This design comes from an exercise in tuning for small area on the open sky130 flow, not from production work. The RTL was checked by simulation tests, not by an equivalence proof against the original design. Not every run is shown, and edits may drop behaviour that the tests do not exercise.

<file path="flow/design.v">
module ms53l(
    input       clk,
    input       rst_n,
    input       key_in,
    input       uart_rx,
    output      uart_tx,
    input       uart_rx_ms53l,
    output      uart_tx_ms531,
    output reg  led_out,
    output wire stcp,
    output wire shcp,
    output wire ds,
    output wire oe
);
assign uart_tx = uart_rx_ms53l;
assign oe      = ~rst_n;
reg key_d1, key_d2;
wire touch = key_d2 & ~key_d1;
always @(posedge clk or negedge rst_n)
    if (!rst_n) begin
        key_d1  <= 1'b0;
        key_d2  <= 1'b0;
        led_out <= 1'b1;
    end else begin
        key_d1  <= key_in;
        key_d2  <= key_d1;
        if (touch) led_out <= ~led_out;
    end
reg        snd_en;       
reg [12:0] gap_cnt;      
reg        give;         
reg [3:0]  byte_cnt;     
reg [8:0]  bit_cnt;      
reg [3:0]  bit_idx;      
always @(posedge clk or negedge rst_n)
    if (!rst_n) begin
        snd_en   <= 1'b0;
        gap_cnt  <= 13'd0;
        give     <= 1'b0;
        byte_cnt <= 4'd0;
    end else begin
        if (byte_cnt == 4'd11)
            snd_en <= 1'b0;
        else if (touch)
            snd_en <= 1'b1;
        if (snd_en)
            gap_cnt <= (gap_cnt == 13'd4900) ? 13'd0 : gap_cnt + 1'b1;
        give <= (gap_cnt == 13'd4900);
        if (!snd_en)
            byte_cnt <= 4'd0;
        else if (give)
            byte_cnt <= byte_cnt + 1'b1;
    end
always @(posedge clk or negedge rst_n)
    if (!rst_n) begin
        bit_cnt <= 9'd0;
        bit_idx <= 4'd9;
    end else if (give) begin
        bit_cnt <= 9'd0;
        bit_idx <= 4'd15;
    end else if (bit_idx != 4'd9) begin
        bit_cnt <= (bit_cnt == 9'd433) ? 9'd0 : bit_cnt + 1'b1;
        if (bit_cnt == 9'd3)
            bit_idx <= bit_idx + 1'b1;
    end
reg [7:0] tx_byte;
always @(*)
    case (byte_cnt)
        4'd1:    tx_byte = 8'h51;
        4'd2:    tx_byte = 8'h0B;
        4'd3:    tx_byte = 8'h00;
        4'd4:    tx_byte = 8'h01;
        4'd5:    tx_byte = 8'h00;
        4'd6:    tx_byte = 8'h05;
        4'd7:    tx_byte = 8'h02;
        4'd8:    tx_byte = 8'h00;
        4'd9:    tx_byte = 8'h64;
        4'd10:   tx_byte = 8'h0D;
        default: tx_byte = 8'h0A;
    endcase
reg tx_bit;
always @(*)
    case (bit_idx)
        4'd0:    tx_bit = 1'b0;
        4'd1:    tx_bit = tx_byte[0];
        4'd2:    tx_bit = tx_byte[1];
        4'd3:    tx_bit = tx_byte[2];
        4'd4:    tx_bit = tx_byte[3];
        4'd5:    tx_bit = tx_byte[4];
        4'd6:    tx_bit = tx_byte[5];
        4'd7:    tx_bit = tx_byte[6];
        4'd8:    tx_bit = tx_byte[7];
        default: tx_bit = 1'b1;
    endcase
assign uart_tx_ms531 = tx_bit;
reg       rxd_d0, rxd_d1;
reg       rx_flag;
reg [8:0] rx_clk;
reg [3:0] rx_cnt;
reg [7:0] rx_data;
reg [3:0] rx_bytes;      
reg [15:0] value;        
wire rx_start = rxd_d1 & ~rxd_d0;
wire rx_done  = (rx_cnt == 4'd9) && (rx_clk == 9'd2);
always @(posedge clk or negedge rst_n)
    if (!rst_n) begin
        rxd_d0  <= 1'b0;
        rxd_d1  <= 1'b0;
        rx_flag <= 1'b0;
        rx_clk  <= 9'd0;
        rx_cnt  <= 4'd0;
        rx_bytes <= 4'd0;
    end else begin
        rxd_d0 <= uart_rx_ms53l;
        rxd_d1 <= rxd_d0;
        if (rx_start)
            rx_flag <= 1'b1;
        else if ((rx_cnt == 4'd9) && (rx_clk == 9'd217))
            rx_flag <= 1'b0;
        if (rx_flag) begin
            rx_clk <= (rx_clk == 9'd433) ? 9'd0 : rx_clk + 1'b1;
            if (rx_clk == 9'd433)
                rx_cnt <= rx_cnt + 1'b1;
        end else begin
            rx_clk <= 9'd0;
            rx_cnt <= 4'd0;
        end
        if (rx_done)
            rx_bytes <= (rx_bytes == 4'd11) ? 4'd0 : rx_bytes + 1'b1;
    end
always @(posedge clk)
    if (rx_clk == 9'd217)
        rx_data <= {rxd_d1, rx_data[7:1]};
reg [1:0] ph;        
reg [3:0] bitn;      
reg [7:0] slot;      
reg [3:0] sub;       
reg       stcp_r, shcp_r;
always @(posedge clk or negedge rst_n)
    if (!rst_n) begin
        ph     <= 2'd0;
        bitn   <= 4'd13;
        slot   <= 8'd0;
        sub    <= 4'd0;
        stcp_r <= 1'b0;
        shcp_r <= 1'b0;
    end else begin
        ph <= ph + 1'b1;
        if (ph == 2'd0)
            bitn <= (bitn == 4'd13) ? 4'd0 : bitn + 1'b1;
        if (ph == 2'd3) begin
            slot <= (slot == 8'd249) ? 8'd0 : slot + 1'b1;
            sub  <= (sub == 4'd10) ? 4'd0 : sub + 1'b1;
        end
        stcp_r <= (bitn == 4'd13) && (ph == 2'd3);
        shcp_r <= ph[1];
    end
assign stcp = stcp_r;
assign shcp = shcp_r;
reg freeze, pend;
wire freeze_set = (sub == 4'd0) && (ph == 2'd0) && (slot >= 8'd228) && (slot <= 8'd238);
wire upd        = (slot == 8'd1) && (ph == 2'd0);
wire rx_wr      = rx_done && ((rx_bytes == 4'd8) || (rx_bytes == 4'd9));
wire we_hi      = !freeze && ((rx_done && rx_bytes == 4'd8) || (pend && rx_bytes == 4'd9));
wire we_lo      = !freeze && ((rx_done && rx_bytes == 4'd9) || (pend && rx_bytes == 4'd10));
always @(posedge clk or negedge rst_n)
    if (!rst_n) begin
        freeze <= 1'b0;
        pend   <= 1'b0;
        value  <= 16'd0;
    end else begin
        if (freeze_set)
            freeze <= 1'b1;
        else if (upd)
            freeze <= 1'b0;
        pend <= freeze & (pend | rx_wr);
        if (we_hi) value[15:8] <= rx_data;
        if (we_lo) value[7:0]  <= rx_data;
    end
reg [3:0] rm1, rm2, rm3, rm4;
reg [2:0] rm5;
wire first = (slot == 8'd247) && (ph == 2'd0);
wire [1:0] ord = {~slot[7] | (slot[3] & slot[0]), ~slot[0]};
wire vbit = value[~{ord, ph}];
function [4:0] dstep;    
    input [3:0] r;
    input       x;
    input       clr;
    reg   [3:0] re;
    reg   [3:0] m;
    reg         q;
    begin
        re = clr ? 4'd0 : r;
        q  = (re >= 4'd5);
        m  = q ? re - 4'd5 : re;
        dstep = {q, m[2:0], x};
    end
endfunction
wire [4:0] s1 = dstep(rm1, vbit,  first);
wire [4:0] s2 = dstep(rm2, s1[4], first);
wire [4:0] s3 = dstep(rm3, s2[4], first);
wire [4:0] s4 = dstep(rm4, s3[4], first);
always @(posedge clk) begin
    rm1 <= s1[3:0];
    rm2 <= s2[3:0];
    rm3 <= s3[3:0];
    rm4 <= s4[3:0];
    rm5 <= {rm5[1:0], s4[4]};
end
reg [2:0] dsel;      
reg [3:0] dval;      
wire z5 = (rm5 == 3'd0);
wire z4 = z5 & (rm4 == 4'd0);
wire z3 = z4 & (rm3 == 4'd0);
wire z2 = z3 & (rm2 == 4'd0);
wire [2:0] dnext = (dsel == 3'd5 || dsel == 3'd7) ? 3'd0 : dsel + 1'b1;
reg  [3:0] dnew;
always @(*)
    case (dnext)
        3'd0:    dnew = rm1;
        3'd1:    dnew = z2 ? 4'd11 : rm2;
        3'd2:    dnew = z3 ? 4'd11 : rm3;
        3'd3:    dnew = z4 ? 4'd11 : rm4;
        3'd4:    dnew = z5 ? 4'd11 : {1'b0, rm5};
        default: dnew = 4'd11;
    endcase
always @(posedge clk or negedge rst_n)
    if (!rst_n) begin
        dsel <= 3'd6;
        dval <= 4'd0;
    end else if (upd) begin
        dsel <= (dsel == 3'd6) ? 3'd7 : dnext;
        if (dsel != 3'd6)
            dval <= dnew;
    end
reg [6:0] segs;      
always @(*)
    case (dval)
        4'd0:    segs = 7'b100_0000;
        4'd1:    segs = 7'b111_1001;
        4'd2:    segs = 7'b010_0100;
        4'd3:    segs = 7'b011_0000;
        4'd4:    segs = 7'b001_1001;
        4'd5:    segs = 7'b001_0010;
        4'd6:    segs = 7'b000_0010;
        4'd7:    segs = 7'b111_1000;
        4'd8:    segs = 7'b000_0000;
        4'd9:    segs = 7'b001_0000;
        default: segs = 7'b111_1111;
    endcase
reg ds_w;
always @(*)
    case (bitn)
        4'd0, 4'd1, 4'd2, 4'd3, 4'd4, 4'd5: ds_w = (dsel == bitn[2:0]);
        4'd6:    ds_w = 1'b1;
        4'd7:    ds_w = segs[6];
        4'd8:    ds_w = segs[5];
        4'd9:    ds_w = segs[4];
        4'd10:   ds_w = segs[3];
        4'd11:   ds_w = segs[2];
        4'd12:   ds_w = segs[1];
        default: ds_w = segs[0];
    endcase
assign ds = ds_w;
endmodule
</file>
<file path="flow/run.sh">
#!/bin/bash
# synth_recipe.tcl (not shown) runs the flow's synth.tcl, then flattens the netlist and writes it again
# the make line also repeats each setting of config.mk as NAME=value (left out here)
make -C /OpenROAD-flow-scripts/flow DESIGN_CONFIG=/design/flow/config.mk WORK_HOME=/design/flow/orfs CLKGATE_MAP_FILE= SYNTH_SCRIPT=/design/flow/synth_recipe.tcl finish
</file>
<file path="flow/config.mk">
export PLATFORM = sky130hd
export DESIGN_NAME = ms53l
export DESIGN_NICKNAME = ms53l
export VERILOG_FILES = /design/flow/design.v
export SDC_FILE = /design/flow/constraint.sdc
export NUM_CORES = 4
export LEC_CHECK = 0
export CAP_MARGIN = 20
export CORE_MARGIN = 2
export CORE_UTILIZATION = 40
export SLEW_MARGIN = 20
</file>
<file path="flow/constraint.sdc">
create_clock -name core_clock -period 10.0 [get_ports {clk}]
set_input_delay 2.0000 -clock core_clock [delete_from_list [all_inputs] [get_ports {clk}]]
set_output_delay 2.0000 -clock core_clock [all_outputs]
set_load 0.01 [all_outputs]
</file>
### Placed cells, one color a class, run 1

The bar under the picture is 50 um long.
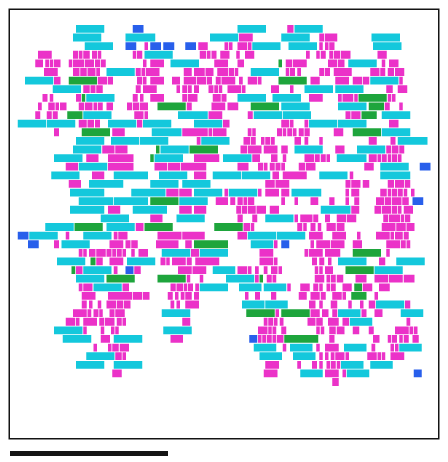
registers: in cyan, cells 127. remaining logic cells: in magenta, cells 540. remaining buffers and delay cells: in blue, cells 13. clock drivers and dummy loads: in green, cells 32.

### Register map, names as in the netlist, run 1

Other sequential cells in the stronger gray, the rest of the logic in the fainter gray.
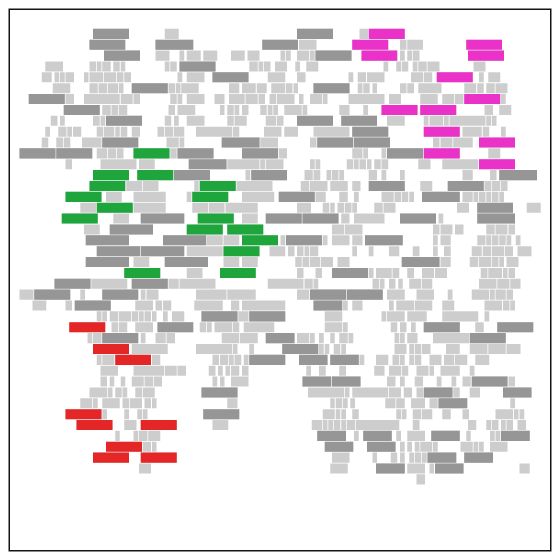
value: in green, flops 16. gap_cnt: in magenta, flops 13, where north-east. rx_clk: in red, flops 9, where south-west.
Another 89 sequential cells are not colored.

### Local utilization, run 1

14 x 14 tiles, from white (low) to dark blue (high), 0 to 100% covered.
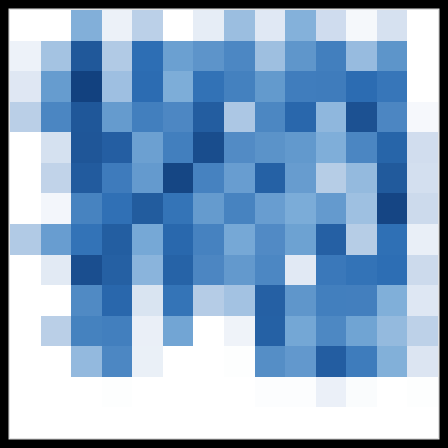
The mean over all tiles is 41%. 15% of the tiles are over 75% full. The fullest tile reaches 93%. The densest ninth of the die: center. 23% of the tiles are nearly empty.
share of the core filled with cells: 0.4649
CORE AREA: 16700 um2
starting density of the core: 0.4121

==> implementation parameters, run 1 <==
Parameter                              Value

Place
  Routability-driven placement congestion ratio    0.8464
  Detailed-placement wirelength estimate    9.162 mm
  Placed cell count    900

Worst setup path
  Arrival @ worst endpoint    3.09 ns
  Worst-case reg-to-reg path depth    12
  Buffering stage count on the worst path with inverters included    3
  Sort of element at the start of the critical path    input pin
  Worst path depth    3
  CP cell instances    buf_4 -> inv_1 -> clkdlybuf4s50_1
  Delay-heaviest family, CP    buffers and inverters
  Largest fanout on the critical path    45
  Slowest CP cell    sky130_fd_sc_hd__clkdlybuf4s50_1
  Data required, critical path    approximately 8.0 ns
  Crit path largest cell delay    ~0.5 ns

Timing
  Crit share post-route    0.5094
  Setup Total Neg Slack    0 ns
  Clk_skew    about 0.012 ns
  Highest Clock Rate    a little under 200 MHz
  Count of final max-slew check failures    0
  Slew at the pin closest to its max-slew limit    0.7264 ns
  Time the final worst path needs with I/O delays and setup    approximately 5.1 ns
  Final setup vio count    0
  Tightest slew margin relative to the limit    0.5157
  RSZ-0062 raised after global routing    false

Route
  Final WL    roughly 13 mm
  Total number of vias    around 5000
  Length of the first detailed-routing pass in iterations    6
  Number of design rule violations left after detail routing    0
  Detailed-route wire length per cell    between 10 and 15 um
  Via-to-Cell Ratio    5.358
  Detailed router's first-iteration violation count    roughly 280

Logic synthesis
  Number of distinct library cells after synthesis    76
  Main combinational cell family by area after synthesis    simple AND/OR/NAND/NOR gates
  Parity-gate share of the synthesized area counting xor and xnor cells    0.03690
  Main synth FF type    sky130_fd_sc_hd__dfrtp_1
  Fraction of the yosys area taken by sequential cells    0.4552
  Synth Area in Adders    0.07999
  Synth async-reset ratio    0.7874
  Average footprint of a synthesized cell    around 10 um2
  Fraction of post-synthesis cell area in the top cell type by area    0.3345
  Mux share of post-synthesis cell area    0.05599
  Number of synthesized flops with an enable pin    8
  Synthesized cell area    approximately 7000 um2
  Number of instances in the synthesized netlist    a little under 700
  Count of warnings emitted by yosys    1
  Synthesized netlist net count    about 740
  Flop and latch count out of synthesis    approximately 130
  Post-synthesis share of cell area spent on and, or, nand and nor gates    0.1956
  Cell taking the most area after synthesis    sky130_fd_sc_hd__dfrtp_1
  Top post-synthesis cells by area    sky130_fd_sc_hd__dfrtp_1 (33%), sky130_fd_sc_hd__ha_1 (8.0%), sky130_fd_sc_hd__dfxtp_1 (5.5%), sky130_fd_sc_hd__o21ai_0 (3.7%), sky130_fd_sc_hd__nand2_1 (3.5%)

Global routing
  Met3 track demand over resource    0.04227
  Antenna violations before repair    0
  Number of global-route vias before repair    5007
  Wire length of the first global-routing pass    about 23 mm
  Global Route Usage Sum    0.1572
  Met2 Resource Use GR    0.2555
  Peak-usage layer in the global routing report    met2
  Maximum number of pins on one net before global-route repair    58
  Met1 capacity usage during global routing    0.1979

Clock tree
  CTS Buf Count    17
  Clock tree sinks    127
  Worst skew pair latency    0.42 ns
  Clock input transition at the sequential cells of the worst setup and hold paths    roughly 0.050 ns
  Count of hold buffers inserted by post-cts repair    0
  Clock tree from TritonCTS    yes
  Number of buffers added for setup after CTS    0
  Number of buffers on the longest clock path    2
  H-tree lvl count    4
  Number of gates resized after CTS    0
  Clock Root Buffer    sky130_fd_sc_hd__clkbuf_16

Die
  Die Y-Extent    approximately 140 um
  Die extent in x    around 140 um
  Die outline area    approximately 18000 um2
  Cell Rows    47

Worst hold path
  Path type of the worst min-delay path    reg -> reg

Cells and area
  Antenna diode count    0
  Nets@finish    748
  Proportion of layout cells with a drive suffix above 1    0.1124
  Area growth syn-to-layout    12.82%
  Non-Filler Instances    between 900 and 1000

Status
  Result of the run    finished clean

Run
  Maximum capacitance violations    0
## run 1: metrics by stage
| stage | setup slack [ns] | hold slack (ns) | instance area [um2] | util |
|---|---|---|---|---|
| 2_1_floorplan | 5.881 | 0.3456 | 6883 | - |
| 3_3_place_gp | 4.896 | 0.3549 | 7164 | 0.4290 |
| 3_5_place_dp | 4.871 | 0.3593 | 7164 | 0.4290 |
| 4_1_cts | 4.874 | 0.3712 | 7765 | 0.4649 |
| 5_1_grt | 4.776 | 0.3768 | 7765 | 0.4649 |
| 6_report | 4.906 | 0.3682 | 7765 | 0.4649 |
## run 1: placed cells by master (no fill, tap or decap), drive strengths merged, types with 4 or more instances in the layout
cell           instances
ha                    44
o31ai                  9
edfxtp                 8
dfrtp                 92
nor2                  67
mux2i                  7
nand2                 65
clkbuf                28
nand4b                 4
clkdlybuf4s50          9
a22oi                  4
and2                   6
xnor2                 16
nand2b                13
nor4                  10
o21ai                 53
dfxtp                 19
o22ai                  4
nand4                  8
a21o                   6
a211oi                 4
nor2b                  9
a21oi                 28
nand3                 22
a31oi                  6
inv                   40
xor2                  13
nor3                  15
dfstp                  8
and3                  13
buf                    4
mux4                   5
mux2                  18
## run 1: flip-flops by register name, summed over array words and instances, names as in the netlist, 2 cells and up
name / count
ph: 2
rm4: 4
rm1: 4
rx_clk: 9
dval: 4
byte_cnt: 4
gap_cnt: 13
rm3: 4
slot: 8
rx_bytes: 4
bitn: 4
rm5: 3
dsel: 3
sub: 4
rx_data: 8
rm2: 4
bit_idx: 4
bit_cnt: 9
value: 16
rx_cnt: 4
## run 1: Yosys cell counts (12+ instances only)
| cell type | n |
|---|---|
| sky130_fd_sc_hd__nor3_1 | 14 |
| sky130_fd_sc_hd__xor2_1 | 13 |
| sky130_fd_sc_hd__and3_1 | 12 |
| sky130_fd_sc_hd__inv_1 | 40 |
| sky130_fd_sc_hd__dfrtp_1 | 92 |
| sky130_fd_sc_hd__nand2_1 | 65 |
| sky130_fd_sc_hd__dfxtp_1 | 19 |
| sky130_fd_sc_hd__o21ai_0 | 51 |
| sky130_fd_sc_hd__a21oi_1 | 27 |
| sky130_fd_sc_hd__xnor2_1 | 16 |
| sky130_fd_sc_hd__ha_1 | 44 |
| sky130_fd_sc_hd__clkbuf_1 | 13 |
| sky130_fd_sc_hd__nor2_1 | 65 |
| sky130_fd_sc_hd__nand2b_1 | 12 |
| sky130_fd_sc_hd__mux2_2 | 18 |
| sky130_fd_sc_hd__nand3_1 | 22 |
## run 1: worst reg2reg max path, stage by stage (launching register included)
cell,delay (ns)
sky130_fd_sc_hd__dfrtp_1,0.48
sky130_fd_sc_hd__inv_1,0.12
sky130_fd_sc_hd__ha_1,0.34
sky130_fd_sc_hd__nand4_1,0.21
sky130_fd_sc_hd__or4_1,0.69
sky130_fd_sc_hd__nand2_1,0.17
sky130_fd_sc_hd__inv_1,0.05
sky130_fd_sc_hd__ha_1,0.17
sky130_fd_sc_hd__nand2b_1,0.15
sky130_fd_sc_hd__a21oi_1,0.30
sky130_fd_sc_hd__nor2_1,0.07
sky130_fd_sc_hd__a21oi_1,0.14
sky130_fd_sc_hd__nor2_1,0.05
## run 1: path summary, 6_finish.rpt
check / start / end / slack [ns]
min reg2reg: key_d1 / key_d2 / 0.37
min in group asynchronous: rst_n / dval[3] / 1.59
max: rst_n / oe / 4.91
max reg2reg: ph[0] / rm4[2] / 6.94
max in group asynchronous: rst_n / value[10] / 7.26
min: key_d1 / key_d2 / 0.37
## run 1: layer usage
metal,vias to the layer above,routed length [um]
met3,20,415
met1,2439,6249
met2,74,6294
met5,-,0
li1,2461,-
met4,0,233
## run 1: area by class of cell
type                    instances  area [um2]
multi-input cells             499        3482
fillers                      1521        8936
repair buffers                 13       120.1
flip-flops and latches        127        3133
well taps                     220       275.3
inverters                      41       153.9
clock inverters                 4       72.57
clock buffers                  28       528.0
==> inputs of run 2 (changes only) <==
--- a/flow/config.mk
+++ b/flow/config.mk
@@ -8,4 +8,7 @@
 export CAP_MARGIN = 20
 export CORE_MARGIN = 2
 export CORE_UTILIZATION = 40
+export CTS_BUF_LIST = sky130_fd_sc_hd__clkbuf_4
+export CTS_CLUSTER_DIAMETER = 100
+export CTS_CLUSTER_SIZE = 50
 export SLEW_MARGIN = 20
### Cell placement, run 2

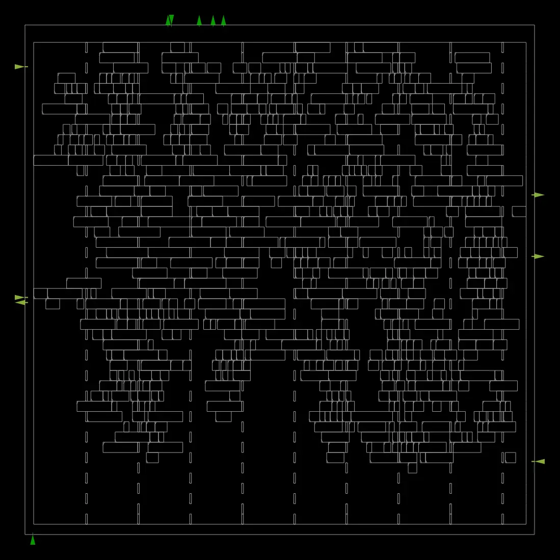
Cell Rows: 47
Non-Filler Instances: 932
Fill cells: 1571
layout sequential cell count: 127

### Selected gate families, run 2

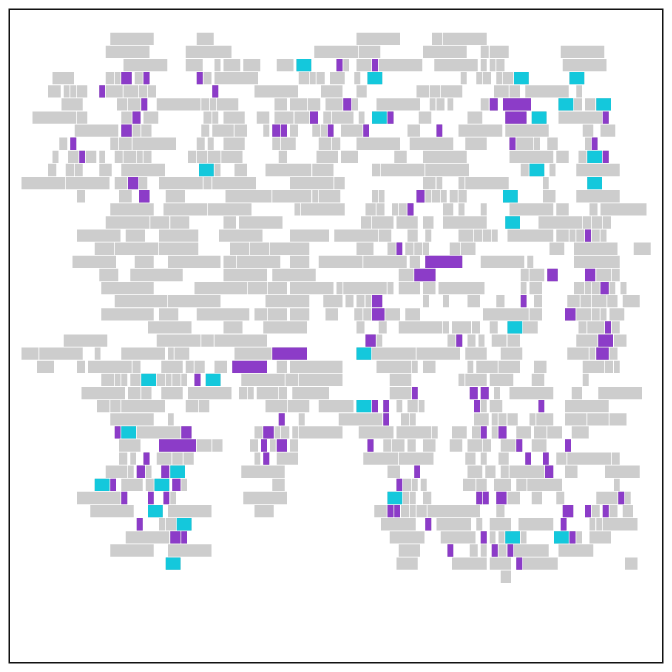
nor cells: in purple, cells 104, most used nor2_1, where widely spread. xor and xnor cells: in cyan, cells 29, most used xnor2_1, where widely spread.

==> implementation parameters, run 2 <==
Parameter                              Value

Route
  Final WL    12.96 mm (-1.7%)
  Detailed router's first-iteration violation count    325 (+17%)
  Detailed-route wire length per cell    13.91 um (-1.7%)
  Via-to-Cell Ratio    5.377 (+0.34%)
  Number of design rule violations left after detail routing    0 (unchanged)

Cells and area
  Proportion of layout cells with a drive suffix above 1    0.1152 (+0.002809)
  Largest register by flop count    value
  Nets@finish    748 (unchanged)
  Area growth syn-to-layout    8.308%
  Number of flip-flops under the largest register name    16 (unchanged)
  Most used cells in the layout excluding fill and tap cells    sky130_fd_sc_hd__dfrtp_1 (92), sky130_fd_sc_hd__nand2_1 (65), sky130_fd_sc_hd__nor2_1 (65)
  Largest registers    value x16, gap_cnt x13
  Antenna diode count    0 (unchanged)

Logic synthesis
  Number of instances in the synthesized netlist    690 (unchanged)
  Mux share of post-synthesis cell area    0.05599 (unchanged)
  Main combinational cell family by area after synthesis    simple AND/OR/NAND/NOR gates
  Most used standard cells in the synthesized netlist    sky130_fd_sc_hd__dfrtp_1 (92), sky130_fd_sc_hd__nand2_1 (65), sky130_fd_sc_hd__nor2_1 (65)
  Number of synthesized flops with an enable pin    8 (unchanged)
  Number of distinct library cells after synthesis    76 (unchanged)
  Synth Area in Adders    0.07999 (unchanged)
  Fraction of post-synthesis cell area in the top cell type by area    0.3345 (unchanged)
  Cell taking the most area after synthesis    sky130_fd_sc_hd__dfrtp_1
  Top post-synthesis cells by area    sky130_fd_sc_hd__dfrtp_1 (33%), sky130_fd_sc_hd__ha_1 (8.0%), sky130_fd_sc_hd__dfxtp_1 (5.5%), sky130_fd_sc_hd__o21ai_0 (3.7%), sky130_fd_sc_hd__nand2_1 (3.5%)

Global routing
  Number of global-route vias before repair    4942 (-1.3%)
  Antenna violations before repair    0 (unchanged)
  Maximum number of pins on one net before global-route repair    58 (unchanged)
  Wire length of the first global-routing pass    22.73 mm (-1.6%)
  Global Route Usage Sum    0.1533 (-0.003987)

Clock tree
  Count of hold buffers inserted by post-cts repair    0 (unchanged)
  Number of buffers on the longest clock path    2 (unchanged)
  Worst skew pair latency    0.53 ns (+0.11 ns)
  H-tree lvl count    4 (unchanged)
  CTS Buf Count    17 (unchanged)
  Clock input transition at the sequential cells of the worst setup and hold paths    0.10 ns (+0.05 ns)

Timing
  Highest Clock Rate    196.4 MHz (about the same)
  Count of final max-slew check failures    0 (unchanged)
  Time the final worst path needs with I/O delays and setup    5.091 ns (-0.002720 ns)
  RSZ-0062 raised after global routing    false
  PnR worst setup slack    4.909 ns (+0.002720 ns)

Die
  Die outline area    18270 um2 (unchanged)
  Die extent in x    135.2 um (unchanged)
  Starting density of the core    0.4121 (unchanged)

Worst hold path
  Path type of the worst min-delay path    reg -> reg

Run
  Maximum capacitance violations    0 (unchanged)

Worst setup path
  Crit path largest cell delay    0.50 ns (about the same)
  CP cell instances    buf_4 -> inv_1 -> clkdlybuf4s50_1
  Arrival @ worst endpoint    3.09 ns (about the same)
  Data required, critical path    8.00 ns (about the same)
  Largest fanout on the critical path    45 (unchanged)

Place
  Worst Setup Slack post-DPL    4.871 ns (unchanged)

Status
  Result of the run    finished clean
### Register map, names as in the netlist, run 2

Other sequential cells in the stronger gray, the rest of the logic in the fainter gray.
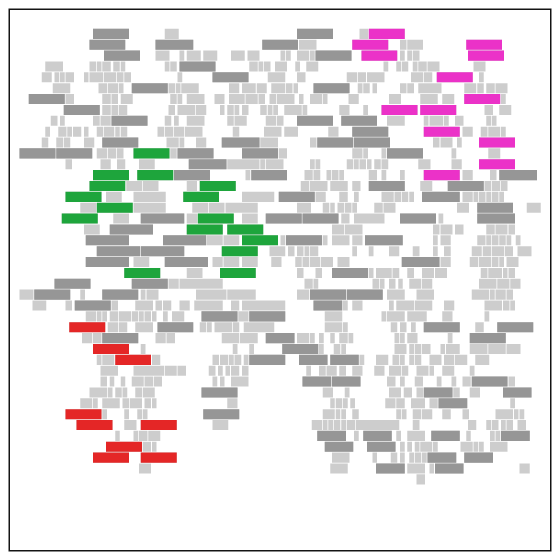
rx_clk: in red, flops 9, where south-west. value: in green, flops 16. gap_cnt: in magenta, flops 13, where north-east.
Another 89 sequential cells are not colored.
fraction of standard cell area that is sequential: 0.4203
share of the core filled with cells: 0.4464
register cell area after layout: 3133 um2

==> run 2: changes by cell type in the layout (fill, tap and decap cells not counted) <==
cell,change
sky130_fd_sc_hd__bufinv_16,+1
sky130_fd_sc_hd__clkinv_1,+4
sky130_fd_sc_hd__clkbuf_4,+23
sky130_fd_sc_hd__clkbuf_8,-4
sky130_fd_sc_hd__clkbuf_16,-18
sky130_fd_sc_hd__clkbuf_1,-6
==> run 2: path summary, 6_finish.rpt <==
path | from | to | slack, ns | cells after the start
min in group asynchronous | rst_n | dval[3] | 1.47 | 1
min reg2reg | rxd_d0 | rxd_d1 | 0.38 | 0
min | rxd_d0 | rxd_d1 | 0.38 | 0
max | rst_n | oe | 4.91 | 3
max in group asynchronous | rst_n | bit_cnt[0] | 7.38 | 2
max reg2reg | ph[0] | rm4[2] | 6.92 | 12
==> run 2: cells by family after synthesis <==
logic type               Yosys count
AO/OA/AOI/OAI                    145
AND/OR/NAND/NOR                  251
adder cells (fa/ha/maj)           44
flip-flops                       127
XOR/XNOR                          29
multiplexers                      30
buffers and inverters             64
==> run 2: through the flow <==
step	hold slack [ns]	cells	utilization	cell area [um2]
after global placement	0.3549	900	0.4290	7164
after detailed placement	0.3593	900	0.4290	7164
after global routing	0.3914	932	0.4464	7455
after floorplan	0.3456	690	-	6883
final	0.3799	932	0.4464	7455
after CTS	0.3824	932	0.4464	7455
==> run 2: area by class of cell <==
| type | instances | area [um2] |
|---|---|---|
| inverters | 41 | 153.9 |
| clock inverters | 9 | 117.6 |
| repair buffers | 13 | 120.1 |
| fillers | 1571 | 9246 |
| well taps | 220 | 275.3 |
| flip-flops and latches | 127 | 3133 |
| clock buffers | 23 | 172.7 |
| multi-input cells | 499 | 3482 |
==> run 2: metal layers <==
metal | up-vias | GRT usage | share of wire
li1 | 2459 | - | -
met1 | 2445 | 0.1961 | 0.48
met2 | 88 | 0.2527 | 0.48
met3 | 19 | 0.03816 | 0.032
met4 | 0 | 0.05613 | 0.017
met5 | - | 0 | 0
==> run 2: critical path: cells and delay by family <==
family	cells	cell delay (ns)
buffers and inverters	3	1.05
==> inputs of run 3 (changes only) <==
--- a/flow/config.mk
+++ b/flow/config.mk
@@ -5,6 +5,7 @@
 export SDC_FILE = /design/flow/constraint.sdc
 export NUM_CORES = 4
 export LEC_CHECK = 0
+export ABC_AREA = 1
 export CAP_MARGIN = 20
 export CORE_MARGIN = 2
 export CORE_UTILIZATION = 40
==> implementation parameters, run 3 <==
Parameter                              Value

Route
  Via-to-Cell Ratio    4.940 (-8.1%)
  Detailed-route wire length per cell    11.85 um (-15%)
  Final WL    13.53 mm (+4.4%)
  Number of design rule violations left after detail routing    0 (unchanged)
  Detailed router's first-iteration violation count    231 (-29%)

Place
  Placed cell count    1109 (+23%)
  Worst Setup Slack post-DPL    4.985 ns (+0.1140 ns)

Worst setup path
  Arrival @ worst endpoint    3.02 ns (-0.07 ns)
  Delay-heaviest family, CP    buffers and inverters
  Reg-to-reg startpoint    ph[0]
  CP cell instances    clkdlybuf4s50_1 -> clkdlybuf4s50_1
  Buffering stage count on the worst path with inverters included    2 (-1)
  Crit path largest cell delay    0.54 ns (+0.04 ns)
  Reg2Reg Setup Slack    7.19 ns (+0.27 ns)
  Capture instance of the worst register-to-register path    rm1[3]

Clock tree
  Worst skew pair latency    0.54 ns (about the same)
  Clock input transition at the sequential cells of the worst setup and hold paths    0.09 ns (about the same)
  Number of buffers on the longest clock path    2 (unchanged)
  H-tree lvl count    4 (unchanged)
  Count of hold buffers inserted by post-cts repair    0 (unchanged)

Worst hold path
  Count of cells along the worst hold path    0 (unchanged)
  Capture endpoint of the worst hold path    rm5[1]
  Hold path start    rm5[0]
  Path type of the worst min-delay path    reg -> reg

Cells and area
  Most used cells in the layout excluding fill and tap cells    sky130_fd_sc_hd__nand2_1 (178), sky130_fd_sc_hd__inv_1 (104), sky130_fd_sc_hd__dfrtp_1 (92)
  Proportion of layout cells with a drive suffix above 1    0.1234 (+0.008194)
  Area growth syn-to-layout    7.885%
  Number of flip-flops under the largest register name    16 (unchanged)
  Nets@finish    952 (+27%)

Logic synthesis
  Number of distinct library cells after synthesis    49 (-36%)
  Number of instances in the synthesized netlist    886 (+28%)
  Most used standard cells in the synthesized netlist    sky130_fd_sc_hd__nand2_1 (178), sky130_fd_sc_hd__inv_1 (104), sky130_fd_sc_hd__dfrtp_1 (92)
  Fraction of post-synthesis cell area in the top cell type by area    0.3217 (-0.01281)
  Cell taking the most area after synthesis    sky130_fd_sc_hd__dfrtp_1
  Top post-synthesis cells by area    sky130_fd_sc_hd__dfrtp_1 (32%), sky130_fd_sc_hd__nand2_1 (9.3%), sky130_fd_sc_hd__ha_1 (7.7%), sky130_fd_sc_hd__inv_1 (5.5%), sky130_fd_sc_hd__dfxtp_1 (5.3%)

Global routing
  Peak-usage layer in the global routing report    met2
  Met1 capacity usage during global routing    0.2040 (+0.007894)
  Met2 Resource Use GR    0.2653 (+0.01266)
  Number of global-route vias before repair    5482 (+11%)
  Global Route Usage Sum    0.1594 (+0.006179)
  Wire length of the first global-routing pass    24.31 mm (+7.0%)
  Antenna violations before repair    1 (+1)

Timing
  Time the final worst path needs with I/O delays and setup    5.017 ns (-0.07411 ns)
  PnR worst setup slack    4.983 ns (+0.07411 ns)

Die
  Die outline area    18980 um2 (+3.9%)
  Die extent in x    137.8 um (+1.9%)
  Starting density of the core    0.4109 (-0.001202)

Status
  Result of the run    finished clean

Run
  Maximum capacitance violations    0 (unchanged)
run 3: worst max-delay path by stage:
| stage | start | slack (ns) | end | cells past startpoint |
|---|---|---|---|---|
| CTS | uart_rx_ms53l | 4.98 | uart_tx | 2 |
| detailed placement | uart_rx_ms53l | 4.99 | uart_tx | 2 |
| finish | uart_rx_ms53l | 4.98 | uart_tx | 2 |
| global placement | uart_rx_ms53l | 5.00 | uart_tx | 2 |
| global route | uart_rx_ms53l | 4.94 | uart_tx | 2 |
| floorplan | uart_rx_ms53l | 5.88 | uart_tx | 1 |
run 3: logic make-up (layout without fill, tap and decap cells):
family	Yosys count	in the layout	synth area share
AND/OR/NAND/NOR	413	413	0.2781
buffers and inverters	149	179	0.08199
AO/OA/AOI/OAI	133	133	0.1007
flip-flops	127	127	0.4378
adder cells (fa/ha/maj)	44	44	0.07692
XOR/XNOR	20	20	0.02448
other	0	1	0
run 3: layout make-up:
| type | count | area, um2 | share of cell area |
|---|---|---|---|
| flip-flops and latches | 127 | 3133 | 0.4058 |
| inverters | 136 | 510.5 | 0.06612 |
| multi-input cells | 610 | 3447 | 0.4464 |
| diodes | 1 | 2.502 | 0.0003241 |
| clock inverters | 9 | 68.82 | 0.008913 |
| repair buffers | 11 | 105.1 | 0.01361 |
| well taps | 225 | 281.5 | 0.03646 |
| clock buffers | 23 | 172.7 | 0.02236 |
run 3: worst register-to-register path: stages (launching register included):
cell                      delay, ns
sky130_fd_sc_hd__dfrtp_1       0.50
sky130_fd_sc_hd__inv_2         0.19
sky130_fd_sc_hd__ha_1          0.38
sky130_fd_sc_hd__nand3_2       0.55
sky130_fd_sc_hd__nand2_2       0.24
sky130_fd_sc_hd__inv_2         0.05
sky130_fd_sc_hd__ha_1          0.17
sky130_fd_sc_hd__o21ai_0       0.19
sky130_fd_sc_hd__nand2_1       0.14
sky130_fd_sc_hd__nand2_1       0.10
sky130_fd_sc_hd__xnor2_1       0.11
sky130_fd_sc_hd__nand2_1       0.06
sky130_fd_sc_hd__inv_1         0.06
run 3: through the flow:
step / hold slack [ns] / cell area (um2)
floorplan: 0.3308 / 7157
global placement: 0.3369 / 7467
detailed placement: 0.3390 / 7472
CTS: 0.3593 / 7714
global route: 0.3686 / 7721
finish: 0.3566 / 7721
run 3: layer usage:
layer,vias to the layer above,share of wire,wire length (um)
met5,-,0,0
met4,0,0.014,191
met3,16,0.028,373
met2,59,0.46,6240
met1,2630,0.50,6730
li1,2937,-,-
### Placed cells, one color a class, run 3

The bar under the picture is 50 um long.
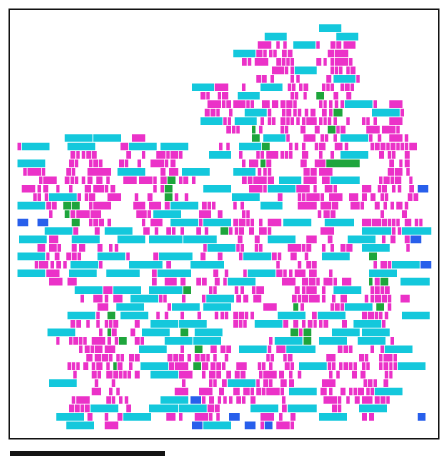
share of the core filled with cells: 0.4433
fraction of standard cell area that is sequential: 0.4058
CORE AREA: 17420 um2
Cell Rows: 48
Layout Cell Area excl Fill: 7721 um2

### Selected gate families, run 3

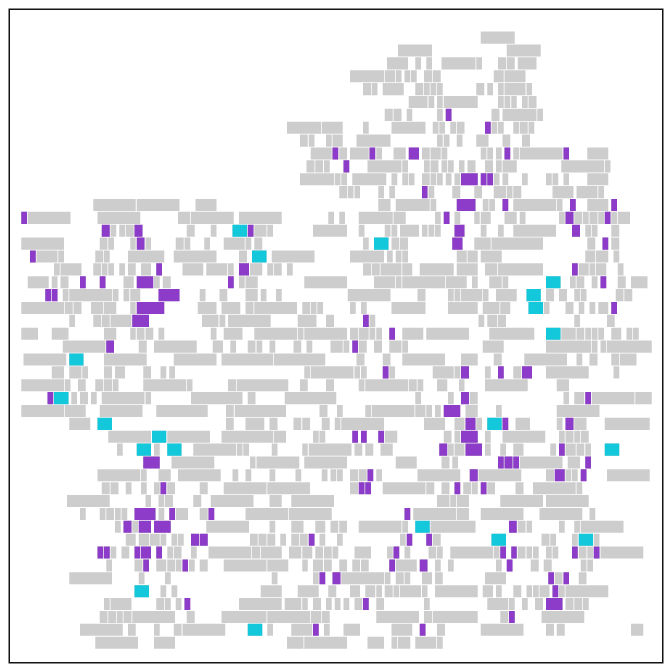
nor cells: in purple, cells 118, most used nor2_1. xor and xnor cells: in cyan, cells 20, most used xor2_1.

### Cell placement, run 3

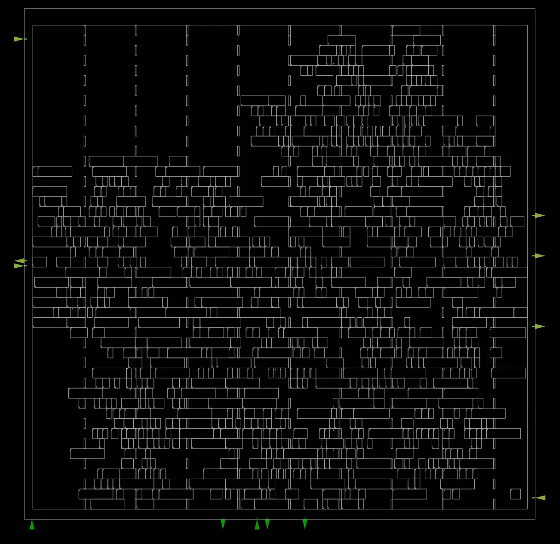
Fill cells: 1771
tapcell count: 225
Non-Filler Instances: 1142

==> inputs of run 4 (changes only) <==
==> flow/config.mk (replaced) <==
export PLATFORM = sky130hd
export DESIGN_NAME = ms53l
export DESIGN_NICKNAME = ms53l
export VERILOG_FILES = /design/flow/design.v
export SDC_FILE = /design/flow/constraint.sdc
export NUM_CORES = 4
export LEC_CHECK = 0
export CAP_MARGIN = 20
export CORE_MARGIN = 2
export CORE_UTILIZATION = 60
export CTS_BUF_LIST = sky130_fd_sc_hd__clkbuf_8
export CTS_CLUSTER_DIAMETER = 300
export CTS_CLUSTER_SIZE = 100
export SLEW_MARGIN = 20
### Selected gate families, run 4

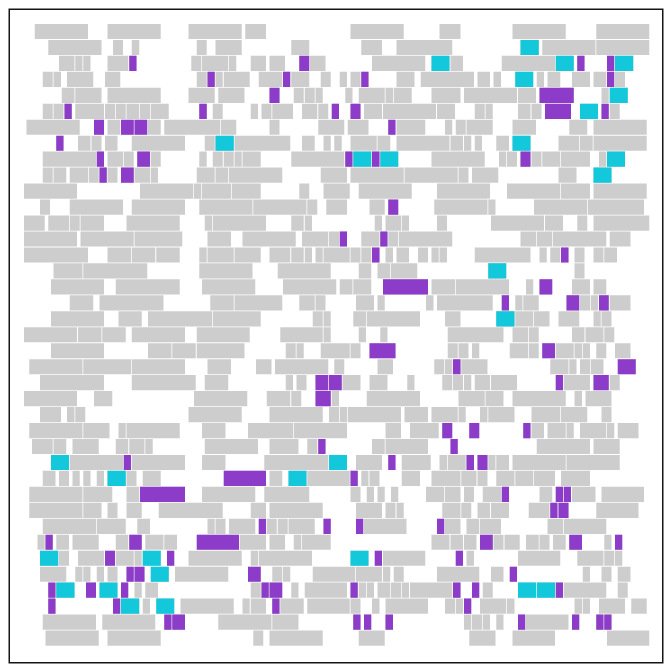
multi-input logic portion of the cell area: 0.4671
most frequent standard cell in the layout excluding fill and tap cells: sky130_fd_sc_hd__dfrtp_1

### Cell placement, run 4

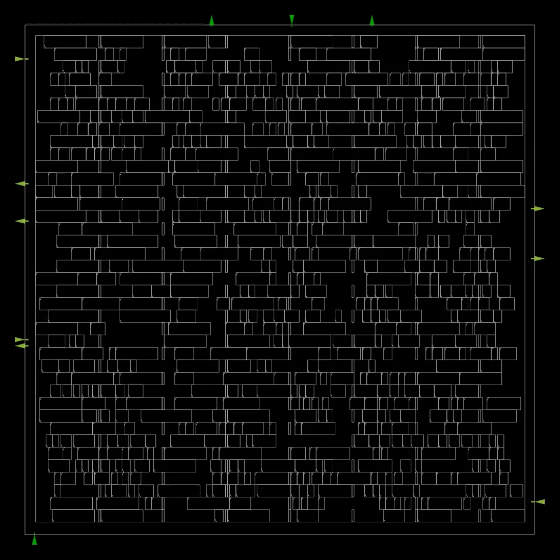
Cell Rows: 39
Non-Filler Instances: 855
fraction of standard cell area that is sequential: 0.4203
share of the core filled with cells: 0.6585
CORE AREA: 11320 um2

### Local utilization, run 4

11 x 11 tiles, from white (low) to dark blue (high), 0 to 100% covered.
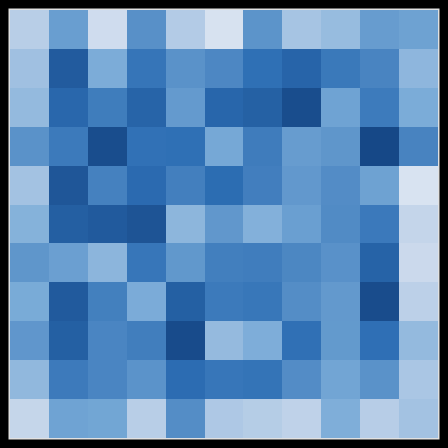
starting density of the core: 0.6080

==> implementation parameters, run 4 <==
Parameter                              Value

Status
  Result of the run    finished clean

Logic synthesis
  Synthesized netlist net count    roughly 740
  Main synth FF type    sky130_fd_sc_hd__dfrtp_1
  Most used standard cells in the synthesized netlist    sky130_fd_sc_hd__dfrtp_1 (92), sky130_fd_sc_hd__nand2_1 (65), sky130_fd_sc_hd__nor2_1 (65)
  Count of warnings emitted by yosys    1
  Number of synthesized flops with an enable pin    8
  Synthesized cell area    a little under 7000 um2
  Number of distinct library cells after synthesis    76 (+55%)
  Synth async-reset ratio    0.7874
  Top post-synthesis cells by area    sky130_fd_sc_hd__dfrtp_1 (33%), sky130_fd_sc_hd__ha_1 (8.0%), sky130_fd_sc_hd__dfxtp_1 (5.5%), sky130_fd_sc_hd__o21ai_0 (3.7%), sky130_fd_sc_hd__nand2_1 (3.5%)
  Number of instances in the synthesized netlist    690 (-22%)
  Fraction of post-synthesis cell area in the top cell type by area    0.3345 (+0.01281)
  Average footprint of a synthesized cell    9.975 um2
  Fraction of the yosys area taken by sequential cells    0.4552
  Cell taking the most area after synthesis    sky130_fd_sc_hd__dfrtp_1
  Flop and latch count out of synthesis    between 100 and 150
  Count leader, synth    sky130_fd_sc_hd__dfrtp_1

Route
  Total number of vias    about 5000
  Detailed-route wire length per cell    14.71 um (+24%)
  Length of the first detailed-routing pass in iterations    5
  Number of design rule violations left after detail routing    0 (unchanged)
  Via-to-Cell Ratio    5.847 (+18%)
  Final WL    12.58 mm (-7.1%)
  Detailed router's first-iteration violation count    342 (+48%)
  DRT antenna net count    0

Cells and area
  Largest register by flop count    value
  Antenna diode count    0 (-1)
  Largest registers    value x16, gap_cnt x13
  Nets@finish    748 (-21%)
  Most used cells in the layout excluding fill and tap cells    sky130_fd_sc_hd__dfrtp_1 (92), sky130_fd_sc_hd__nand2_1 (65), sky130_fd_sc_hd__nor2_1 (65)
  Proportion of layout cells with a drive suffix above 1    0.1208 (-0.002576)
  Area growth syn-to-layout    8.308%
  Number of flip-flops under the largest register name    16 (unchanged)

Global routing
  Global Route Usage Sum    0.2225 (+0.06312)
  Number of global-route vias before repair    4953 (-9.6%)
  Maximum number of pins on one net before global-route repair    between 60 and 70
  Wire length of the first global-routing pass    22.63 mm (-6.9%)
  Grt ovf    0
  Antenna violations before repair    0 (-1)

Place
  Detailed-placement wirelength estimate    approximately 8.8 mm
  Routability-driven placement congestion ratio    about 0.87
  Count of input and output buffers    10
  Worst Setup Slack post-DPL    4.939 ns (-0.04599 ns)

Clock tree
  Clock tree sinks    around 130
  Clock input transition at the sequential cells of the worst setup and hold paths    0.08 ns (about the same)
  Number of buffers added for setup after CTS    0
  Clock Root Buffer    sky130_fd_sc_hd__clkbuf_8
  Number of buffers on the longest clock path    2 (unchanged)
  Count of hold buffers inserted by post-cts repair    0 (unchanged)
  Number of gates resized after CTS    0
  CTS Buf Count    17
  Worst skew pair latency    0.45 ns (-0.09 ns)
  H-tree lvl count    4 (unchanged)
  Clock tree from TritonCTS    yes

Timing
  PnR worst setup slack    4.978 ns (-0.004830 ns)
  Slew at the pin closest to its max-slew limit    0.8450 ns
  RSZ-0062 raised after global routing    false
  Tightest slew margin relative to the limit    0.4367
  Setup Total Neg Slack    0 ns
  Hold Fails Final Rpt    0
  Final setup vio count    0
  Time the final worst path needs with I/O delays and setup    5.022 ns (+0.004830 ns)
  Clk_skew    about 0.013 ns
  Highest Clock Rate    between 150 and 200 MHz
  Crit share post-route    0.5022
  Tightest hold margin    0.3726 ns (+0.01607 ns)
  Count of final max-slew check failures    0

Worst setup path
  Arrival @ worst endpoint    3.02 ns (about the same)
  Data required, critical path    approximately 8 ns
  Sort of element at the end of the critical path    output pin
  Largest fanout on the critical path    35
  Category of the most critical setup path    in -> out
  Sort of element at the start of the critical path    input pin

Die
  Die outline area    12340 um2 (-35%)
  Die Y-Extent    111.1 um
  Die extent in x    111.1 um (-19%)
  Ports placed on the boundary    12

Worst hold path
  Path type of the worst min-delay path    reg -> reg

Run
  Maximum capacitance violations    0 (unchanged)
[run 4: cell types whose count changed after synthesis, sizes merged, moves of 15 or more]
cell,change
nand2,-129
o21ai,-15
mux2,+18
inv,-93
nand3,-50
nand4,-16
nor2,-18
[run 4: per-layer routing]
| layer | GRT usage | share of wire | up-vias |
|---|---|---|---|
| li1 | - | - | 2465 |
| met1 | 0.2896 | 0.47 | 2434 |
| met4 | 0.07984 | 0.011 | 0 |
| met2 | 0.3628 | 0.48 | 88 |
| met5 | 0 | 0 | - |
| met3 | 0.05796 | 0.036 | 12 |
[run 4: area by class of cell]
class,count,area [um2]
clock buffers,17,234.0
clock inverters,15,152.6
inverters,41,153.9
flip-flops and latches,127,3133
repair buffers,13,120.1
fillers,935,3866
well taps,143,178.9
multi-input cells,499,3482
[run 4: critical path, cell delays in order]
cell                              delay (ns)
sky130_fd_sc_hd__buf_4                  0.36
sky130_fd_sc_hd__inv_1                  0.12
sky130_fd_sc_hd__clkdlybuf4s50_1        0.50
[run 4: path summary, 6_finish.rpt]
| check | end | start | slack, ns | cells past startpoint |
|---|---|---|---|---|
| max | oe | rst_n | 4.98 | 3 |
| min | key_d2 | key_d1 | 0.37 | 0 |
| max reg2reg | rm3[2] | ph[0] | 6.97 | 12 |
| min reg2reg | key_d2 | key_d1 | 0.37 | 0 |
| max in group asynchronous | rx_clk[0] | rst_n | 7.29 | 2 |
| min in group asynchronous | dval[3] | rst_n | 1.49 | 1 |
[run 4: logic make-up (layout without fill, tap and decap cells)]
group,Yosys count,in the layout,share of synthesized area
AO/OA/AOI/OAI,145,145,0.1374
adder cells (fa/ha/maj),44,44,0.07999
flip-flops,127,127,0.4552
multiplexers,30,30,0.05599
XOR/XNOR,29,29,0.03690
AND/OR/NAND/NOR,251,251,0.1956
buffers and inverters,64,86,0.03890
[run 4: metrics by stage]
step	util	cell area, um2	instances
after floorplan	-	6883	690
after global placement	0.6243	7068	823
after detailed placement	0.6243	7068	823
after CTS	0.6585	7455	855
after global routing	0.6585	7455	855
final	0.6585	7455	855
==> inputs of run 5 (changes only) <==
==> flow/flow/run.sh (new file) <==
#!/bin/bash
# Standard ORFS layout with a lighter clock tree (no dummy loads, small
# clock buffers) and minimum-size port buffers. Every tool's output is
# kept in its own log file in this folder.
set -euo pipefail
export CTS_ARGS="-sink_clustering_enable -sink_clustering_size 40 -sink_clustering_max_diameter 150 -buf_list {sky130_fd_sc_hd__clkbuf_4 sky130_fd_sc_hd__clkbuf_8} -dont_use_dummy_load -repair_clock_nets"
export BUFFER_PORTS_ARGS="-buffer_cell sky130_fd_sc_hd__buf_1"
bash standard.sh synth > synth.log 2>&1
bash standard.sh finish > layout.log 2>&1
==> flow/standard.sh (new file) <==
#!/bin/bash
# synth_recipe.tcl (not shown) runs the flow's synth.tcl, then flattens the netlist and writes it again
# the make line also repeats each setting of config.mk as NAME=value (left out here)
make -C /OpenROAD-flow-scripts/flow DESIGN_CONFIG=/design/flow/config.mk WORK_HOME=/design/flow/orfs CLKGATE_MAP_FILE= SYNTH_SCRIPT=/design/flow/synth_recipe.tcl "${@:-finish}"
==> flow/config.mk (replaced) <==
export PLATFORM = sky130hd
export DESIGN_NAME = ms53l
export DESIGN_NICKNAME = ms53l
export VERILOG_FILES = /design/flow/design.v
export SDC_FILE = /design/flow/constraint.sdc
export NUM_CORES = 4
export LEC_CHECK = 0
export ABC_AREA = 1
export CAP_MARGIN = 20
export CORE_MARGIN = 2
export CORE_UTILIZATION = 40
export SLEW_MARGIN = 20
removed: flow/run.sh
### Placed cells, one color a class, run 5

The bar under the picture is 50 um long.
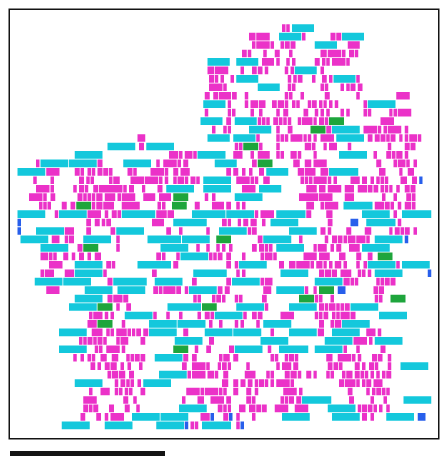
clock-net drivers: in green, cells 17. registers: in cyan, cells 127. remaining logic cells: in magenta, cells 746. remaining buffers and delay cells: in blue, cells 12.

### Selected gate families, run 5

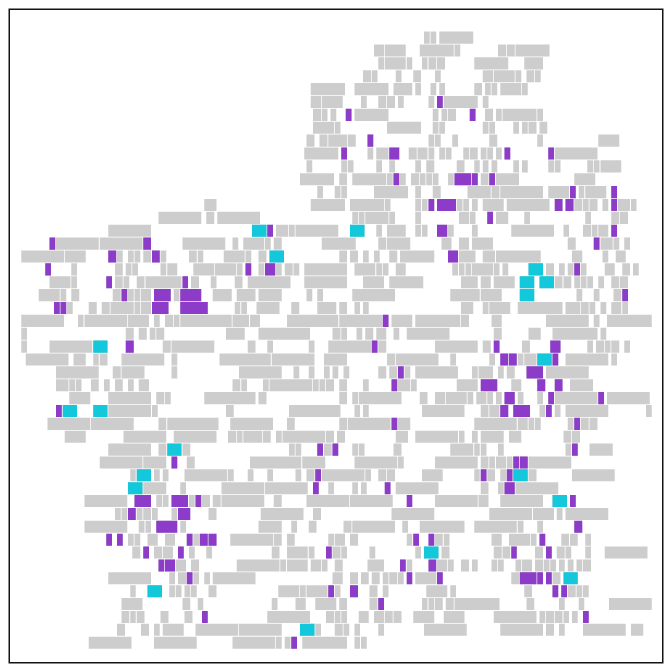
Non-Filler Instances: 1127
multi-input logic portion of the cell area: 0.4495

==> implementation parameters, run 5 <==
Parameter                              Value

Status
  Result of the run    finished clean

Logic synthesis
  Number of instances in the synthesized netlist    886 (+28%)
  Synthesized cell area    7157 um2 (+4.0%)
  Synthesized netlist net count    935 (+27%)
  Most used standard cells in the synthesized netlist    sky130_fd_sc_hd__nand2_1 (178), sky130_fd_sc_hd__inv_1 (104), sky130_fd_sc_hd__dfrtp_1 (92)
  Count leader, synth    sky130_fd_sc_hd__nand2_1
  Cell taking the most area after synthesis    sky130_fd_sc_hd__dfrtp_1
  Average footprint of a synthesized cell    8.078 um2 (-19%)
  Top post-synthesis cells by area    sky130_fd_sc_hd__dfrtp_1 (32%), sky130_fd_sc_hd__nand2_1 (9.3%), sky130_fd_sc_hd__ha_1 (7.7%), sky130_fd_sc_hd__inv_1 (5.5%), sky130_fd_sc_hd__dfxtp_1 (5.3%)
  Main synth FF type    sky130_fd_sc_hd__dfrtp_1
  Synth async-reset ratio    0.7874 (unchanged)
  Number of distinct library cells after synthesis    49 (-36%)
  Count of warnings emitted by yosys    1 (unchanged)
  Number of synthesized flops with an enable pin    8 (unchanged)

Cells and area
  Fill cells    1730 (+85%)
  Most frequent standard cell in the layout excluding fill and tap cells    sky130_fd_sc_hd__nand2_1
  Layout Cell Area excl Fill    7657 um2 (+2.7%)
  Most used cells in the layout excluding fill and tap cells    sky130_fd_sc_hd__nand2_1 (178), sky130_fd_sc_hd__inv_1 (104), sky130_fd_sc_hd__dfrtp_1 (92)
  Antenna diode count    0 (unchanged)
  Nets@finish    953 (+27%)
  Largest register by flop count    value
  Number of flip-flops under the largest register name    16 (unchanged)
  Largest registers    value x16, gap_cnt x13

Die
  Starting density of the core    0.4109 (-0.1971)
  Cell Rows    48 (+23%)
  CORE AREA    17420 um2 (+54%)
  Die outline area    18980 um2 (+54%)

Run
  Maximum capacitance violations    0 (unchanged)

Clock tree
  CTS Buf Count    17 (unchanged)
  Count of hold buffers inserted by post-cts repair    0 (unchanged)
  Clock Root Buffer    sky130_fd_sc_hd__clkbuf_8
  Clock tree sinks    127 (unchanged)
  Number of gates resized after CTS    0 (unchanged)
  Clock input transition at the sequential cells of the worst setup and hold paths    0.05 ns (-0.03 ns)
  Clock tree from TritonCTS    yes
  Worst skew pair latency    0.43 ns (-0.02 ns)
  Number of buffers added for setup after CTS    0 (unchanged)

Timing
  Hold Fails Final Rpt    0 (unchanged)
  Crit share post-route    0.4726 (-0.02956)
  Slew at the pin closest to its max-slew limit    0.7474 ns (-0.09761 ns)
  RSZ-0062 raised after global routing    false
  PnR worst setup slack    5.274 ns (+0.2956 ns)
  Clk_skew    0.02738 ns (+0.01425 ns)
  Highest Clock Rate    211.6 MHz (+6.3%)
  Setup Total Neg Slack    0 ns (unchanged)
  Time the final worst path needs with I/O delays and setup    4.726 ns (-0.2956 ns)

Place
  Detailed-placement wirelength estimate    9.483 mm (+7.6%)
  Count of input and output buffers    10 (unchanged)
  Placed inst area    7423 um2 (+5.0%)
  Placed cell count    1110 (+35%)

Worst hold path
  Path type of the worst min-delay path    reg -> reg
  Count of cells along the worst hold path    0 (unchanged)
  Capture endpoint of the worst hold path    rm5[2]

Worst setup path
  Reg2Reg Setup Slack    7.51 ns (+0.54 ns)
  Data required, critical path    8.00 ns (about the same)
  Crit path largest cell delay    0.50 ns (about the same)
  Capture instance of the worst register-to-register path    rm1[3]
  Buffering stage count on the worst path with inverters included    3 (unchanged)
  Largest fanout on the critical path    43 (+23%)
  Sort of element at the end of the critical path    output pin
  Critical Path Start    rst_n
  Reg-to-reg startpoint    ph[0]
  Delay-heaviest family, CP    buffers and inverters
  Slowest CP cell    sky130_fd_sc_hd__clkbuf_4
  CP cell instances    clkbuf_4 -> inv_1 -> buf_1
  Sort of element at the start of the critical path    input pin
  Category of the most critical setup path    in -> out
  Worst-case reg-to-reg path depth    12 (unchanged)

Route
  DRT antenna net count    0 (unchanged)
  Final WL    13.02 mm (+3.5%)
  Via-to-Cell Ratio    4.870 (-17%)
  Detailed router's first-iteration violation count    239 (-30%)
  Length of the first detailed-routing pass in iterations    4 (-1)

Global routing
  Global Route Usage Sum    0.1524 (-0.07010)
  Number of global-route vias before repair    5246 (+5.9%)
  Wire length of the first global-routing pass    23.28 mm (+2.9%)
  Maximum number of pins on one net before global-route repair    60 (-12%)
### Register map, names as in the netlist, run 5

Other sequential cells in the stronger gray, the rest of the logic in the fainter gray.
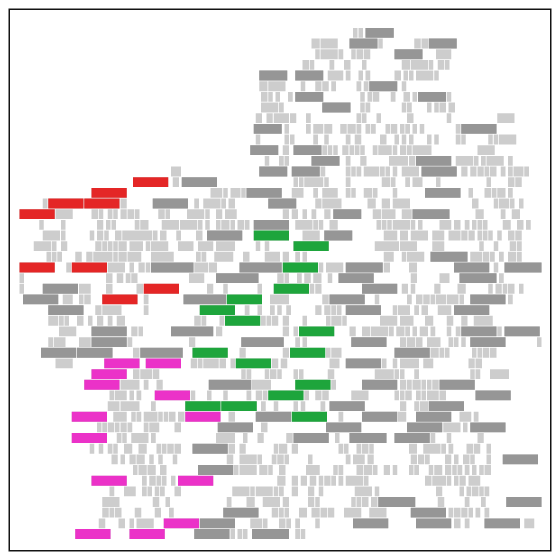
share of the core filled with cells: 0.4397
fraction of standard cell area that is sequential: 0.4091

[run 5: layer usage]
layer,vias to the layer above,part of all wire,track usage
met3,12,0.029,0.03606
met4,0,0.012,0.04819
li1,2919,-,-
met1,2507,0.51,0.2046
met2,50,0.45,0.2441
met5,-,0,0
[run 5: kinds of logic after synthesis]
group                    share of synthesized area
adder cells (fa/ha/maj)                    0.07692
AO/OA/AOI/OAI                               0.1007
flip-flops                                  0.4378
XOR/XNOR                                   0.02448
buffers and inverters                      0.08199
AND/OR/NAND/NOR                             0.2781
[run 5: area by class of cell]
type	count	area (um2)	share of cell area
Clock buffer	17	234.0	0.03056
Inverter	136	510.5	0.06667
Timing Repair Buffer	12	56.30	0.007353
Multi-Input combinational cell	610	3442	0.4495
Tap cell	225	281.5	0.03676
Sequential cell	127	3133	0.4091
[run 5: worst register-to-register path: stages (launching register included)]
cell                      delay [ns]
sky130_fd_sc_hd__dfrtp_1        0.53
sky130_fd_sc_hd__inv_2          0.17
sky130_fd_sc_hd__ha_1           0.35
sky130_fd_sc_hd__nand3_1        0.13
sky130_fd_sc_hd__buf_4          0.30
sky130_fd_sc_hd__nand2_1        0.15
sky130_fd_sc_hd__ha_1           0.21
sky130_fd_sc_hd__o21ai_0        0.17
sky130_fd_sc_hd__nand2_1        0.13
sky130_fd_sc_hd__nand2_1        0.09
sky130_fd_sc_hd__xnor2_1        0.11
sky130_fd_sc_hd__nand2_1        0.06
sky130_fd_sc_hd__inv_1          0.05
[run 5: worst max-delay path by stage]
stage          endpoint  slack, ns  cells after the start
5_1_grt              oe       5.13                      3
6_report             oe       5.27                      3
2_1_floorplan   uart_tx       5.88                      1
3_3_place_gp         oe       5.23                      3
3_5_place_dp         oe       5.21                      3
4_1_cts              oe       5.21                      3
[run 5: stage by stage]
step / hold WS [ns] / utilization
2_1_floorplan: 0.3308 / -
3_3_place_gp: 0.3427 / 0.4259
3_5_place_dp: 0.3486 / 0.4262
4_1_cts: 0.3679 / 0.4397
5_1_grt: 0.3759 / 0.4397
6_report: 0.3671 / 0.4397
==> inputs of run 6 (changes only) <==
--- a/flow/design.v
+++ b/flow/design.v
@@ -55,12 +55,11 @@
     if (!rst_n) begin
         bit_cnt <= 9'd0;
         bit_idx <= 4'd9;
-    end else if (give) begin
-        bit_cnt <= 9'd0;
-        bit_idx <= 4'd15;
-    end else if (bit_idx != 4'd9) begin
-        bit_cnt <= (bit_cnt == 9'd433) ? 9'd0 : bit_cnt + 1'b1;
-        if (bit_cnt == 9'd3)
+    end else begin
+        bit_cnt <= (give || bit_cnt == 9'd182) ? 9'd0 : {bit_cnt[7:0], ~(bit_cnt[8] ^ bit_cnt[4])};
+        if (give)
+            bit_idx <= 4'd15;
+        else if (bit_idx != 4'd9 && bit_cnt == 9'd7)
             bit_idx <= bit_idx + 1'b1;
     end
 reg [7:0] tx_byte;
@@ -95,13 +94,13 @@
 assign uart_tx_ms531 = tx_bit;
 reg       rxd_d0, rxd_d1;
 reg       rx_flag;
-reg [8:0] rx_clk;
+reg [8:0] rx_clk;        
 reg [3:0] rx_cnt;
 reg [7:0] rx_data;
 reg [3:0] rx_bytes;      
 reg [15:0] value;        
 wire rx_start = rxd_d1 & ~rxd_d0;
-wire rx_done  = (rx_cnt == 4'd9) && (rx_clk == 9'd2);
+wire rx_done  = (rx_cnt == 4'd9) && (rx_clk == 9'd3);
 always @(posedge clk or negedge rst_n)
     if (!rst_n) begin
         rxd_d0  <= 1'b0;
@@ -115,34 +114,30 @@
         rxd_d1 <= rxd_d0;
         if (rx_start)
             rx_flag <= 1'b1;
-        else if ((rx_cnt == 4'd9) && (rx_clk == 9'd217))
+        else if ((rx_cnt == 4'd9) && (rx_clk == 9'd77))
             rx_flag <= 1'b0;
-        if (rx_flag) begin
-            rx_clk <= (rx_clk == 9'd433) ? 9'd0 : rx_clk + 1'b1;
-            if (rx_clk == 9'd433)
-                rx_cnt <= rx_cnt + 1'b1;
-        end else begin
-            rx_clk <= 9'd0;
+        rx_clk <= (rx_flag && rx_clk != 9'd182) ? {rx_clk[7:0], ~(rx_clk[8] ^ rx_clk[4])} : 9'd0;
+        if (!rx_flag)
             rx_cnt <= 4'd0;
-        end
+        else if (rx_clk == 9'd182)
+            rx_cnt <= rx_cnt + 1'b1;
         if (rx_done)
             rx_bytes <= (rx_bytes == 4'd11) ? 4'd0 : rx_bytes + 1'b1;
     end
 always @(posedge clk)
-    if (rx_clk == 9'd217)
+    if (rx_clk == 9'd77)
         rx_data <= {rxd_d1, rx_data[7:1]};
 reg [1:0] ph;        
 reg [3:0] bitn;      
 reg [7:0] slot;      
 reg [3:0] sub;       
-reg       stcp_r, shcp_r;
+reg       shcp_r;
 always @(posedge clk or negedge rst_n)
     if (!rst_n) begin
         ph     <= 2'd0;
         bitn   <= 4'd13;
         slot   <= 8'd0;
         sub    <= 4'd0;
-        stcp_r <= 1'b0;
         shcp_r <= 1'b0;
     end else begin
         ph <= ph + 1'b1;
@@ -152,10 +147,9 @@
             slot <= (slot == 8'd249) ? 8'd0 : slot + 1'b1;
             sub  <= (sub == 4'd10) ? 4'd0 : sub + 1'b1;
         end
-        stcp_r <= (bitn == 4'd13) && (ph == 2'd3);
         shcp_r <= ph[1];
     end
-assign stcp = stcp_r;
+assign stcp = (bitn == 4'd13) && (ph == 2'd0) && (dsel != 3'd6);
 assign shcp = shcp_r;
 reg freeze, pend;
 wire freeze_set = (sub == 4'd0) && (ph == 2'd0) && (slot >= 8'd228) && (slot <= 8'd238);
==> flow/run.sh (new file) <==
#!/bin/bash
# synth_recipe.tcl (not shown) runs the flow's synth.tcl, then flattens the netlist and writes it again
# the make line also repeats each setting of config.mk as NAME=value (left out here)
make -C /OpenROAD-flow-scripts/flow DESIGN_CONFIG=/design/flow/config.mk WORK_HOME=/design/flow/orfs CLKGATE_MAP_FILE= SYNTH_SCRIPT=/design/flow/synth_recipe.tcl finish
--- a/flow/config.mk
+++ b/flow/config.mk
@@ -5,8 +5,10 @@
 export SDC_FILE = /design/flow/constraint.sdc
 export NUM_CORES = 4
 export LEC_CHECK = 0
-export ABC_AREA = 1
 export CAP_MARGIN = 20
 export CORE_MARGIN = 2
 export CORE_UTILIZATION = 40
+export CTS_BUF_LIST = sky130_fd_sc_hd__clkbuf_4
+export CTS_CLUSTER_DIAMETER = 100
+export CTS_CLUSTER_SIZE = 50
 export SLEW_MARGIN = 20
removed: flow/flow/run.sh
removed: flow/standard.sh
==> implementation parameters, run 6 <==
Parameter                              Value

Logic synthesis
  Cell taking the most area after synthesis    sky130_fd_sc_hd__dfrtp_1
  Fraction of the yosys area taken by sequential cells    0.4822
  Average footprint of a synthesized cell    10.04 um2 (+24%)
  Synthesized netlist net count    686 (-27%)
  Main synth FF type    sky130_fd_sc_hd__dfrtp_1
  Number of distinct library cells after synthesis    62 (+27%)
  Number of synthesized flops with an enable pin    8 (unchanged)
  Synthesized cell area    6445 um2 (-9.9%)
  Number of instances in the synthesized netlist    642 (-28%)
  Synth async-reset ratio    0.7857 (-0.001687)
  Fraction of post-synthesis cell area in the top cell type by area    0.3533
  Count leader, synth    sky130_fd_sc_hd__dfrtp_1
  Most used standard cells in the synthesized netlist    sky130_fd_sc_hd__dfrtp_1 (91), sky130_fd_sc_hd__nor2_1 (55), sky130_fd_sc_hd__nand2_1 (52)
  Count of warnings emitted by yosys    1 (unchanged)
  Top post-synthesis cells by area    sky130_fd_sc_hd__dfrtp_1 (35%), sky130_fd_sc_hd__ha_1 (7.6%), sky130_fd_sc_hd__dfxtp_1 (5.9%), sky130_fd_sc_hd__edfxtp_1 (3.7%), sky130_fd_sc_hd__dfstp_2 (3.3%)

Die
  Cell Rows    46 (-4.2%)
  Ports placed on the boundary    12
  Die Y-Extent    130.9 um
  Starting density of the core    0.4072 (-0.003726)
  Die outline area    17140 um2 (-9.7%)
  CORE AREA    15830 um2 (-9.1%)

Cells and area
  Proportion of layout cells with a drive suffix above 1    0.1099
  Nets@finish    695 (-27%)
  Layout Cell Area excl Fill    6983 um2 (-8.8%)
  Largest registers    value x16, gap_cnt x13
  Largest register by flop count    value
  Number of flip-flops under the largest register name    16 (unchanged)
  Most frequent standard cell in the layout excluding fill and tap cells    sky130_fd_sc_hd__dfrtp_1
  Most used cells in the layout excluding fill and tap cells    sky130_fd_sc_hd__dfrtp_1 (91), sky130_fd_sc_hd__nor2_1 (55), sky130_fd_sc_hd__nand2_1 (52)

Timing
  Crit share post-route    0.5011 (+0.02843)
  Tightest slew margin relative to the limit    0.4711
  RSZ-0062 raised after global routing    false
  Hold Fails Final Rpt    0 (unchanged)
  Setup Total Neg Slack    0 ns (unchanged)
  Final setup vio count    0
  Slew at the pin closest to its max-slew limit    0.7861 ns (+0.03867 ns)
  Count of final max-slew check failures    0
  Time the final worst path needs with I/O delays and setup    5.011 ns (+0.2843 ns)
  Highest Clock Rate    199.6 MHz (-5.7%)
  Clk_skew    0.02055 ns (-0.006832 ns)

Global routing
  Grt ovf    0
  Antenna violations before repair    1
  Global Route Usage Sum    0.1515 (-0.0009579)
  Wire length of the first global-routing pass    20.84 mm (-10%)
  Maximum number of pins on one net before global-route repair    59 (-1.7%)
  Number of global-route vias before repair    4736 (-9.7%)

Route
  Number of design rule violations left after detail routing    0
  Final WL    11.51 mm (-12%)
  DRT antenna net count    0 (unchanged)
  Total number of vias    roughly 4600
  Via-to-Cell Ratio    5.263 (+8.1%)
  WL met3    357 um (-4.3%)
  Detailed router's first-iteration violation count    380 (+59%)
  Met2 wire length    5.609 mm (-4.0%)
  Highest layer used for signal routing    met4
  Sum of routed wire segments on met1    5.370 mm (-19%)
  Length of the first detailed-routing pass in iterations    5 (+1)

Worst setup path
  Reg2Reg Setup Slack    7.19 ns (-0.32 ns)
  Largest fanout on the critical path    43 (unchanged)
  Sort of element at the end of the critical path    output pin
  Slowest CP cell    sky130_fd_sc_hd__clkdlybuf4s50_1
  Arrival @ worst endpoint    roughly 3.0 ns
  Category of the most critical setup path    in -> out
  Worst-case reg-to-reg path depth    13 (+1)
  Reg-to-reg startpoint    ph[0]
  Data required, critical path    8.00 ns (about the same)
  CP cell instances    buf_4 -> inv_1 -> clkdlybuf4s50_1
  Sort of element at the start of the critical path    input pin
  Crit path largest cell delay    0.49 ns (about the same)
  Capture instance of the worst register-to-register path    rm2[2]
  Endpoint of the most critical setup path    oe
  Critical Path Start    rst_n

Clock tree
  CTS Buf Count    17 (unchanged)
  Worst skew pair latency    0.53 ns (+0.10 ns)
  Clock Root Buffer    sky130_fd_sc_hd__clkbuf_4
  Count of hold buffers inserted by post-cts repair    0 (unchanged)
  Number of buffers added for setup after CTS    0 (unchanged)
  Number of buffers on the longest clock path    2
  Clock input transition at the sequential cells of the worst setup and hold paths    0.11 ns (+0.06 ns)
  Number of gates resized after CTS    0 (unchanged)
  H-tree lvl count    4
  Clock tree sinks    126 (-0.79%)
  Clock tree from TritonCTS    yes

Place
  Placed inst area    6741 um2 (-9.2%)
  Detailed-placement wirelength estimate    8.136 mm (-14%)
  Routability-driven placement congestion ratio    between 0.7 and 0.8
  Count of input and output buffers    10 (unchanged)

Status
  Result of the run    finished clean

Worst hold path
  Path type of the worst min-delay path    reg -> reg

Run
  Maximum capacitance violations    0 (unchanged)
[run 6: cell count changes after synthesis, sizes merged, moves of 18 or more]
cell,delta
nor2,-28
o21ai,-29
inv,-94
clkbuf,+18
nand2,-142
nand3,-52
nand2b,+19
nand4,-20
[run 6: worst min-delay path by stage]
stage | depth (start not counted) | slack (ns) | to | startpoint
6_report | 0 | 0.38 | rm5[2] | rm5[1]
5_1_grt | 0 | 0.39 | rm5[2] | rm5[1]
4_1_cts | 0 | 0.38 | rm5[2] | rm5[1]
3_5_place_dp | 0 | 0.36 | key_d2 | key_d1
3_3_place_gp | 0 | 0.35 | key_d2 | key_d1
2_1_floorplan | 0 | 0.35 | key_d2 | key_d1
[run 6: final cells by class]
cell class,count,area (um2)
antenna,1,2.502
clock buffer,18,135.1
clock inverter,14,103.9
fill,1525,8845
inverter,39,146.4
multi-input combinational,455,3104
sequential,126,3108
tap,216,270.3
timing repair buffer,12,112.6
[run 6: worst max-delay path: cells and delay by family]
family,cells,cell delay [ns]
buf+inv,3,1.00
[run 6: through the flow]
stage	std cells	setup slack (ns)	hold WS (ns)	util
after floorplan	642	5.881	0.3456	-
after global placement	848	4.950	0.3527	0.4259
after detailed placement	848	4.935	0.3568	0.4259
after CTS	880	4.932	0.3801	0.4410
after global routing	881	4.858	0.3913	0.4412
final	881	4.989	0.3800	0.4412
[run 6: kinds of logic after synthesis]
family,share of synthesized area
buffers and inverters,0.03611
XOR/XNOR,0.03397
flip-flops,0.4822
adder cells (fa/ha/maj),0.07571
AND/OR/NAND/NOR,0.1943
AO/OA/AOI/OAI,0.1233
multiplexers,0.05436
[run 6: metal layers]
layer / GRT usage / vias to the layer above
met5: 0 / -
met4: 0.06383 / 0
met3: 0.04235 / 17
met2: 0.2543 / 64
met1: 0.1839 / 2271
li1: - / 2285
### Local utilization, run 6

13 x 13 tiles, from white (low) to dark blue (high), 0 to 100% covered.
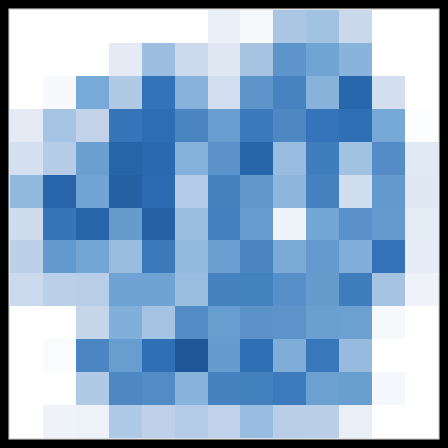
The emptiest ninth of the die: north-west. The mean over all tiles is 39%. 6.5% of the tiles are over 75% full. The fullest tile reaches 85%. 17% of the tiles are nearly empty.

### Placed cells, one color a class, run 6

The bar under the picture is 50 um long.
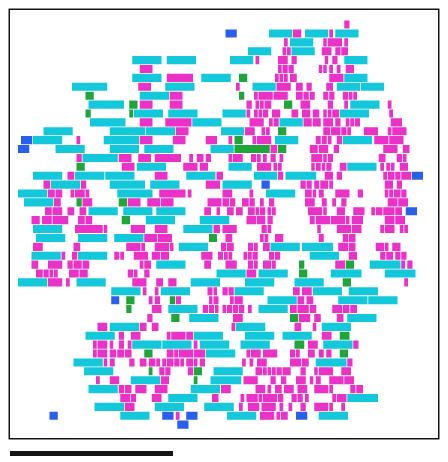
clock drivers and dummy loads: in green, cells 32. registers: in cyan, cells 126. remaining buffers and delay cells: in blue, cells 12. remaining logic cells: in magenta, cells 494.

### Selected gate families, run 6

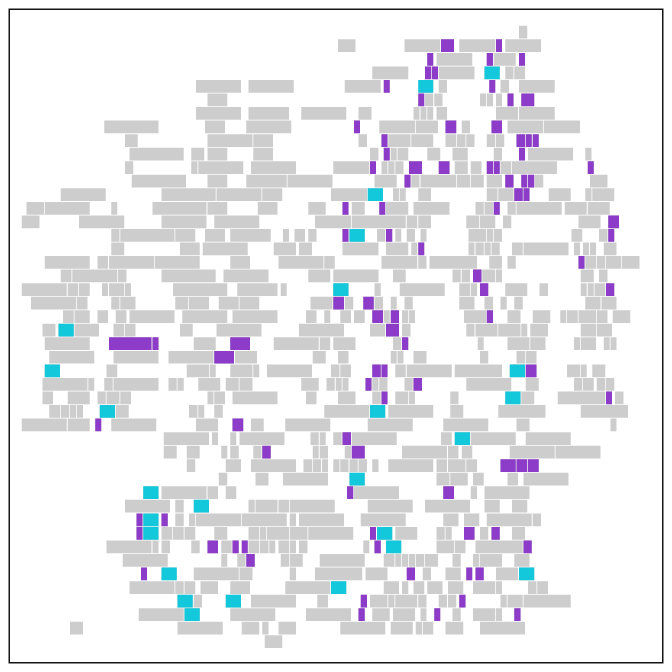
nor cells: in purple, cells 94, most used nor2_1. xor and xnor cells: in cyan, cells 25, most used xnor2_1.
multi-input logic portion of the cell area: 0.4445
Non-Filler Instances: 881

==> inputs of run 7 (changes only) <==
==> flow/flow/run.sh (new file) <==
#!/bin/bash
# Layout flow: the standard ORFS flow (standard.sh) with three changes:
#  - synthesis: the standard script (own_synth.tcl = synth_recipe.tcl) with
#    ORFS's adder extraction off and ABC run on an area script
#    (abc_area.abc); flip-flops are mapped exactly as in the standard run;
#  - port buffers are the minimum-size buffer;
#  - clock tree built from clkbuf_4 only, without dummy loads.
# Each tool's full output goes to the ORFS logs, and each make run's output
# to a log file in this folder.
set -euo pipefail
F="$(pwd)/flow"
export OWN_ABC_SCRIPT="$F/abc_area.abc"
export CTS_ARGS='-sink_clustering_enable -buf_list "sky130_fd_sc_hd__clkbuf_4" -dont_use_dummy_load -repair_clock_nets'
export BUFFER_PORTS_ARGS="-buffer_cell sky130_fd_sc_hd__buf_1"
bash standard.sh SYNTH_SCRIPT="$F/own_synth.tcl" ADDER_MAP_FILE= synth > synth.log 2>&1
bash standard.sh SYNTH_SCRIPT="$F/own_synth.tcl" ADDER_MAP_FILE= finish > layout.log 2>&1
==> flow/flow/abc_area.abc (new file) <==
strash
&get -n
&fraig -x
&put
scorr
dc2
strash
&get -n
&syn2
&dch -f
&nf -R 1000
&put
==> flow/flow/own_synth.tcl (new file) <==
proc synth {args} { yosys synth -nofsm -noshare {*}$args }
proc abc {args} {
  set i [lsearch -exact $args -script]
  if { $i >= 0 } { lset args [expr { $i + 1 }] $::env(OWN_ABC_SCRIPT) }
  yosys abc {*}$args
}
source $::env(SCRIPTS_DIR)/synth.tcl
# left out here: clear keep_hierarchy, flatten, clean up, hide names made inside functions, write 1_2_yosys.v
==> flow/standard.sh (new file) <==
#!/bin/bash
# synth_recipe.tcl (not shown) runs the flow's synth.tcl, then flattens the netlist and writes it again
# the make line also repeats each setting of config.mk as NAME=value (left out here)
make -C /OpenROAD-flow-scripts/flow DESIGN_CONFIG=/design/flow/config.mk WORK_HOME=/design/flow/orfs CLKGATE_MAP_FILE= SYNTH_SCRIPT=/design/flow/synth_recipe.tcl "${@:-finish}"
==> flow/config.mk (replaced) <==
export PLATFORM = sky130hd
export DESIGN_NAME = ms53l
export DESIGN_NICKNAME = ms53l
export VERILOG_FILES = /design/flow/design.v
export SDC_FILE = /design/flow/constraint.sdc
export NUM_CORES = 4
export LEC_CHECK = 0
export CAP_MARGIN = 20
export CORE_MARGIN = 2
export CORE_UTILIZATION = 55
export SLEW_MARGIN = 20
removed: flow/run.sh
### Local utilization, run 7

10 x 10 tiles, from white (low) to dark blue (high), 0 to 100% covered.
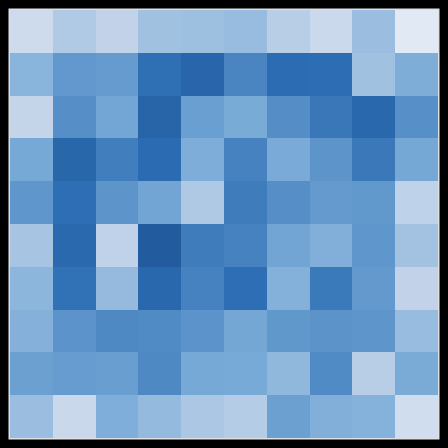
The mean over all tiles is 53%. 11% of the tiles are over 75% full. The fullest tile reaches 82%.

### Register map, names as in the netlist, run 7

Other sequential cells in the stronger gray, the rest of the logic in the fainter gray.
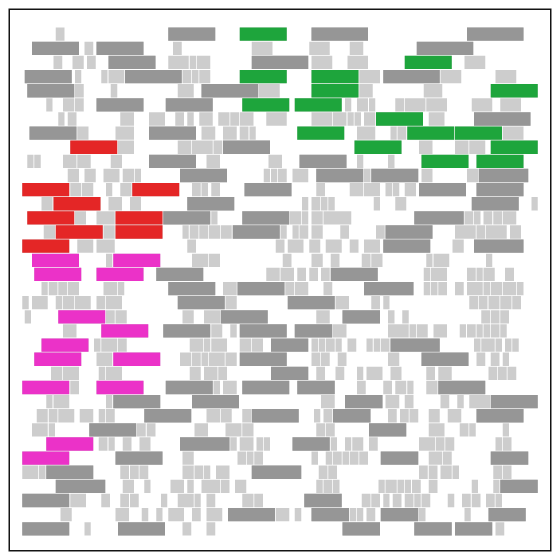
rx_clk: in red, flops 9, where west. value: in green, flops 16. gap_cnt: in magenta, flops 13.
Another 88 sequential cells are not colored.
register cell area after layout: 3108 um2

### Placed cells, one color a class, run 7

The bar under the picture is 20 um long.
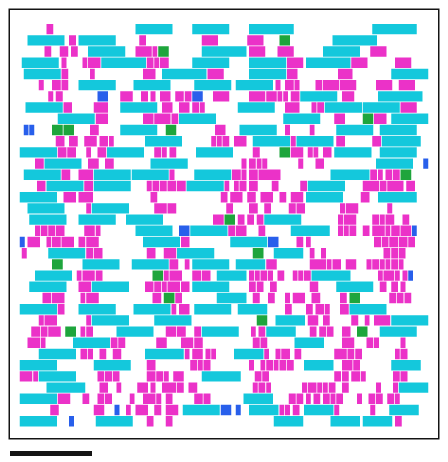
fraction of standard cell area that is sequential: 0.5304
CORE AREA: 9729 um2
Cell Rows: 36
Layout Cell Area excl Fill: 5859 um2
share of the core filled with cells: 0.6022

==> implementation parameters, run 7 <==
Parameter                              Value

Cells and area
  Number of flip-flops under the largest register name    16 (unchanged)
  Largest register by flop count    value
  Most used cells in the layout excluding fill and tap cells    sky130_fd_sc_hd__dfrtp_1 (91), sky130_fd_sc_hd__nor2_1 (58), sky130_fd_sc_hd__a21oi_1 (55)
  Largest registers    value x16, gap_cnt x13
  Non-Filler Instances    701 (-20%)
  Fill cells    850 (-44%)
  Nets@finish    574 (-17%)
  Most frequent standard cell in the layout excluding fill and tap cells    sky130_fd_sc_hd__dfrtp_1
  Proportion of layout cells with a drive suffix above 1    0.05467 (-0.05527)

Logic synthesis
  Top post-synthesis cells by area    sky130_fd_sc_hd__dfrtp_1 (41%), sky130_fd_sc_hd__dfxtp_1 (6.9%), sky130_fd_sc_hd__a21oi_1 (5.0%), sky130_fd_sc_hd__mux2_1 (4.5%), sky130_fd_sc_hd__edfxtp_1 (4.4%)
  Count of warnings emitted by yosys    1 (unchanged)
  Cell taking the most area after synthesis    sky130_fd_sc_hd__dfrtp_1
  Most used standard cells in the synthesized netlist    sky130_fd_sc_hd__dfrtp_1 (91), sky130_fd_sc_hd__nor2_1 (58), sky130_fd_sc_hd__a21oi_1 (55)
  Fraction of the yosys area taken by sequential cells    0.5658 (+0.08359)
  Number of distinct library cells after synthesis    49 (-21%)
  Count leader, synth    sky130_fd_sc_hd__dfrtp_1
  Number of synthesized flops with an enable pin    8 (unchanged)
  Synth async-reset ratio    0.7857 (unchanged)
  Fraction of post-synthesis cell area in the top cell type by area    0.4146 (+0.06125)
  Synthesized netlist net count    542 (-21%)

Worst setup path
  Sort of element at the end of the critical path    output pin
  CP cell instances    clkbuf_4 -> clkinv_1 -> buf_1
  Arrival @ worst endpoint    2.77 ns (-0.24 ns)
  Slowest CP cell    sky130_fd_sc_hd__clkbuf_4
  Crit path largest cell delay    0.47 ns (-0.02 ns)
  Category of the most critical setup path    in -> out
  Sort of element at the start of the critical path    input pin
  Largest fanout on the critical path    42 (-2.3%)
  Data required, critical path    8.00 ns (about the same)

Place
  Routability-driven placement congestion ratio    0.8510 (+8.7%)
  Placed cell count    683 (-19%)
  Placed inst area    5729 um2 (-15%)
  Detailed-placement wirelength estimate    6.880 mm (-15%)
  Count of input and output buffers    10 (unchanged)

Die
  Starting density of the core    0.5646 (+0.1574)
  Die Y-Extent    103.9 um (-21%)
  Die outline area    10800 um2 (-37%)
  Ports placed on the boundary    12 (unchanged)

Status
  Result of the run    finished clean

Clock tree
  Clock Root Buffer    sky130_fd_sc_hd__clkbuf_4
  Number of buffers on the longest clock path    2 (unchanged)
  Number of buffers added for setup after CTS    0 (unchanged)
  Number of gates resized after CTS    0 (unchanged)
  Clock tree sinks    126 (unchanged)
  Count of hold buffers inserted by post-cts repair    0 (unchanged)
  Clock input transition at the sequential cells of the worst setup and hold paths    0.10 ns (about the same)
  CTS Buf Count    17 (unchanged)
  Clock tree from TritonCTS    yes

Timing
  Tightest slew margin relative to the limit    0.3743 (-0.09687)
  Slew at the pin closest to its max-slew limit    0.9300 ns (+0.1440 ns)
  Clk_skew    0.02914 ns (+0.008593 ns)
  Highest Clock Rate    209.7 MHz (+5.1%)
  Final setup vio count    0 (unchanged)
  RSZ-0062 raised after global routing    false
  Crit share post-route    0.4770 (-0.02410)
  Setup Total Neg Slack    0 ns (unchanged)
  Count of final max-slew check failures    0 (unchanged)

Global routing
  Number of global-route vias before repair    3830 (-19%)
  Antenna violations before repair    0 (-1)
  Wire length of the first global-routing pass    17.89 mm (-14%)
  Global Route Usage Sum    0.2059 (+0.05442)
  Maximum number of pins on one net before global-route repair    60 (+1.7%)

Route
  Detailed router's first-iteration violation count    190 (-50%)
  Number of design rule violations left after detail routing    0 (unchanged)
  Length of the first detailed-routing pass in iterations    5 (unchanged)
  Detailed-route wire length per cell    14.23 um

Worst hold path
  Path type of the worst min-delay path    reg -> reg

Run
  Maximum capacitance violations    0 (unchanged)
## run 7: kinds of logic (layout without fill, tap and decap cells)
family | count (synthesis) | count (layout) | share of synthesized area
flops | 126 | 126 | 0.5658
other cells | 0 | 1 | 0
compound gates | 130 | 130 | 0.1362
simple gates | 222 | 222 | 0.2075
buf+inv | 16 | 46 | 0.01162
xor+xnor | 20 | 20 | 0.03189
mux | 23 | 23 | 0.04693
## run 7: final cells by class
cell class | instances | share of cell area
Sequential cell | 126 | 0.5304
Multi-Input combinational cell | 395 | 0.3972
Timing Repair Buffer | 14 | 0.01217
Inverter | 15 | 0.009609
Tap cell | 133 | 0.02840
Antenna cell | 1 | 0.0004271
Clock buffer | 17 | 0.02178
## run 7: routing by layer
metal | vias to the layer above | wire (um) | GRT usage
met4 | 0 | 150 | 0.07046
met1 | 1919 | 4913 | 0.2855
met5 | - | 0 | 0
li1 | 2006 | - | -
met3 | 14 | 318 | 0.06391
met2 | 50 | 4590 | 0.3097
## run 7: final timing paths
| path | start | to | slack (ns) | cells past startpoint |
|---|---|---|---|---|
| min in group asynchronous | rst_n | byte_cnt[3] | 1.47 | 1 |
| max reg2reg | rx_clk[4] | value[10] | 7.08 | 5 |
| max in group asynchronous | rst_n | dval[0] | 7.36 | 2 |
| min reg2reg | rm5[1] | rm5[2] | 0.36 | 0 |
| min | rm5[1] | rm5[2] | 0.36 | 0 |
| max | rst_n | oe | 5.23 | 3 |
## run 7: stage by stage
step	hold slack [ns]	setup WS, ns
after global routing	0.3877	5.093
after detailed placement	0.3586	5.173
after CTS	0.3603	5.172
after global placement	0.3508	5.175
after floorplan	0.3456	5.881
final	0.3569	5.230
## run 7: critical path: cells and delay by family
kind     cells  cell delay, ns
buf+inv      3            0.75
==> inputs of run 8 (changes only) <==
--- a/flow/design.v
+++ b/flow/design.v
@@ -32,6 +32,7 @@
 reg [3:0]  byte_cnt;     
 reg [8:0]  bit_cnt;      
 reg [3:0]  bit_idx;      
+wire gap_end = (gap_cnt == 13'd1790);
 always @(posedge clk or negedge rst_n)
     if (!rst_n) begin
         snd_en   <= 1'b0;
@@ -43,13 +44,20 @@
             snd_en <= 1'b0;
         else if (touch)
             snd_en <= 1'b1;
-        if (snd_en)
-            gap_cnt <= (gap_cnt == 13'd4900) ? 13'd0 : gap_cnt + 1'b1;
-        give <= (gap_cnt == 13'd4900);
         if (!snd_en)
+            gap_cnt <= {11'd0, byte_cnt[3], 1'b0};
+        else if (gap_end)
+            gap_cnt <= 13'd0;
+        else
+            gap_cnt <= {gap_cnt[11:0], ~(gap_cnt[12] ^ gap_cnt[3] ^ gap_cnt[2] ^ gap_cnt[0])};
+        give <= gap_end;
+        if (snd_en) begin
+            if (give)
+                byte_cnt <= byte_cnt + 1'b1;
+        end else if (byte_cnt == 4'd11)
+            byte_cnt <= 4'd12;
+        else if (touch)
             byte_cnt <= 4'd0;
-        else if (give)
-            byte_cnt <= byte_cnt + 1'b1;
     end
 always @(posedge clk or negedge rst_n)
     if (!rst_n) begin
--- a/flow/config.mk
+++ b/flow/config.mk
@@ -7,5 +7,5 @@
 export LEC_CHECK = 0
 export CAP_MARGIN = 20
 export CORE_MARGIN = 2
-export CORE_UTILIZATION = 55
+export CORE_UTILIZATION = 40
 export SLEW_MARGIN = 20
==> implementation parameters, run 8 <==
Parameter                              Value

Die
  Die Y-Extent    120.7 um (+16%)
  Die outline area    14570 um2 (+35%)
  Starting density of the core    0.4097 (-0.1549)
  Ports placed on the boundary    12 (unchanged)
  Die extent in x    120.7 um

Logic synthesis
  Synth async-reset ratio    0.7857 (unchanged)
  Fraction of post-synthesis cell area in the top cell type by area    0.4181 (+0.003524)
  Cell taking the most area after synthesis    sky130_fd_sc_hd__dfrtp_1
  Number of distinct library cells after synthesis    54 (+10%)
  Count of warnings emitted by yosys    1 (unchanged)
  Count leader, synth    sky130_fd_sc_hd__dfrtp_1
  Top post-synthesis cells by area    sky130_fd_sc_hd__dfrtp_1 (42%), sky130_fd_sc_hd__dfxtp_1 (7.0%), sky130_fd_sc_hd__nor2_1 (4.5%), sky130_fd_sc_hd__edfxtp_1 (4.4%), sky130_fd_sc_hd__mux2_1 (3.9%)
  Number of instances in the synthesized netlist    524
  Most used standard cells in the synthesized netlist    sky130_fd_sc_hd__dfrtp_1 (91), sky130_fd_sc_hd__nor2_1 (65), sky130_fd_sc_hd__nand2_1 (41)
  Fraction of the yosys area taken by sequential cells    0.5706 (+0.004810)
  Flop and latch count out of synthesis    around 130
  Main synth FF type    sky130_fd_sc_hd__dfrtp_1
  Number of synthesized flops with an enable pin    8 (unchanged)
  Synthesized netlist net count    529 (-2.4%)

Route
  Detailed router's first-iteration violation count    164 (-14%)
  Detailed-route wire length per cell    13.49 um (-5.2%)
  Length of the first detailed-routing pass in iterations    4 (-1)
  Via-to-Cell Ratio    roughly 5.3
  Number of design rule violations left after detail routing    0 (unchanged)

Worst setup path
  Largest fanout on the critical path    29 (-31%)
  Sort of element at the start of the critical path    input pin
  Reg-to-reg startpoint    rx_clk[6]
  Arrival @ worst endpoint    2.62 ns (-0.15 ns)
  Reg2Reg Setup Slack    6.97 ns (-0.11 ns)
  Data required, critical path    8.00 ns (about the same)
  Sort of element at the end of the critical path    output pin
  Worst-case reg-to-reg path depth    7 (+2)
  Capture instance of the worst register-to-register path    value[15]
  Endpoint of the most critical setup path    oe
  Category of the most critical setup path    in -> out
  Critical Path Start    rst_n

Status
  Result of the run    finished clean

Timing
  Clk_skew    0.02732 ns (-0.001821 ns)
  Setup Total Neg Slack    0 ns (unchanged)
  Slew at the pin closest to its max-slew limit    1.003 ns (+0.07303 ns)
  Count of final max-slew check failures    0 (unchanged)
  Final setup vio count    0 (unchanged)
  Highest Clock Rate    216.6 MHz (+3.3%)
  Crit share post-route    0.4616 (-0.01534)
  Tightest slew margin relative to the limit    0.3251 (-0.04913)
  RSZ-0062 raised after global routing    false

Worst hold path
  Hold path start    key_d1
  Count of cells along the worst hold path    0 (unchanged)
  Path type of the worst min-delay path    reg -> reg

Global routing
  Wire length of the first global-routing pass    17.42 mm (-2.7%)
  Antenna violations before repair    1 (+1)
  Grt ovf    0
  Maximum number of pins on one net before global-route repair    73 (+22%)
  Global Route Usage Sum    0.1499 (-0.05598)
  Number of global-route vias before repair    3890 (+1.6%)

Clock tree
  Count of hold buffers inserted by post-cts repair    0 (unchanged)
  Number of gates resized after CTS    0 (unchanged)
  Clock input transition at the sequential cells of the worst setup and hold paths    0.10 ns (about the same)
  Number of buffers added for setup after CTS    0 (unchanged)
  Worst skew pair latency    between 0.5 and 0.6 ns
  CTS Buf Count    17 (unchanged)
  Clock Root Buffer    sky130_fd_sc_hd__clkbuf_4
  Number of buffers on the longest clock path    2 (unchanged)
  Clock tree sinks    126 (unchanged)
  Clock tree from TritonCTS    yes

Cells and area
  Fill cells    1285 (+51%)
  Most frequent standard cell in the layout excluding fill and tap cells    sky130_fd_sc_hd__dfrtp_1
  Most used cells in the layout excluding fill and tap cells    sky130_fd_sc_hd__dfrtp_1 (91), sky130_fd_sc_hd__nor2_1 (65), sky130_fd_sc_hd__nand2_1 (41)
  Largest register by flop count    value
  Register cell area after layout    3108 um2 (unchanged)
  Area growth syn-to-layout    7.328%
  Number of flip-flops under the largest register name    16 (unchanged)
  Nets@finish    559 (-2.6%)
  Largest registers    value x16, gap_cnt x13
  Proportion of layout cells with a drive suffix above 1    0.05072 (-0.003949)

Run
  Maximum capacitance violations    0 (unchanged)

Place
  Count of input and output buffers    10 (unchanged)
  Detailed-placement wirelength estimate    6.905 mm (+0.35%)
  Routability-driven placement congestion ratio    0.7471 (-12%)
[run 8: cell types whose count changed in the layout (fill, tap and decap cells not counted), sizes merged, moves of 4 or more]
cell	change
a21oi	-23
and2	+10
nor2b	+8
o21ai	-8
nor2	+7
nand3	-6
nor3	-5
xor2	-5
nand3b	+4
o21bai	-4
or3	+4
[run 8: cell type report]
cell class	instances	area share
sequential	126	0.5317
multi-input combinational	384	0.3904
tap	176	0.03767
clock buffer	17	0.02183
timing repair buffer	12	0.009632
inverter	13	0.008348
antenna	1	0.0004281
[run 8: kinds of logic after synthesis]
| group | Yosys count | share of synthesized area |
|---|---|---|
| mux | 20 | 0.04112 |
| simple gates | 239 | 0.2277 |
| buf+inv | 14 | 0.01034 |
| flops | 126 | 0.5706 |
| xor+xnor | 18 | 0.02895 |
| compound gates | 107 | 0.1213 |
[run 8: layer usage]
layer / vias to the layer above / GRT usage / share of wire
li1: 1941 / - / -
met1: 1895 / 0.1826 / 0.48
met2: 48 / 0.2514 / 0.49
met3: 4 / 0.04387 / 0.031
met4: 0 / 0.05669 / 0.0073
met5: - / 0 / 0
[run 8: worst max-delay path, cell delays in order]
cell	delay, ns
sky130_fd_sc_hd__clkbuf_4	0.35
sky130_fd_sc_hd__clkinv_1	0.12
sky130_fd_sc_hd__buf_1	0.14
[run 8: worst min-delay path by stage]
stage | slack (ns) | end
floorplan | 0.35 | key_d2
global placement | 0.35 | key_d2
detailed placement | 0.35 | key_d2
CTS | 0.39 | key_d2
global route | 0.41 | key_d2
finish | 0.38 | key_d2
[run 8: per-stage QoR]
step / instance area [um2] / utilization / hold slack [ns] / setup slack (ns) / instances
2_1_floorplan: 5446 / - / 0.3456 / 5.881 / 524
3_3_place_gp: 5715 / 0.4299 / 0.3547 / 5.336 / 711
3_5_place_dp: 5715 / 0.4299 / 0.3539 / 5.340 / 711
4_1_cts: 5843 / 0.4395 / 0.3870 / 5.326 / 728
5_1_grt: 5846 / 0.4397 / 0.4072 / 5.280 / 729
6_report: 5846 / 0.4397 / 0.3825 / 5.384 / 729
### Cell placement, run 8

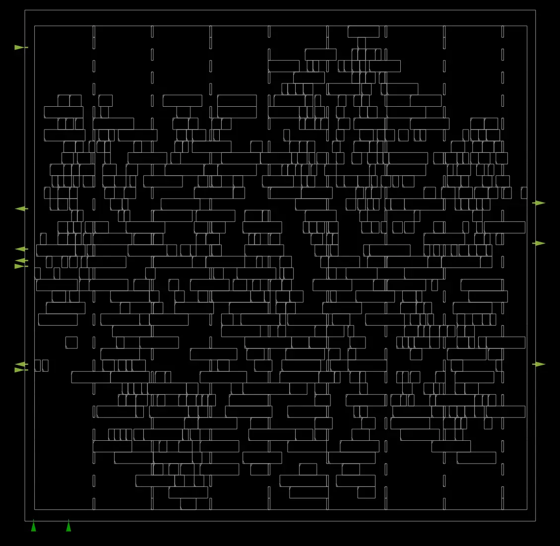
fraction of standard cell area that is sequential: 0.5317
tapcell count: 176

### Selected gate families, run 8

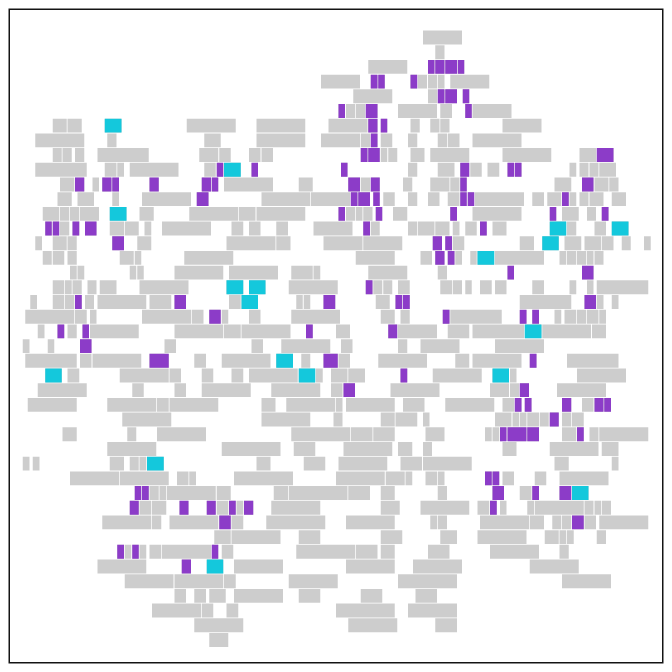
nor cells: in purple, cells 111, most used nor2_1, where widely spread. xor and xnor cells: in cyan, cells 18, most used xnor2_1.

### Placed cells, one color a class, run 8

The bar under the picture is 20 um long.
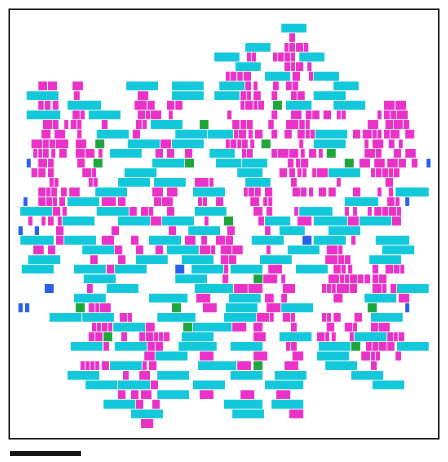
CORE AREA: 13300 um2
Cell Rows: 42

==> inputs of run 9 (changes only) <==
--- a/flow/design.v
+++ b/flow/design.v
@@ -160,7 +160,7 @@
 assign stcp = (bitn == 4'd13) && (ph == 2'd0) && (dsel != 3'd6);
 assign shcp = shcp_r;
 reg freeze, pend;
-wire freeze_set = (sub == 4'd0) && (ph == 2'd0) && (slot >= 8'd228) && (slot <= 8'd238);
+wire freeze_set = (sub == 4'd0) && (ph == 2'd0) && (slot >= 8'd228);
 wire upd        = (slot == 8'd1) && (ph == 2'd0);
 wire rx_wr      = rx_done && ((rx_bytes == 4'd8) || (rx_bytes == 4'd9));
 wire we_hi      = !freeze && ((rx_done && rx_bytes == 4'd8) || (pend && rx_bytes == 4'd9));
@@ -179,8 +179,12 @@
         if (we_hi) value[15:8] <= rx_data;
         if (we_lo) value[7:0]  <= rx_data;
     end
+reg [2:0] dsel;      
+reg [3:0] dval;      
+wire [2:0] dnext = (dsel == 3'd5 || dsel == 3'd7) ? 3'd0 : dsel + 1'b1;
 reg [3:0] rm1, rm2, rm3, rm4;
-reg [2:0] rm5;
+reg [3:0] rmo;       
+reg       nzo;       
 wire first = (slot == 8'd247) && (ph == 2'd0);
 wire [1:0] ord = {~slot[7] | (slot[3] & slot[0]), ~slot[0]};
 wire vbit = value[~{ord, ph}];
@@ -202,30 +206,25 @@
 wire [4:0] s2 = dstep(rm2, s1[4], first);
 wire [4:0] s3 = dstep(rm3, s2[4], first);
 wire [4:0] s4 = dstep(rm4, s3[4], first);
+reg  xo;
+always @(*)
+    case (dnext)
+        3'd0:    xo = vbit;
+        3'd1:    xo = s1[4];
+        3'd2:    xo = s2[4];
+        3'd3:    xo = s3[4];
+        default: xo = s4[4];
+    endcase
+wire [4:0] so = dstep(rmo, xo, first);
 always @(posedge clk) begin
     rm1 <= s1[3:0];
     rm2 <= s2[3:0];
     rm3 <= s3[3:0];
     rm4 <= s4[3:0];
-    rm5 <= {rm5[1:0], s4[4]};
+    rmo <= so[3:0];
+    nzo <= xo | (nzo & ~first);
 end
-reg [2:0] dsel;      
-reg [3:0] dval;      
-wire z5 = (rm5 == 3'd0);
-wire z4 = z5 & (rm4 == 4'd0);
-wire z3 = z4 & (rm3 == 4'd0);
-wire z2 = z3 & (rm2 == 4'd0);
-wire [2:0] dnext = (dsel == 3'd5 || dsel == 3'd7) ? 3'd0 : dsel + 1'b1;
-reg  [3:0] dnew;
-always @(*)
-    case (dnext)
-        3'd0:    dnew = rm1;
-        3'd1:    dnew = z2 ? 4'd11 : rm2;
-        3'd2:    dnew = z3 ? 4'd11 : rm3;
-        3'd3:    dnew = z4 ? 4'd11 : rm4;
-        3'd4:    dnew = z5 ? 4'd11 : {1'b0, rm5};
-        default: dnew = 4'd11;
-    endcase
+wire [3:0] dnew = (dnext == 3'd5 || (dnext != 3'd0 && !nzo)) ? 4'd11 : rmo;
 always @(posedge clk or negedge rst_n)
     if (!rst_n) begin
         dsel <= 3'd6;
==> implementation parameters, run 9 <==
Parameter                              Value

Status
  Result of the run    finished clean

Clock tree
  Clock tree from TritonCTS    yes
  Clock Root Buffer    sky130_fd_sc_hd__clkbuf_4
  Count of hold buffers inserted by post-cts repair    0 (unchanged)
  Clock input transition at the sequential cells of the worst setup and hold paths    0.09 ns (about the same)
  Number of buffers on the longest clock path    2 (unchanged)

Worst hold path
  Path type of the worst min-delay path    reg -> reg

Timing
  Count of final max-slew check failures    0 (unchanged)
  Slew at the pin closest to its max-slew limit    0.8685 ns (-0.1345 ns)
  Setup Total Neg Slack    0 ns (unchanged)
  Crit share post-route    0.4589 (-0.002677)
  PnR worst setup slack    5.411 ns (+0.02677 ns)
  Final setup vio count    0 (unchanged)
  RSZ-0062 raised after global routing    false
  Tightest slew margin relative to the limit    0.4157 (+0.09053)
  Highest Clock Rate    217.9 MHz (+0.58%)

Place
  Count of input and output buffers    10 (unchanged)
  Routability-driven placement congestion ratio    0.7668 (+2.6%)
  Worst Setup Slack post-DPL    5.486 ns (+0.1456 ns)

Route
  Detailed-route wire length per cell    13.34 um (-1.1%)
  Via-to-Cell Ratio    5.250 (-1.6%)
  Length of the first detailed-routing pass in iterations    4 (unchanged)

Cells and area
  Most frequent standard cell in the layout excluding fill and tap cells    sky130_fd_sc_hd__dfrtp_1
  Proportion of layout cells with a drive suffix above 1    0.05351 (+0.002781)
  Largest register by flop count    value
  Most used cells in the layout excluding fill and tap cells    sky130_fd_sc_hd__dfrtp_1 (91), sky130_fd_sc_hd__nor2_1 (60), sky130_fd_sc_hd__a21oi_1 (43)
  Largest registers    value x16, gap_cnt x13
  Non-Filler Instances    719 (-1.4%)

Worst setup path
  Sort of element at the end of the critical path    output pin
  Largest fanout on the critical path    12 (-59%)
  Crit path largest cell delay    0.67 ns (+0.32 ns)
  Buffering stage count on the worst path with inverters included    1 (-2)
  Delay-heaviest family, CP    simple AND/OR/NAND/NOR gates
  CP cell instances    nor2_1 -> xnor2_1 -> a21oi_1 -> nor2_1 -> a31oi_1 -> a21oi_1 -> or4_1 -> buf_1
  Category of the most critical setup path    reg -> out
  Slowest CP cell    sky130_fd_sc_hd__dfstp_2

Logic synthesis
  Top post-synthesis cells by area    sky130_fd_sc_hd__dfrtp_1 (42%), sky130_fd_sc_hd__dfxtp_1 (7.7%), sky130_fd_sc_hd__edfxtp_1 (4.4%), sky130_fd_sc_hd__nor2_1 (4.1%), sky130_fd_sc_hd__a21oi_1 (4.0%)
  Count of warnings emitted by yosys    1 (unchanged)
  Fraction of post-synthesis cell area in the top cell type by area    0.4194 (+0.001252)
  Synthesized netlist net count    520 (-1.7%)
  Synth async-reset ratio    0.7734 (-0.01228)
  Fraction of the yosys area taken by sequential cells    0.5797 (+0.009083)
  Number of synthesized flops with an enable pin    8 (unchanged)
  Flop and latch count out of synthesis    128 (+1.6%)
  Cell taking the most area after synthesis    sky130_fd_sc_hd__dfrtp_1
  Number of distinct library cells after synthesis    48 (-11%)
  Main synth FF type    sky130_fd_sc_hd__dfrtp_1

Die
  Die extent in x    120.5 um (-0.14%)
  Starting density of the core    0.4101 (about the same)
  Die outline area    14520 um2 (-0.29%)
  Die Y-Extent    120.5 um (-0.14%)

Global routing
  Global Route Usage Sum    0.1484 (-0.001480)
  Number of global-route vias before repair    3710 (-4.6%)
  Grt ovf    0 (unchanged)
  Maximum number of pins on one net before global-route repair    89 (+22%)
  Antenna violations before repair    1 (unchanged)
## run 9: area by class of cell
type                    count  area (um2)  area share
well taps                 176       220.2     0.03767
inverters                  13       48.80    0.008348
multi-input cells         373        2246      0.3842
repair buffers             11       52.55    0.008990
diodes                      1       2.502   0.0004281
flip-flops and latches    128        3148      0.5385
clock buffers              17       127.6     0.02183
## run 9: through the flow
step | hold slack, ns | area (um2)
floorplan | 0.3488 | 5430
CTS | 0.3991 | 5831
global placement | 0.3632 | 5698
detailed placement | 0.3720 | 5703
global route | 0.4109 | 5846
finish | 0.3914 | 5846
## run 9: per-layer routing
layer  routed length (um)  global-route usage  vias up
met5                    0                   0        -
met4                  107             0.04724        0
met3                  388             0.05236        9
met2                 4407              0.2263       49
met1                 4687              0.1988     1825
li1                     -                   -     1892
## run 9: worst reg2reg max path, delay by kind of cell, from the launching register on
kind	cells	cell delay, ns
AOI/OAI and AO/OA	2	0.30
DFF	1	0.41
muxes	1	0.37
and+or+nand+nor	4	1.63
## run 9: kinds of logic (layout without fill, tap and decap cells)
group	count (synthesis)	count (layout)	share of synthesized area
AND/OR/NAND/NOR	220	220	0.2120
flip-flops	128	128	0.5797
AO/OA/AOI/OAI	115	115	0.1283
XOR/XNOR	20	20	0.03226
multiplexers	18	18	0.03733
buffers and inverters	14	41	0.01037
other	0	1	0
## run 9: path summary, 6_finish.rpt
kind / startpoint / endpoint / slack, ns / cells after the start
worst max-delay path: bitn[0] / ds / 5.41 / 8
worst min-delay path: key_d1 / key_d2 / 0.39 / 0
worst max register to register: rx_clk[4] / value[0] / 7.18 / 7
worst min register to register: key_d1 / key_d2 / 0.39 / 0
max in group asynchronous: rst_n / gap_cnt[2] / 7.61 / 2
min in group asynchronous: rst_n / dval[1] / 1.37 / 1
### Cell placement, run 9

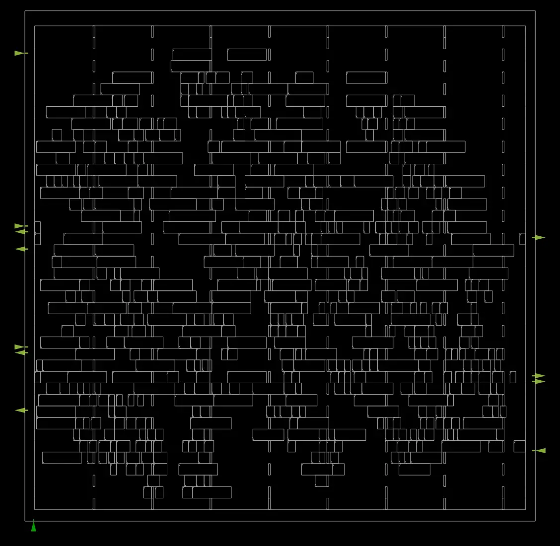
share of the core filled with cells: 0.4414
Fill cells: 1292

### Placed cells, one color a class, run 9

The bar under the picture is 20 um long.
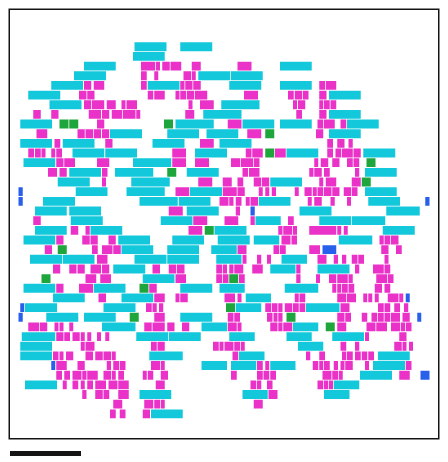
fraction of standard cell area that is sequential: 0.5385
CORE AREA: 13240 um2
Layout Cell Area excl Fill: 5846 um2

### Local utilization, run 9

12 x 12 tiles, from white (low) to dark blue (high), 0 to 100% covered.
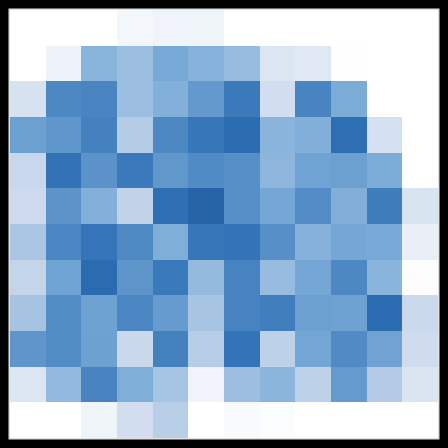
The mean over all tiles is 39%. The densest ninth of the die: center. The fullest tile reaches 80%. 18% of the tiles are nearly empty. The emptiest ninth of the die: north-east.

==> inputs of run 10 (changes only) <==
--- a/flow/design.v
+++ b/flow/design.v
@@ -33,10 +33,16 @@
 reg [8:0]  bit_cnt;      
 reg [3:0]  bit_idx;      
 wire gap_end = (gap_cnt == 13'd1790);
+always @(posedge clk)
+    if (!snd_en)
+        gap_cnt <= {11'd0, byte_cnt[3], 1'b0};
+    else if (gap_end)
+        gap_cnt <= 13'd0;
+    else
+        gap_cnt <= {gap_cnt[11:0], ~(gap_cnt[12] ^ gap_cnt[3] ^ gap_cnt[2] ^ gap_cnt[0])};
 always @(posedge clk or negedge rst_n)
     if (!rst_n) begin
         snd_en   <= 1'b0;
-        gap_cnt  <= 13'd0;
         give     <= 1'b0;
         byte_cnt <= 4'd0;
     end else begin
@@ -44,13 +50,7 @@
             snd_en <= 1'b0;
         else if (touch)
             snd_en <= 1'b1;
-        if (!snd_en)
-            gap_cnt <= {11'd0, byte_cnt[3], 1'b0};
-        else if (gap_end)
-            gap_cnt <= 13'd0;
-        else
-            gap_cnt <= {gap_cnt[11:0], ~(gap_cnt[12] ^ gap_cnt[3] ^ gap_cnt[2] ^ gap_cnt[0])};
-        give <= gap_end;
+        give <= gap_end & snd_en;
         if (snd_en) begin
             if (give)
                 byte_cnt <= byte_cnt + 1'b1;
@@ -59,12 +59,12 @@
         else if (touch)
             byte_cnt <= 4'd0;
     end
-always @(posedge clk or negedge rst_n)
-    if (!rst_n) begin
-        bit_cnt <= 9'd0;
+always @(posedge clk)
+    bit_cnt <= (give || bit_cnt == 9'd182) ? 9'd0 : {bit_cnt[7:0], ~(bit_cnt[8] ^ bit_cnt[4])};
+always @(posedge clk or negedge rst_n)
+    if (!rst_n)
         bit_idx <= 4'd9;
-    end else begin
-        bit_cnt <= (give || bit_cnt == 9'd182) ? 9'd0 : {bit_cnt[7:0], ~(bit_cnt[8] ^ bit_cnt[4])};
+    else begin
         if (give)
             bit_idx <= 4'd15;
         else if (bit_idx != 4'd9 && bit_cnt == 9'd7)
@@ -114,24 +114,24 @@
         rxd_d0  <= 1'b0;
         rxd_d1  <= 1'b0;
         rx_flag <= 1'b0;
-        rx_clk  <= 9'd0;
         rx_cnt  <= 4'd0;
         rx_bytes <= 4'd0;
     end else begin
         rxd_d0 <= uart_rx_ms53l;
         rxd_d1 <= rxd_d0;
+        if (!rx_flag)
+            rx_cnt <= 4'd0;
+        else if (rx_clk == 9'd182)
+            rx_cnt <= rx_cnt + 1'b1;
         if (rx_start)
             rx_flag <= 1'b1;
         else if ((rx_cnt == 4'd9) && (rx_clk == 9'd77))
             rx_flag <= 1'b0;
-        rx_clk <= (rx_flag && rx_clk != 9'd182) ? {rx_clk[7:0], ~(rx_clk[8] ^ rx_clk[4])} : 9'd0;
-        if (!rx_flag)
-            rx_cnt <= 4'd0;
-        else if (rx_clk == 9'd182)
-            rx_cnt <= rx_cnt + 1'b1;
         if (rx_done)
             rx_bytes <= (rx_bytes == 4'd11) ? 4'd0 : rx_bytes + 1'b1;
     end
+always @(posedge clk)
+    rx_clk <= (rx_flag && rx_clk != 9'd182) ? {rx_clk[7:0], ~(rx_clk[8] ^ rx_clk[4])} : 9'd0;
 always @(posedge clk)
     if (rx_clk == 9'd77)
         rx_data <= {rxd_d1, rx_data[7:1]};
==> implementation parameters, run 10 <==
Parameter                              Value

Worst setup path
  Buffering stage count on the worst path with inverters included    4 (+3)
  Sort of element at the end of the critical path    output pin
  Delay-heaviest family, CP    buffers and inverters
  Worst-case reg-to-reg path depth    7 (unchanged)
  Slowest CP cell    sky130_fd_sc_hd__buf_4
  Data required, critical path    around 8.0 ns
  Largest fanout on the critical path    69 (+57)
  Sort of element at the start of the critical path    input pin
  Worst path depth    4 (-4)
  Category of the most critical setup path    in -> out
  Arrival @ worst endpoint    3.06 ns
  Crit path largest cell delay    0.64 ns (-0.03 ns)
  CP cell instances    buf_2 -> buf_4 -> clkinv_1 -> buf_1

Route
  Number of design rule violations left after detail routing    0
  DRT antenna net count    0
  Via-to-Cell Ratio    5.242 (-0.15%)
  Length of the first detailed-routing pass in iterations    4 (unchanged)
  Final WL    8.921 mm
  Total number of vias    ~3700
  Detailed router's first-iteration violation count    159
  Detailed-route wire length per cell    12.49 um (-6.3%)

Die
  Starting density of the core    0.4122 (+0.002123)
  Ports placed on the boundary    12
  Die outline area    14040 um2 (-3.3%)
  Die extent in x    118.5 um (-1.7%)
  Die Y-Extent    118.5 um (-1.7%)

Cells and area
  Largest registers    value x16, gap_cnt x13
  Most frequent standard cell in the layout excluding fill and tap cells    sky130_fd_sc_hd__nor2_1
  Nets@finish    around 550
  Non-Filler Instances    714 (-0.70%)
  Most used cells in the layout excluding fill and tap cells    sky130_fd_sc_hd__nor2_1 (68), sky130_fd_sc_hd__dfrtp_1 (60), sky130_fd_sc_hd__dfxtp_1 (52)
  Area growth syn-to-layout    7.826%
  Largest register by flop count    value
  Antenna diode count    0 (-1)
  Proportion of layout cells with a drive suffix above 1    0.05720 (+0.003690)
  Fill cells    1256 (-2.8%)
  Number of flip-flops under the largest register name    16

Clock tree
  Worst skew pair latency    between 0.5 and 0.6 ns
  Number of buffers on the longest clock path    2 (unchanged)
  Clock Root Buffer    sky130_fd_sc_hd__clkbuf_4
  CTS Buf Count    17
  Number of gates resized after CTS    0
  Clock tree from TritonCTS    yes
  H-tree lvl count    4
  Clock input transition at the sequential cells of the worst setup and hold paths    0.07 ns (-0.02 ns)
  Clock tree sinks    roughly 130
  Count of hold buffers inserted by post-cts repair    0 (unchanged)
  Number of buffers added for setup after CTS    0

Timing
  Count of final max-slew check failures    0 (unchanged)
  Highest Clock Rate    197.7 MHz (-9.3%)
  Hold Fails Final Rpt    0
  Tightest slew margin relative to the limit    0.4335 (+0.01786)
  Setup Total Neg Slack    0 ns (unchanged)
  Slew at the pin closest to its max-slew limit    0.8497 ns (-0.01879 ns)
  Crit share post-route    0.5059 (+0.04693)
  Final setup vio count    0 (unchanged)
  Clk_skew    0.03453 ns
  Time the final worst path needs with I/O delays and setup    5.059 ns
  RSZ-0062 raised after global routing    false

Logic synthesis
  Most used standard cells in the synthesized netlist    sky130_fd_sc_hd__nor2_1 (68), sky130_fd_sc_hd__dfrtp_1 (60), sky130_fd_sc_hd__dfxtp_1 (52)
  Number of distinct library cells after synthesis    53 (+10%)
  Main synth FF type    sky130_fd_sc_hd__dfrtp_1
  Number of instances in the synthesized netlist    around 510
  Top post-synthesis cells by area    sky130_fd_sc_hd__dfrtp_1 (29%), sky130_fd_sc_hd__dfxtp_1 (20%), sky130_fd_sc_hd__nor2_1 (4.9%), sky130_fd_sc_hd__edfxtp_1 (4.6%), sky130_fd_sc_hd__dfstp_2 (4.0%)
  Average footprint of a synthesized cell    approximately 10 um2
  Cell taking the most area after synthesis    sky130_fd_sc_hd__dfrtp_1
  Count of warnings emitted by yosys    1 (unchanged)
  Synth async-reset ratio    0.5313 (-0.2422)
  Fraction of the yosys area taken by sequential cells    0.5707 (-0.008977)
  Count leader, synth    sky130_fd_sc_hd__nor2_1
  Fraction of post-synthesis cell area in the top cell type by area    0.2863 (-0.1330)
  Synthesized cell area    5244 um2
  Flop and latch count out of synthesis    128 (unchanged)
  Synthesized netlist net count    517 (-0.58%)
  Number of synthesized flops with an enable pin    8 (unchanged)

Global routing
  Wire length of the first global-routing pass    approximately 16 mm
  Maximum number of pins on one net before global-route repair    70 (-21%)
  Antenna violations before repair    0 (-1)
  Grt ovf    0 (unchanged)
  Global Route Usage Sum    0.1391 (-0.009368)
  Number of global-route vias before repair    3563 (-4.0%)

Worst hold path
  Path type of the worst min-delay path    reg -> reg
  Count of cells along the worst hold path    0 (unchanged)

Place
  Count of input and output buffers    10 (unchanged)
  Routability-driven placement congestion ratio    0.8090 (+5.5%)
  Detailed-placement wirelength estimate    6.247 mm
  Placed cell count    between 600 and 700

Run
  Maximum capacitance violations    0

Status
  Result of the run    finished clean
-- run 10: cell types whose count changed in the layout (fill, tap and decap cells not counted), sizes merged, moves of 7 or more --
cell and change:
dfrtp -31, nand2 +10, nor2 +8, dfxtp +31, a21oi -11, a31oi -7
-- run 10: kinds of logic after synthesis --
logic type,synth area share
AND/OR/NAND/NOR,0.2143
flip-flops,0.5707
AO/OA/AOI/OAI,0.1243
XOR/XNOR,0.04176
multiplexers,0.03818
buffers and inverters,0.01074
-- run 10: metal layers --
layer  share of wire  up-vias  global-route usage  wire length (um)
li1                -     1893                   -                 -
met1            0.49     1781              0.1725              4343
met2            0.46       56              0.2233              4113
met3           0.036       13             0.04875               321
met4           0.016        0             0.05283               143
met5               0        -                   0                 0
-- run 10: area by class of cell --
cell class / instances / area, um2 / share of cell area
multi-input combinational: 370 / 2201 / 0.3892
timing repair buffer: 14 / 68.82 / 0.01217
clock buffer: 17 / 127.6 / 0.02257
sequential: 128 / 2993 / 0.5293
inverter: 13 / 48.80 / 0.008630
tap: 172 / 215.2 / 0.03806
-- run 10: path summary, 6_finish.rpt --
| check | start | endpoint | slack (ns) |
|---|---|---|---|
| worst min register to register | rxd_d0 | rxd_d1 | 0.39 |
| worst max register to register | rx_clk[4] | value[4] | 7.47 |
| max in group asynchronous | rst_n | key_d2 | 7.76 |
| worst min-delay path | rxd_d0 | rxd_d1 | 0.39 |
| worst max-delay path | rst_n | oe | 4.94 |
| min in group asynchronous | rst_n | dval[3] | 1.66 |
-- run 10: stage by stage --
stage | hold slack (ns) | util | setup WS (ns) | cell area, um2
floorplan | 0.3456 | - | 5.881 | 5244
global placement | 0.3581 | 0.4344 | 4.856 | 5527
detailed placement | 0.3672 | 0.4344 | 4.855 | 5527
CTS | 0.3943 | 0.4444 | 4.854 | 5654
global route | 0.4136 | 0.4444 | 4.723 | 5654
finish | 0.3876 | 0.4444 | 4.941 | 5654
### Local utilization, run 10

12 x 12 tiles, from white (low) to dark blue (high), 0 to 100% covered.
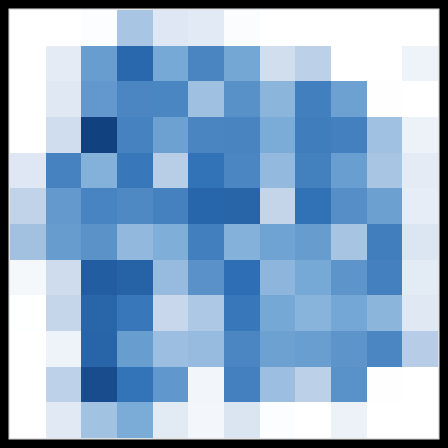
The emptiest ninth of the die: north-east. The fullest tile reaches 93%. The densest ninth of the die: center. 6.9% of the tiles are over 75% full. 18% of the tiles are nearly empty.

### Placed cells, one color a class, run 10

The bar under the picture is 20 um long.
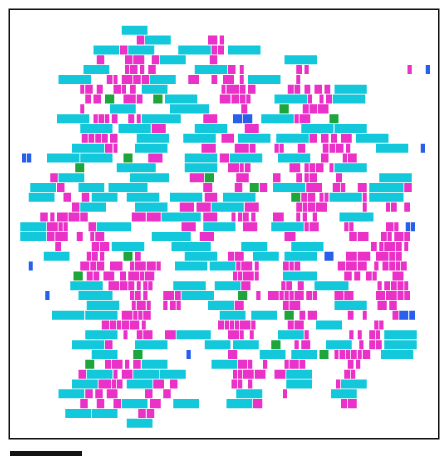
clock-net drivers: in green, cells 17. remaining buffers and delay cells: in blue, cells 14. registers: in cyan, cells 128. remaining logic cells: in magenta, cells 383.
Cell Rows: 41
Layout Cell Area excl Fill: 5654 um2
CORE AREA: 12720 um2
fraction of standard cell area that is sequential: 0.5293

### Register map, names as in the netlist, run 10

Other sequential cells in the stronger gray, the rest of the logic in the fainter gray.
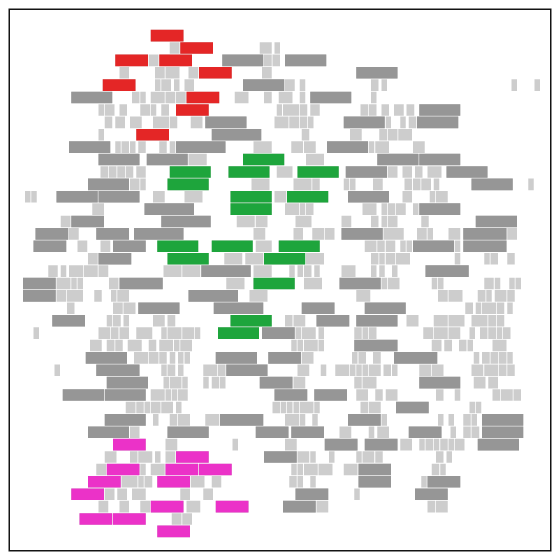
rx_clk: in red, flops 9. gap_cnt: in magenta, flops 13. value: in green, flops 16, where center.
Another 90 sequential cells are not colored.
register cell area after layout: 2993 um2
share of the core filled with cells: 0.4444

==> inputs of run 11 (changes only) <==
--- a/flow/flow/run.sh
+++ b/flow/flow/run.sh
@@ -2,7 +2,7 @@
 # Layout flow: the standard ORFS flow (standard.sh) with three changes:
 #  - synthesis: the standard script (own_synth.tcl = synth_recipe.tcl) with
 #    ORFS's adder extraction off and ABC run on an area script
-#    (abc_area.abc); flip-flops are mapped exactly as in the standard run;
+#    (abc_area.abc, with ABC's deep synthesis); flip-flops are mapped exactly as in the standard run;
 #  - port buffers are the minimum-size buffer;
 #  - clock tree built from clkbuf_4 only, without dummy loads.
 # Each tool's full output goes to the ORFS logs, and each make run's output
==> flow/flow/abc_area.abc (replaced) <==
strash
&get -n
&fraig -x
&put
scorr
dc2
strash
&get -n
&deepsyn -J 1000
&dch -f
&nf -R 1000
&put
### Register map, names as in the netlist, run 11

Other sequential cells in the stronger gray, the rest of the logic in the fainter gray.
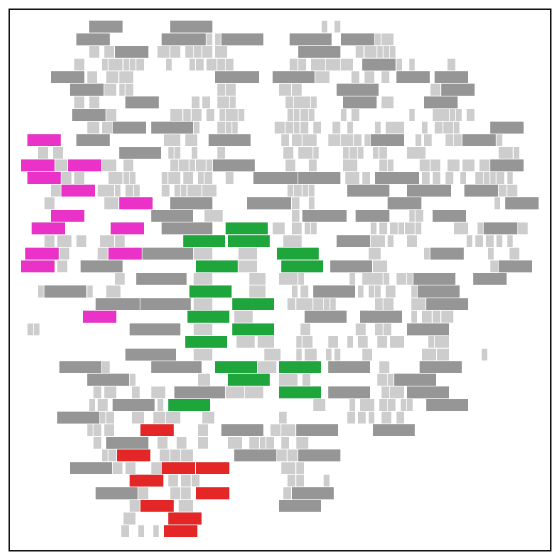
rx_clk: in red, flops 9. value: in green, flops 16, where center. gap_cnt: in magenta, flops 13.
share of the core filled with cells: 0.4377
fraction of standard cell area that is sequential: 0.5485

### Cell placement, run 11

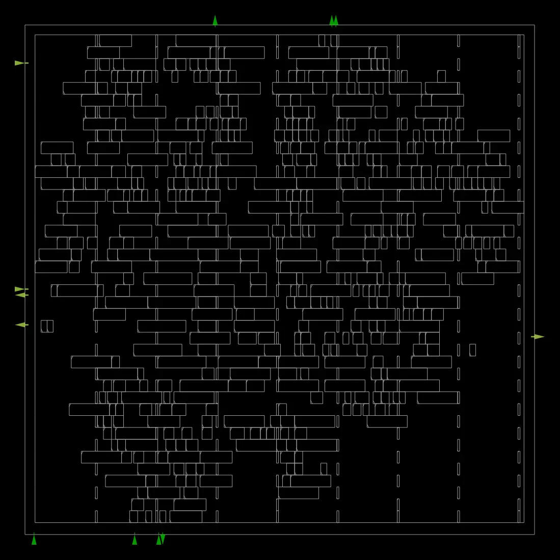
Fill cells: 1212
layout sequential cell count: 128

==> implementation parameters, run 11 <==
Parameter                              Value

Status
  Result of the run    finished clean

Worst setup path
  Crit path largest cell delay    0.66 ns (+0.02 ns)
  Arrival @ worst endpoint    3.06 ns (about the same)
  Sort of element at the end of the critical path    output pin
  Slowest CP cell    sky130_fd_sc_hd__buf_4
  Buffering stage count on the worst path with inverters included    4 (unchanged)
  Worst-case reg-to-reg path depth    6 (-1)
  CP cell instances    buf_2 -> buf_4 -> clkinv_1 -> buf_1

Place
  Detailed-placement wirelength estimate    6.048 mm (-3.2%)

Clock tree
  Clock tree from TritonCTS    yes
  Clock Root Buffer    sky130_fd_sc_hd__clkbuf_4
  H-tree lvl count    4 (unchanged)
  Number of gates resized after CTS    0 (unchanged)
  Number of buffers on the longest clock path    2 (unchanged)
  CTS Buf Count    17 (unchanged)
  Count of hold buffers inserted by post-cts repair    0 (unchanged)

Logic synthesis
  Flop and latch count out of synthesis    128 (unchanged)
  Synth async-reset ratio    0.5313 (unchanged)
  Synthesized cell area    5061 um2 (-3.5%)
  Fraction of post-synthesis cell area in the top cell type by area    0.2967 (+0.01033)
  Cell taking the most area after synthesis    sky130_fd_sc_hd__dfrtp_1
  Average footprint of a synthesized cell    10.48 um2 (+2.3%)
  Number of distinct library cells after synthesis    49 (-7.5%)

Timing
  Count of final max-slew check failures    0 (unchanged)
  Final setup vio count    0 (unchanged)
  Setup Total Neg Slack    0 ns (unchanged)

Route
  Total number of vias    3505 (-6.4%)
  Detailed-route wire length per cell    12.89 um (+3.1%)

Die
  Ports placed on the boundary    12 (unchanged)
  Cell Rows    41 (unchanged)
  CORE AREA    12470 um2 (-2.0%)

Cells and area
  Most used cells in the layout excluding fill and tap cells    sky130_fd_sc_hd__dfrtp_1 (60), sky130_fd_sc_hd__nor2_1 (57), sky130_fd_sc_hd__dfxtp_1 (52)
  Proportion of layout cells with a drive suffix above 1    0.05675 (-0.0004441)
  Nets@finish    518 (-5.6%)

Worst hold path
  Capture endpoint of the worst hold path    key_d2

Run
  Maximum capacitance violations    0 (unchanged)
### Selected gate families, run 11

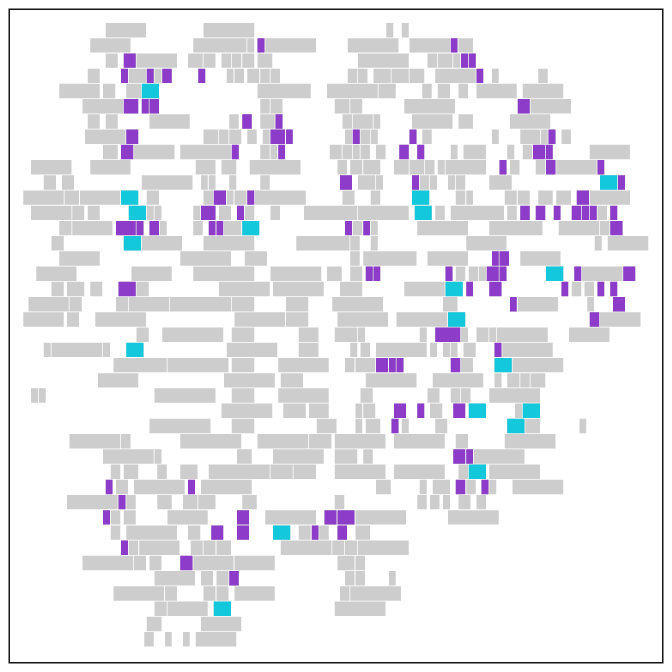
xor and xnor cells: in cyan, cells 19, most used xnor2_1. nor cells: in purple, cells 101, most used nor2_1, where widely spread.
Non-Filler Instances: 683
multi-input logic portion of the cell area: 0.3678

run 11: worst max path at each step:
stage | from | slack, ns | cells past startpoint | endpoint
2_1_floorplan | uart_rx_ms53l | 5.88 | 1 | uart_tx
3_3_place_gp | rst_n | 4.84 | 4 | oe
3_5_place_dp | rst_n | 4.87 | 4 | oe
4_1_cts | rst_n | 4.86 | 4 | oe
5_1_grt | rst_n | 4.70 | 4 | oe
6_report | rst_n | 4.94 | 4 | oe
run 11: kinds of logic after synthesis:
logic type,count (synthesis),share of synthesized area
and+or+nand+nor,205,0.2067
DFF,128,0.5913
xor gates and xnor gates,19,0.03288
AOI/OAI and AO/OA,95,0.1137
buffers and inverters,17,0.01335
muxes,19,0.04203
run 11: metrics by stage:
| step | instance area (um2) | setup WS [ns] | util |
|---|---|---|---|
| after global routing | 5456 | 4.697 | 0.4377 |
| after detailed placement | 5329 | 4.868 | 0.4275 |
| after global placement | 5329 | 4.843 | 0.4275 |
| final | 5456 | 4.940 | 0.4377 |
| after floorplan | 5061 | 5.881 | - |
| after CTS | 5456 | 4.855 | 0.4377 |
run 11: routing by layer:
layer  global-route usage  vias up  wire length, um
met1               0.1831     1693             4267
met2               0.2291       42             4185
met5                    0        -                0
li1                     -     1762                -
met3              0.05189        8              277
met4              0.05317        0               72
run 11: final cells by class:
type | instances | area, um2 | share of cell area
Sequential cell | 128 | 2993 | 0.5485
Clock buffer | 17 | 127.6 | 0.02339
Timing Repair Buffer | 12 | 53.80 | 0.009860
Inverter | 16 | 60.06 | 0.01101
Multi-Input combinational cell | 338 | 2007 | 0.3678
Tap cell | 172 | 215.2 | 0.03944

re-timing with driven ports:
No port has a modelled driver above. Below, the same layouts with a new extraction and two added sets of constraints.
Step 1: set_driving_cell puts a clkbuf_16 on clk and a buf_2 on each other input, an assumption about the parent block.
Step 2 moves the port delays by t, midway between the first and last clock arrival at a register: inputs arrive t later, outputs are due t later. That takes back most of the time a late clock gives input paths.
Three values: ideal ports, drivers, drivers and shift; two values: the first two.
| run | shift t [ns] | setup slack, ns | worst slew at a driven data input, ns | pins driven straight from the clock port |
|---|---|---|---|---|
| run 1 | 0.456 | 4.906 / 4.881 / 4.881 | 0.03 | 1 |
| run 2 | 0.554 | 4.909 / 4.883 / 4.883 | 0.03 | 1 |
| run 3 | 0.567 | 4.983 / 4.961 / 4.961 | 0.03 | 1 |
| run 4 | 0.477 | 4.978 / 4.954 / 4.954 | 0.03 | 1 |
| run 5 | 0.462 | 5.274 / 5.249 / 5.249 | 0.03 | 1 |
| run 6 | 0.561 | 4.989 / 4.965 / 4.965 | 0.03 | 1 |
| run 7 | 0.549 | 5.230 / 5.163 / 5.163 | 0.06 | 1 |
| run 8 | 0.529 | 5.384 / 5.341 / 5.341 | 0.04 | 1 |
| run 9 | 0.522 | 5.411 / 5.377 / 5.493 | 0.03 | 1 |
| run 10 | 0.534 | 4.941 / 4.919 / 4.919 | 0.03 | 1 |
| run 11 | 0.528 | 4.940 / 4.920 / 4.920 | 0.03 | 1 |
After both steps every run listed still meets setup and hold. The setup slack of run 7, which loses most, moves by -0.067 ns with the drivers and by -0.067 ns with both steps.
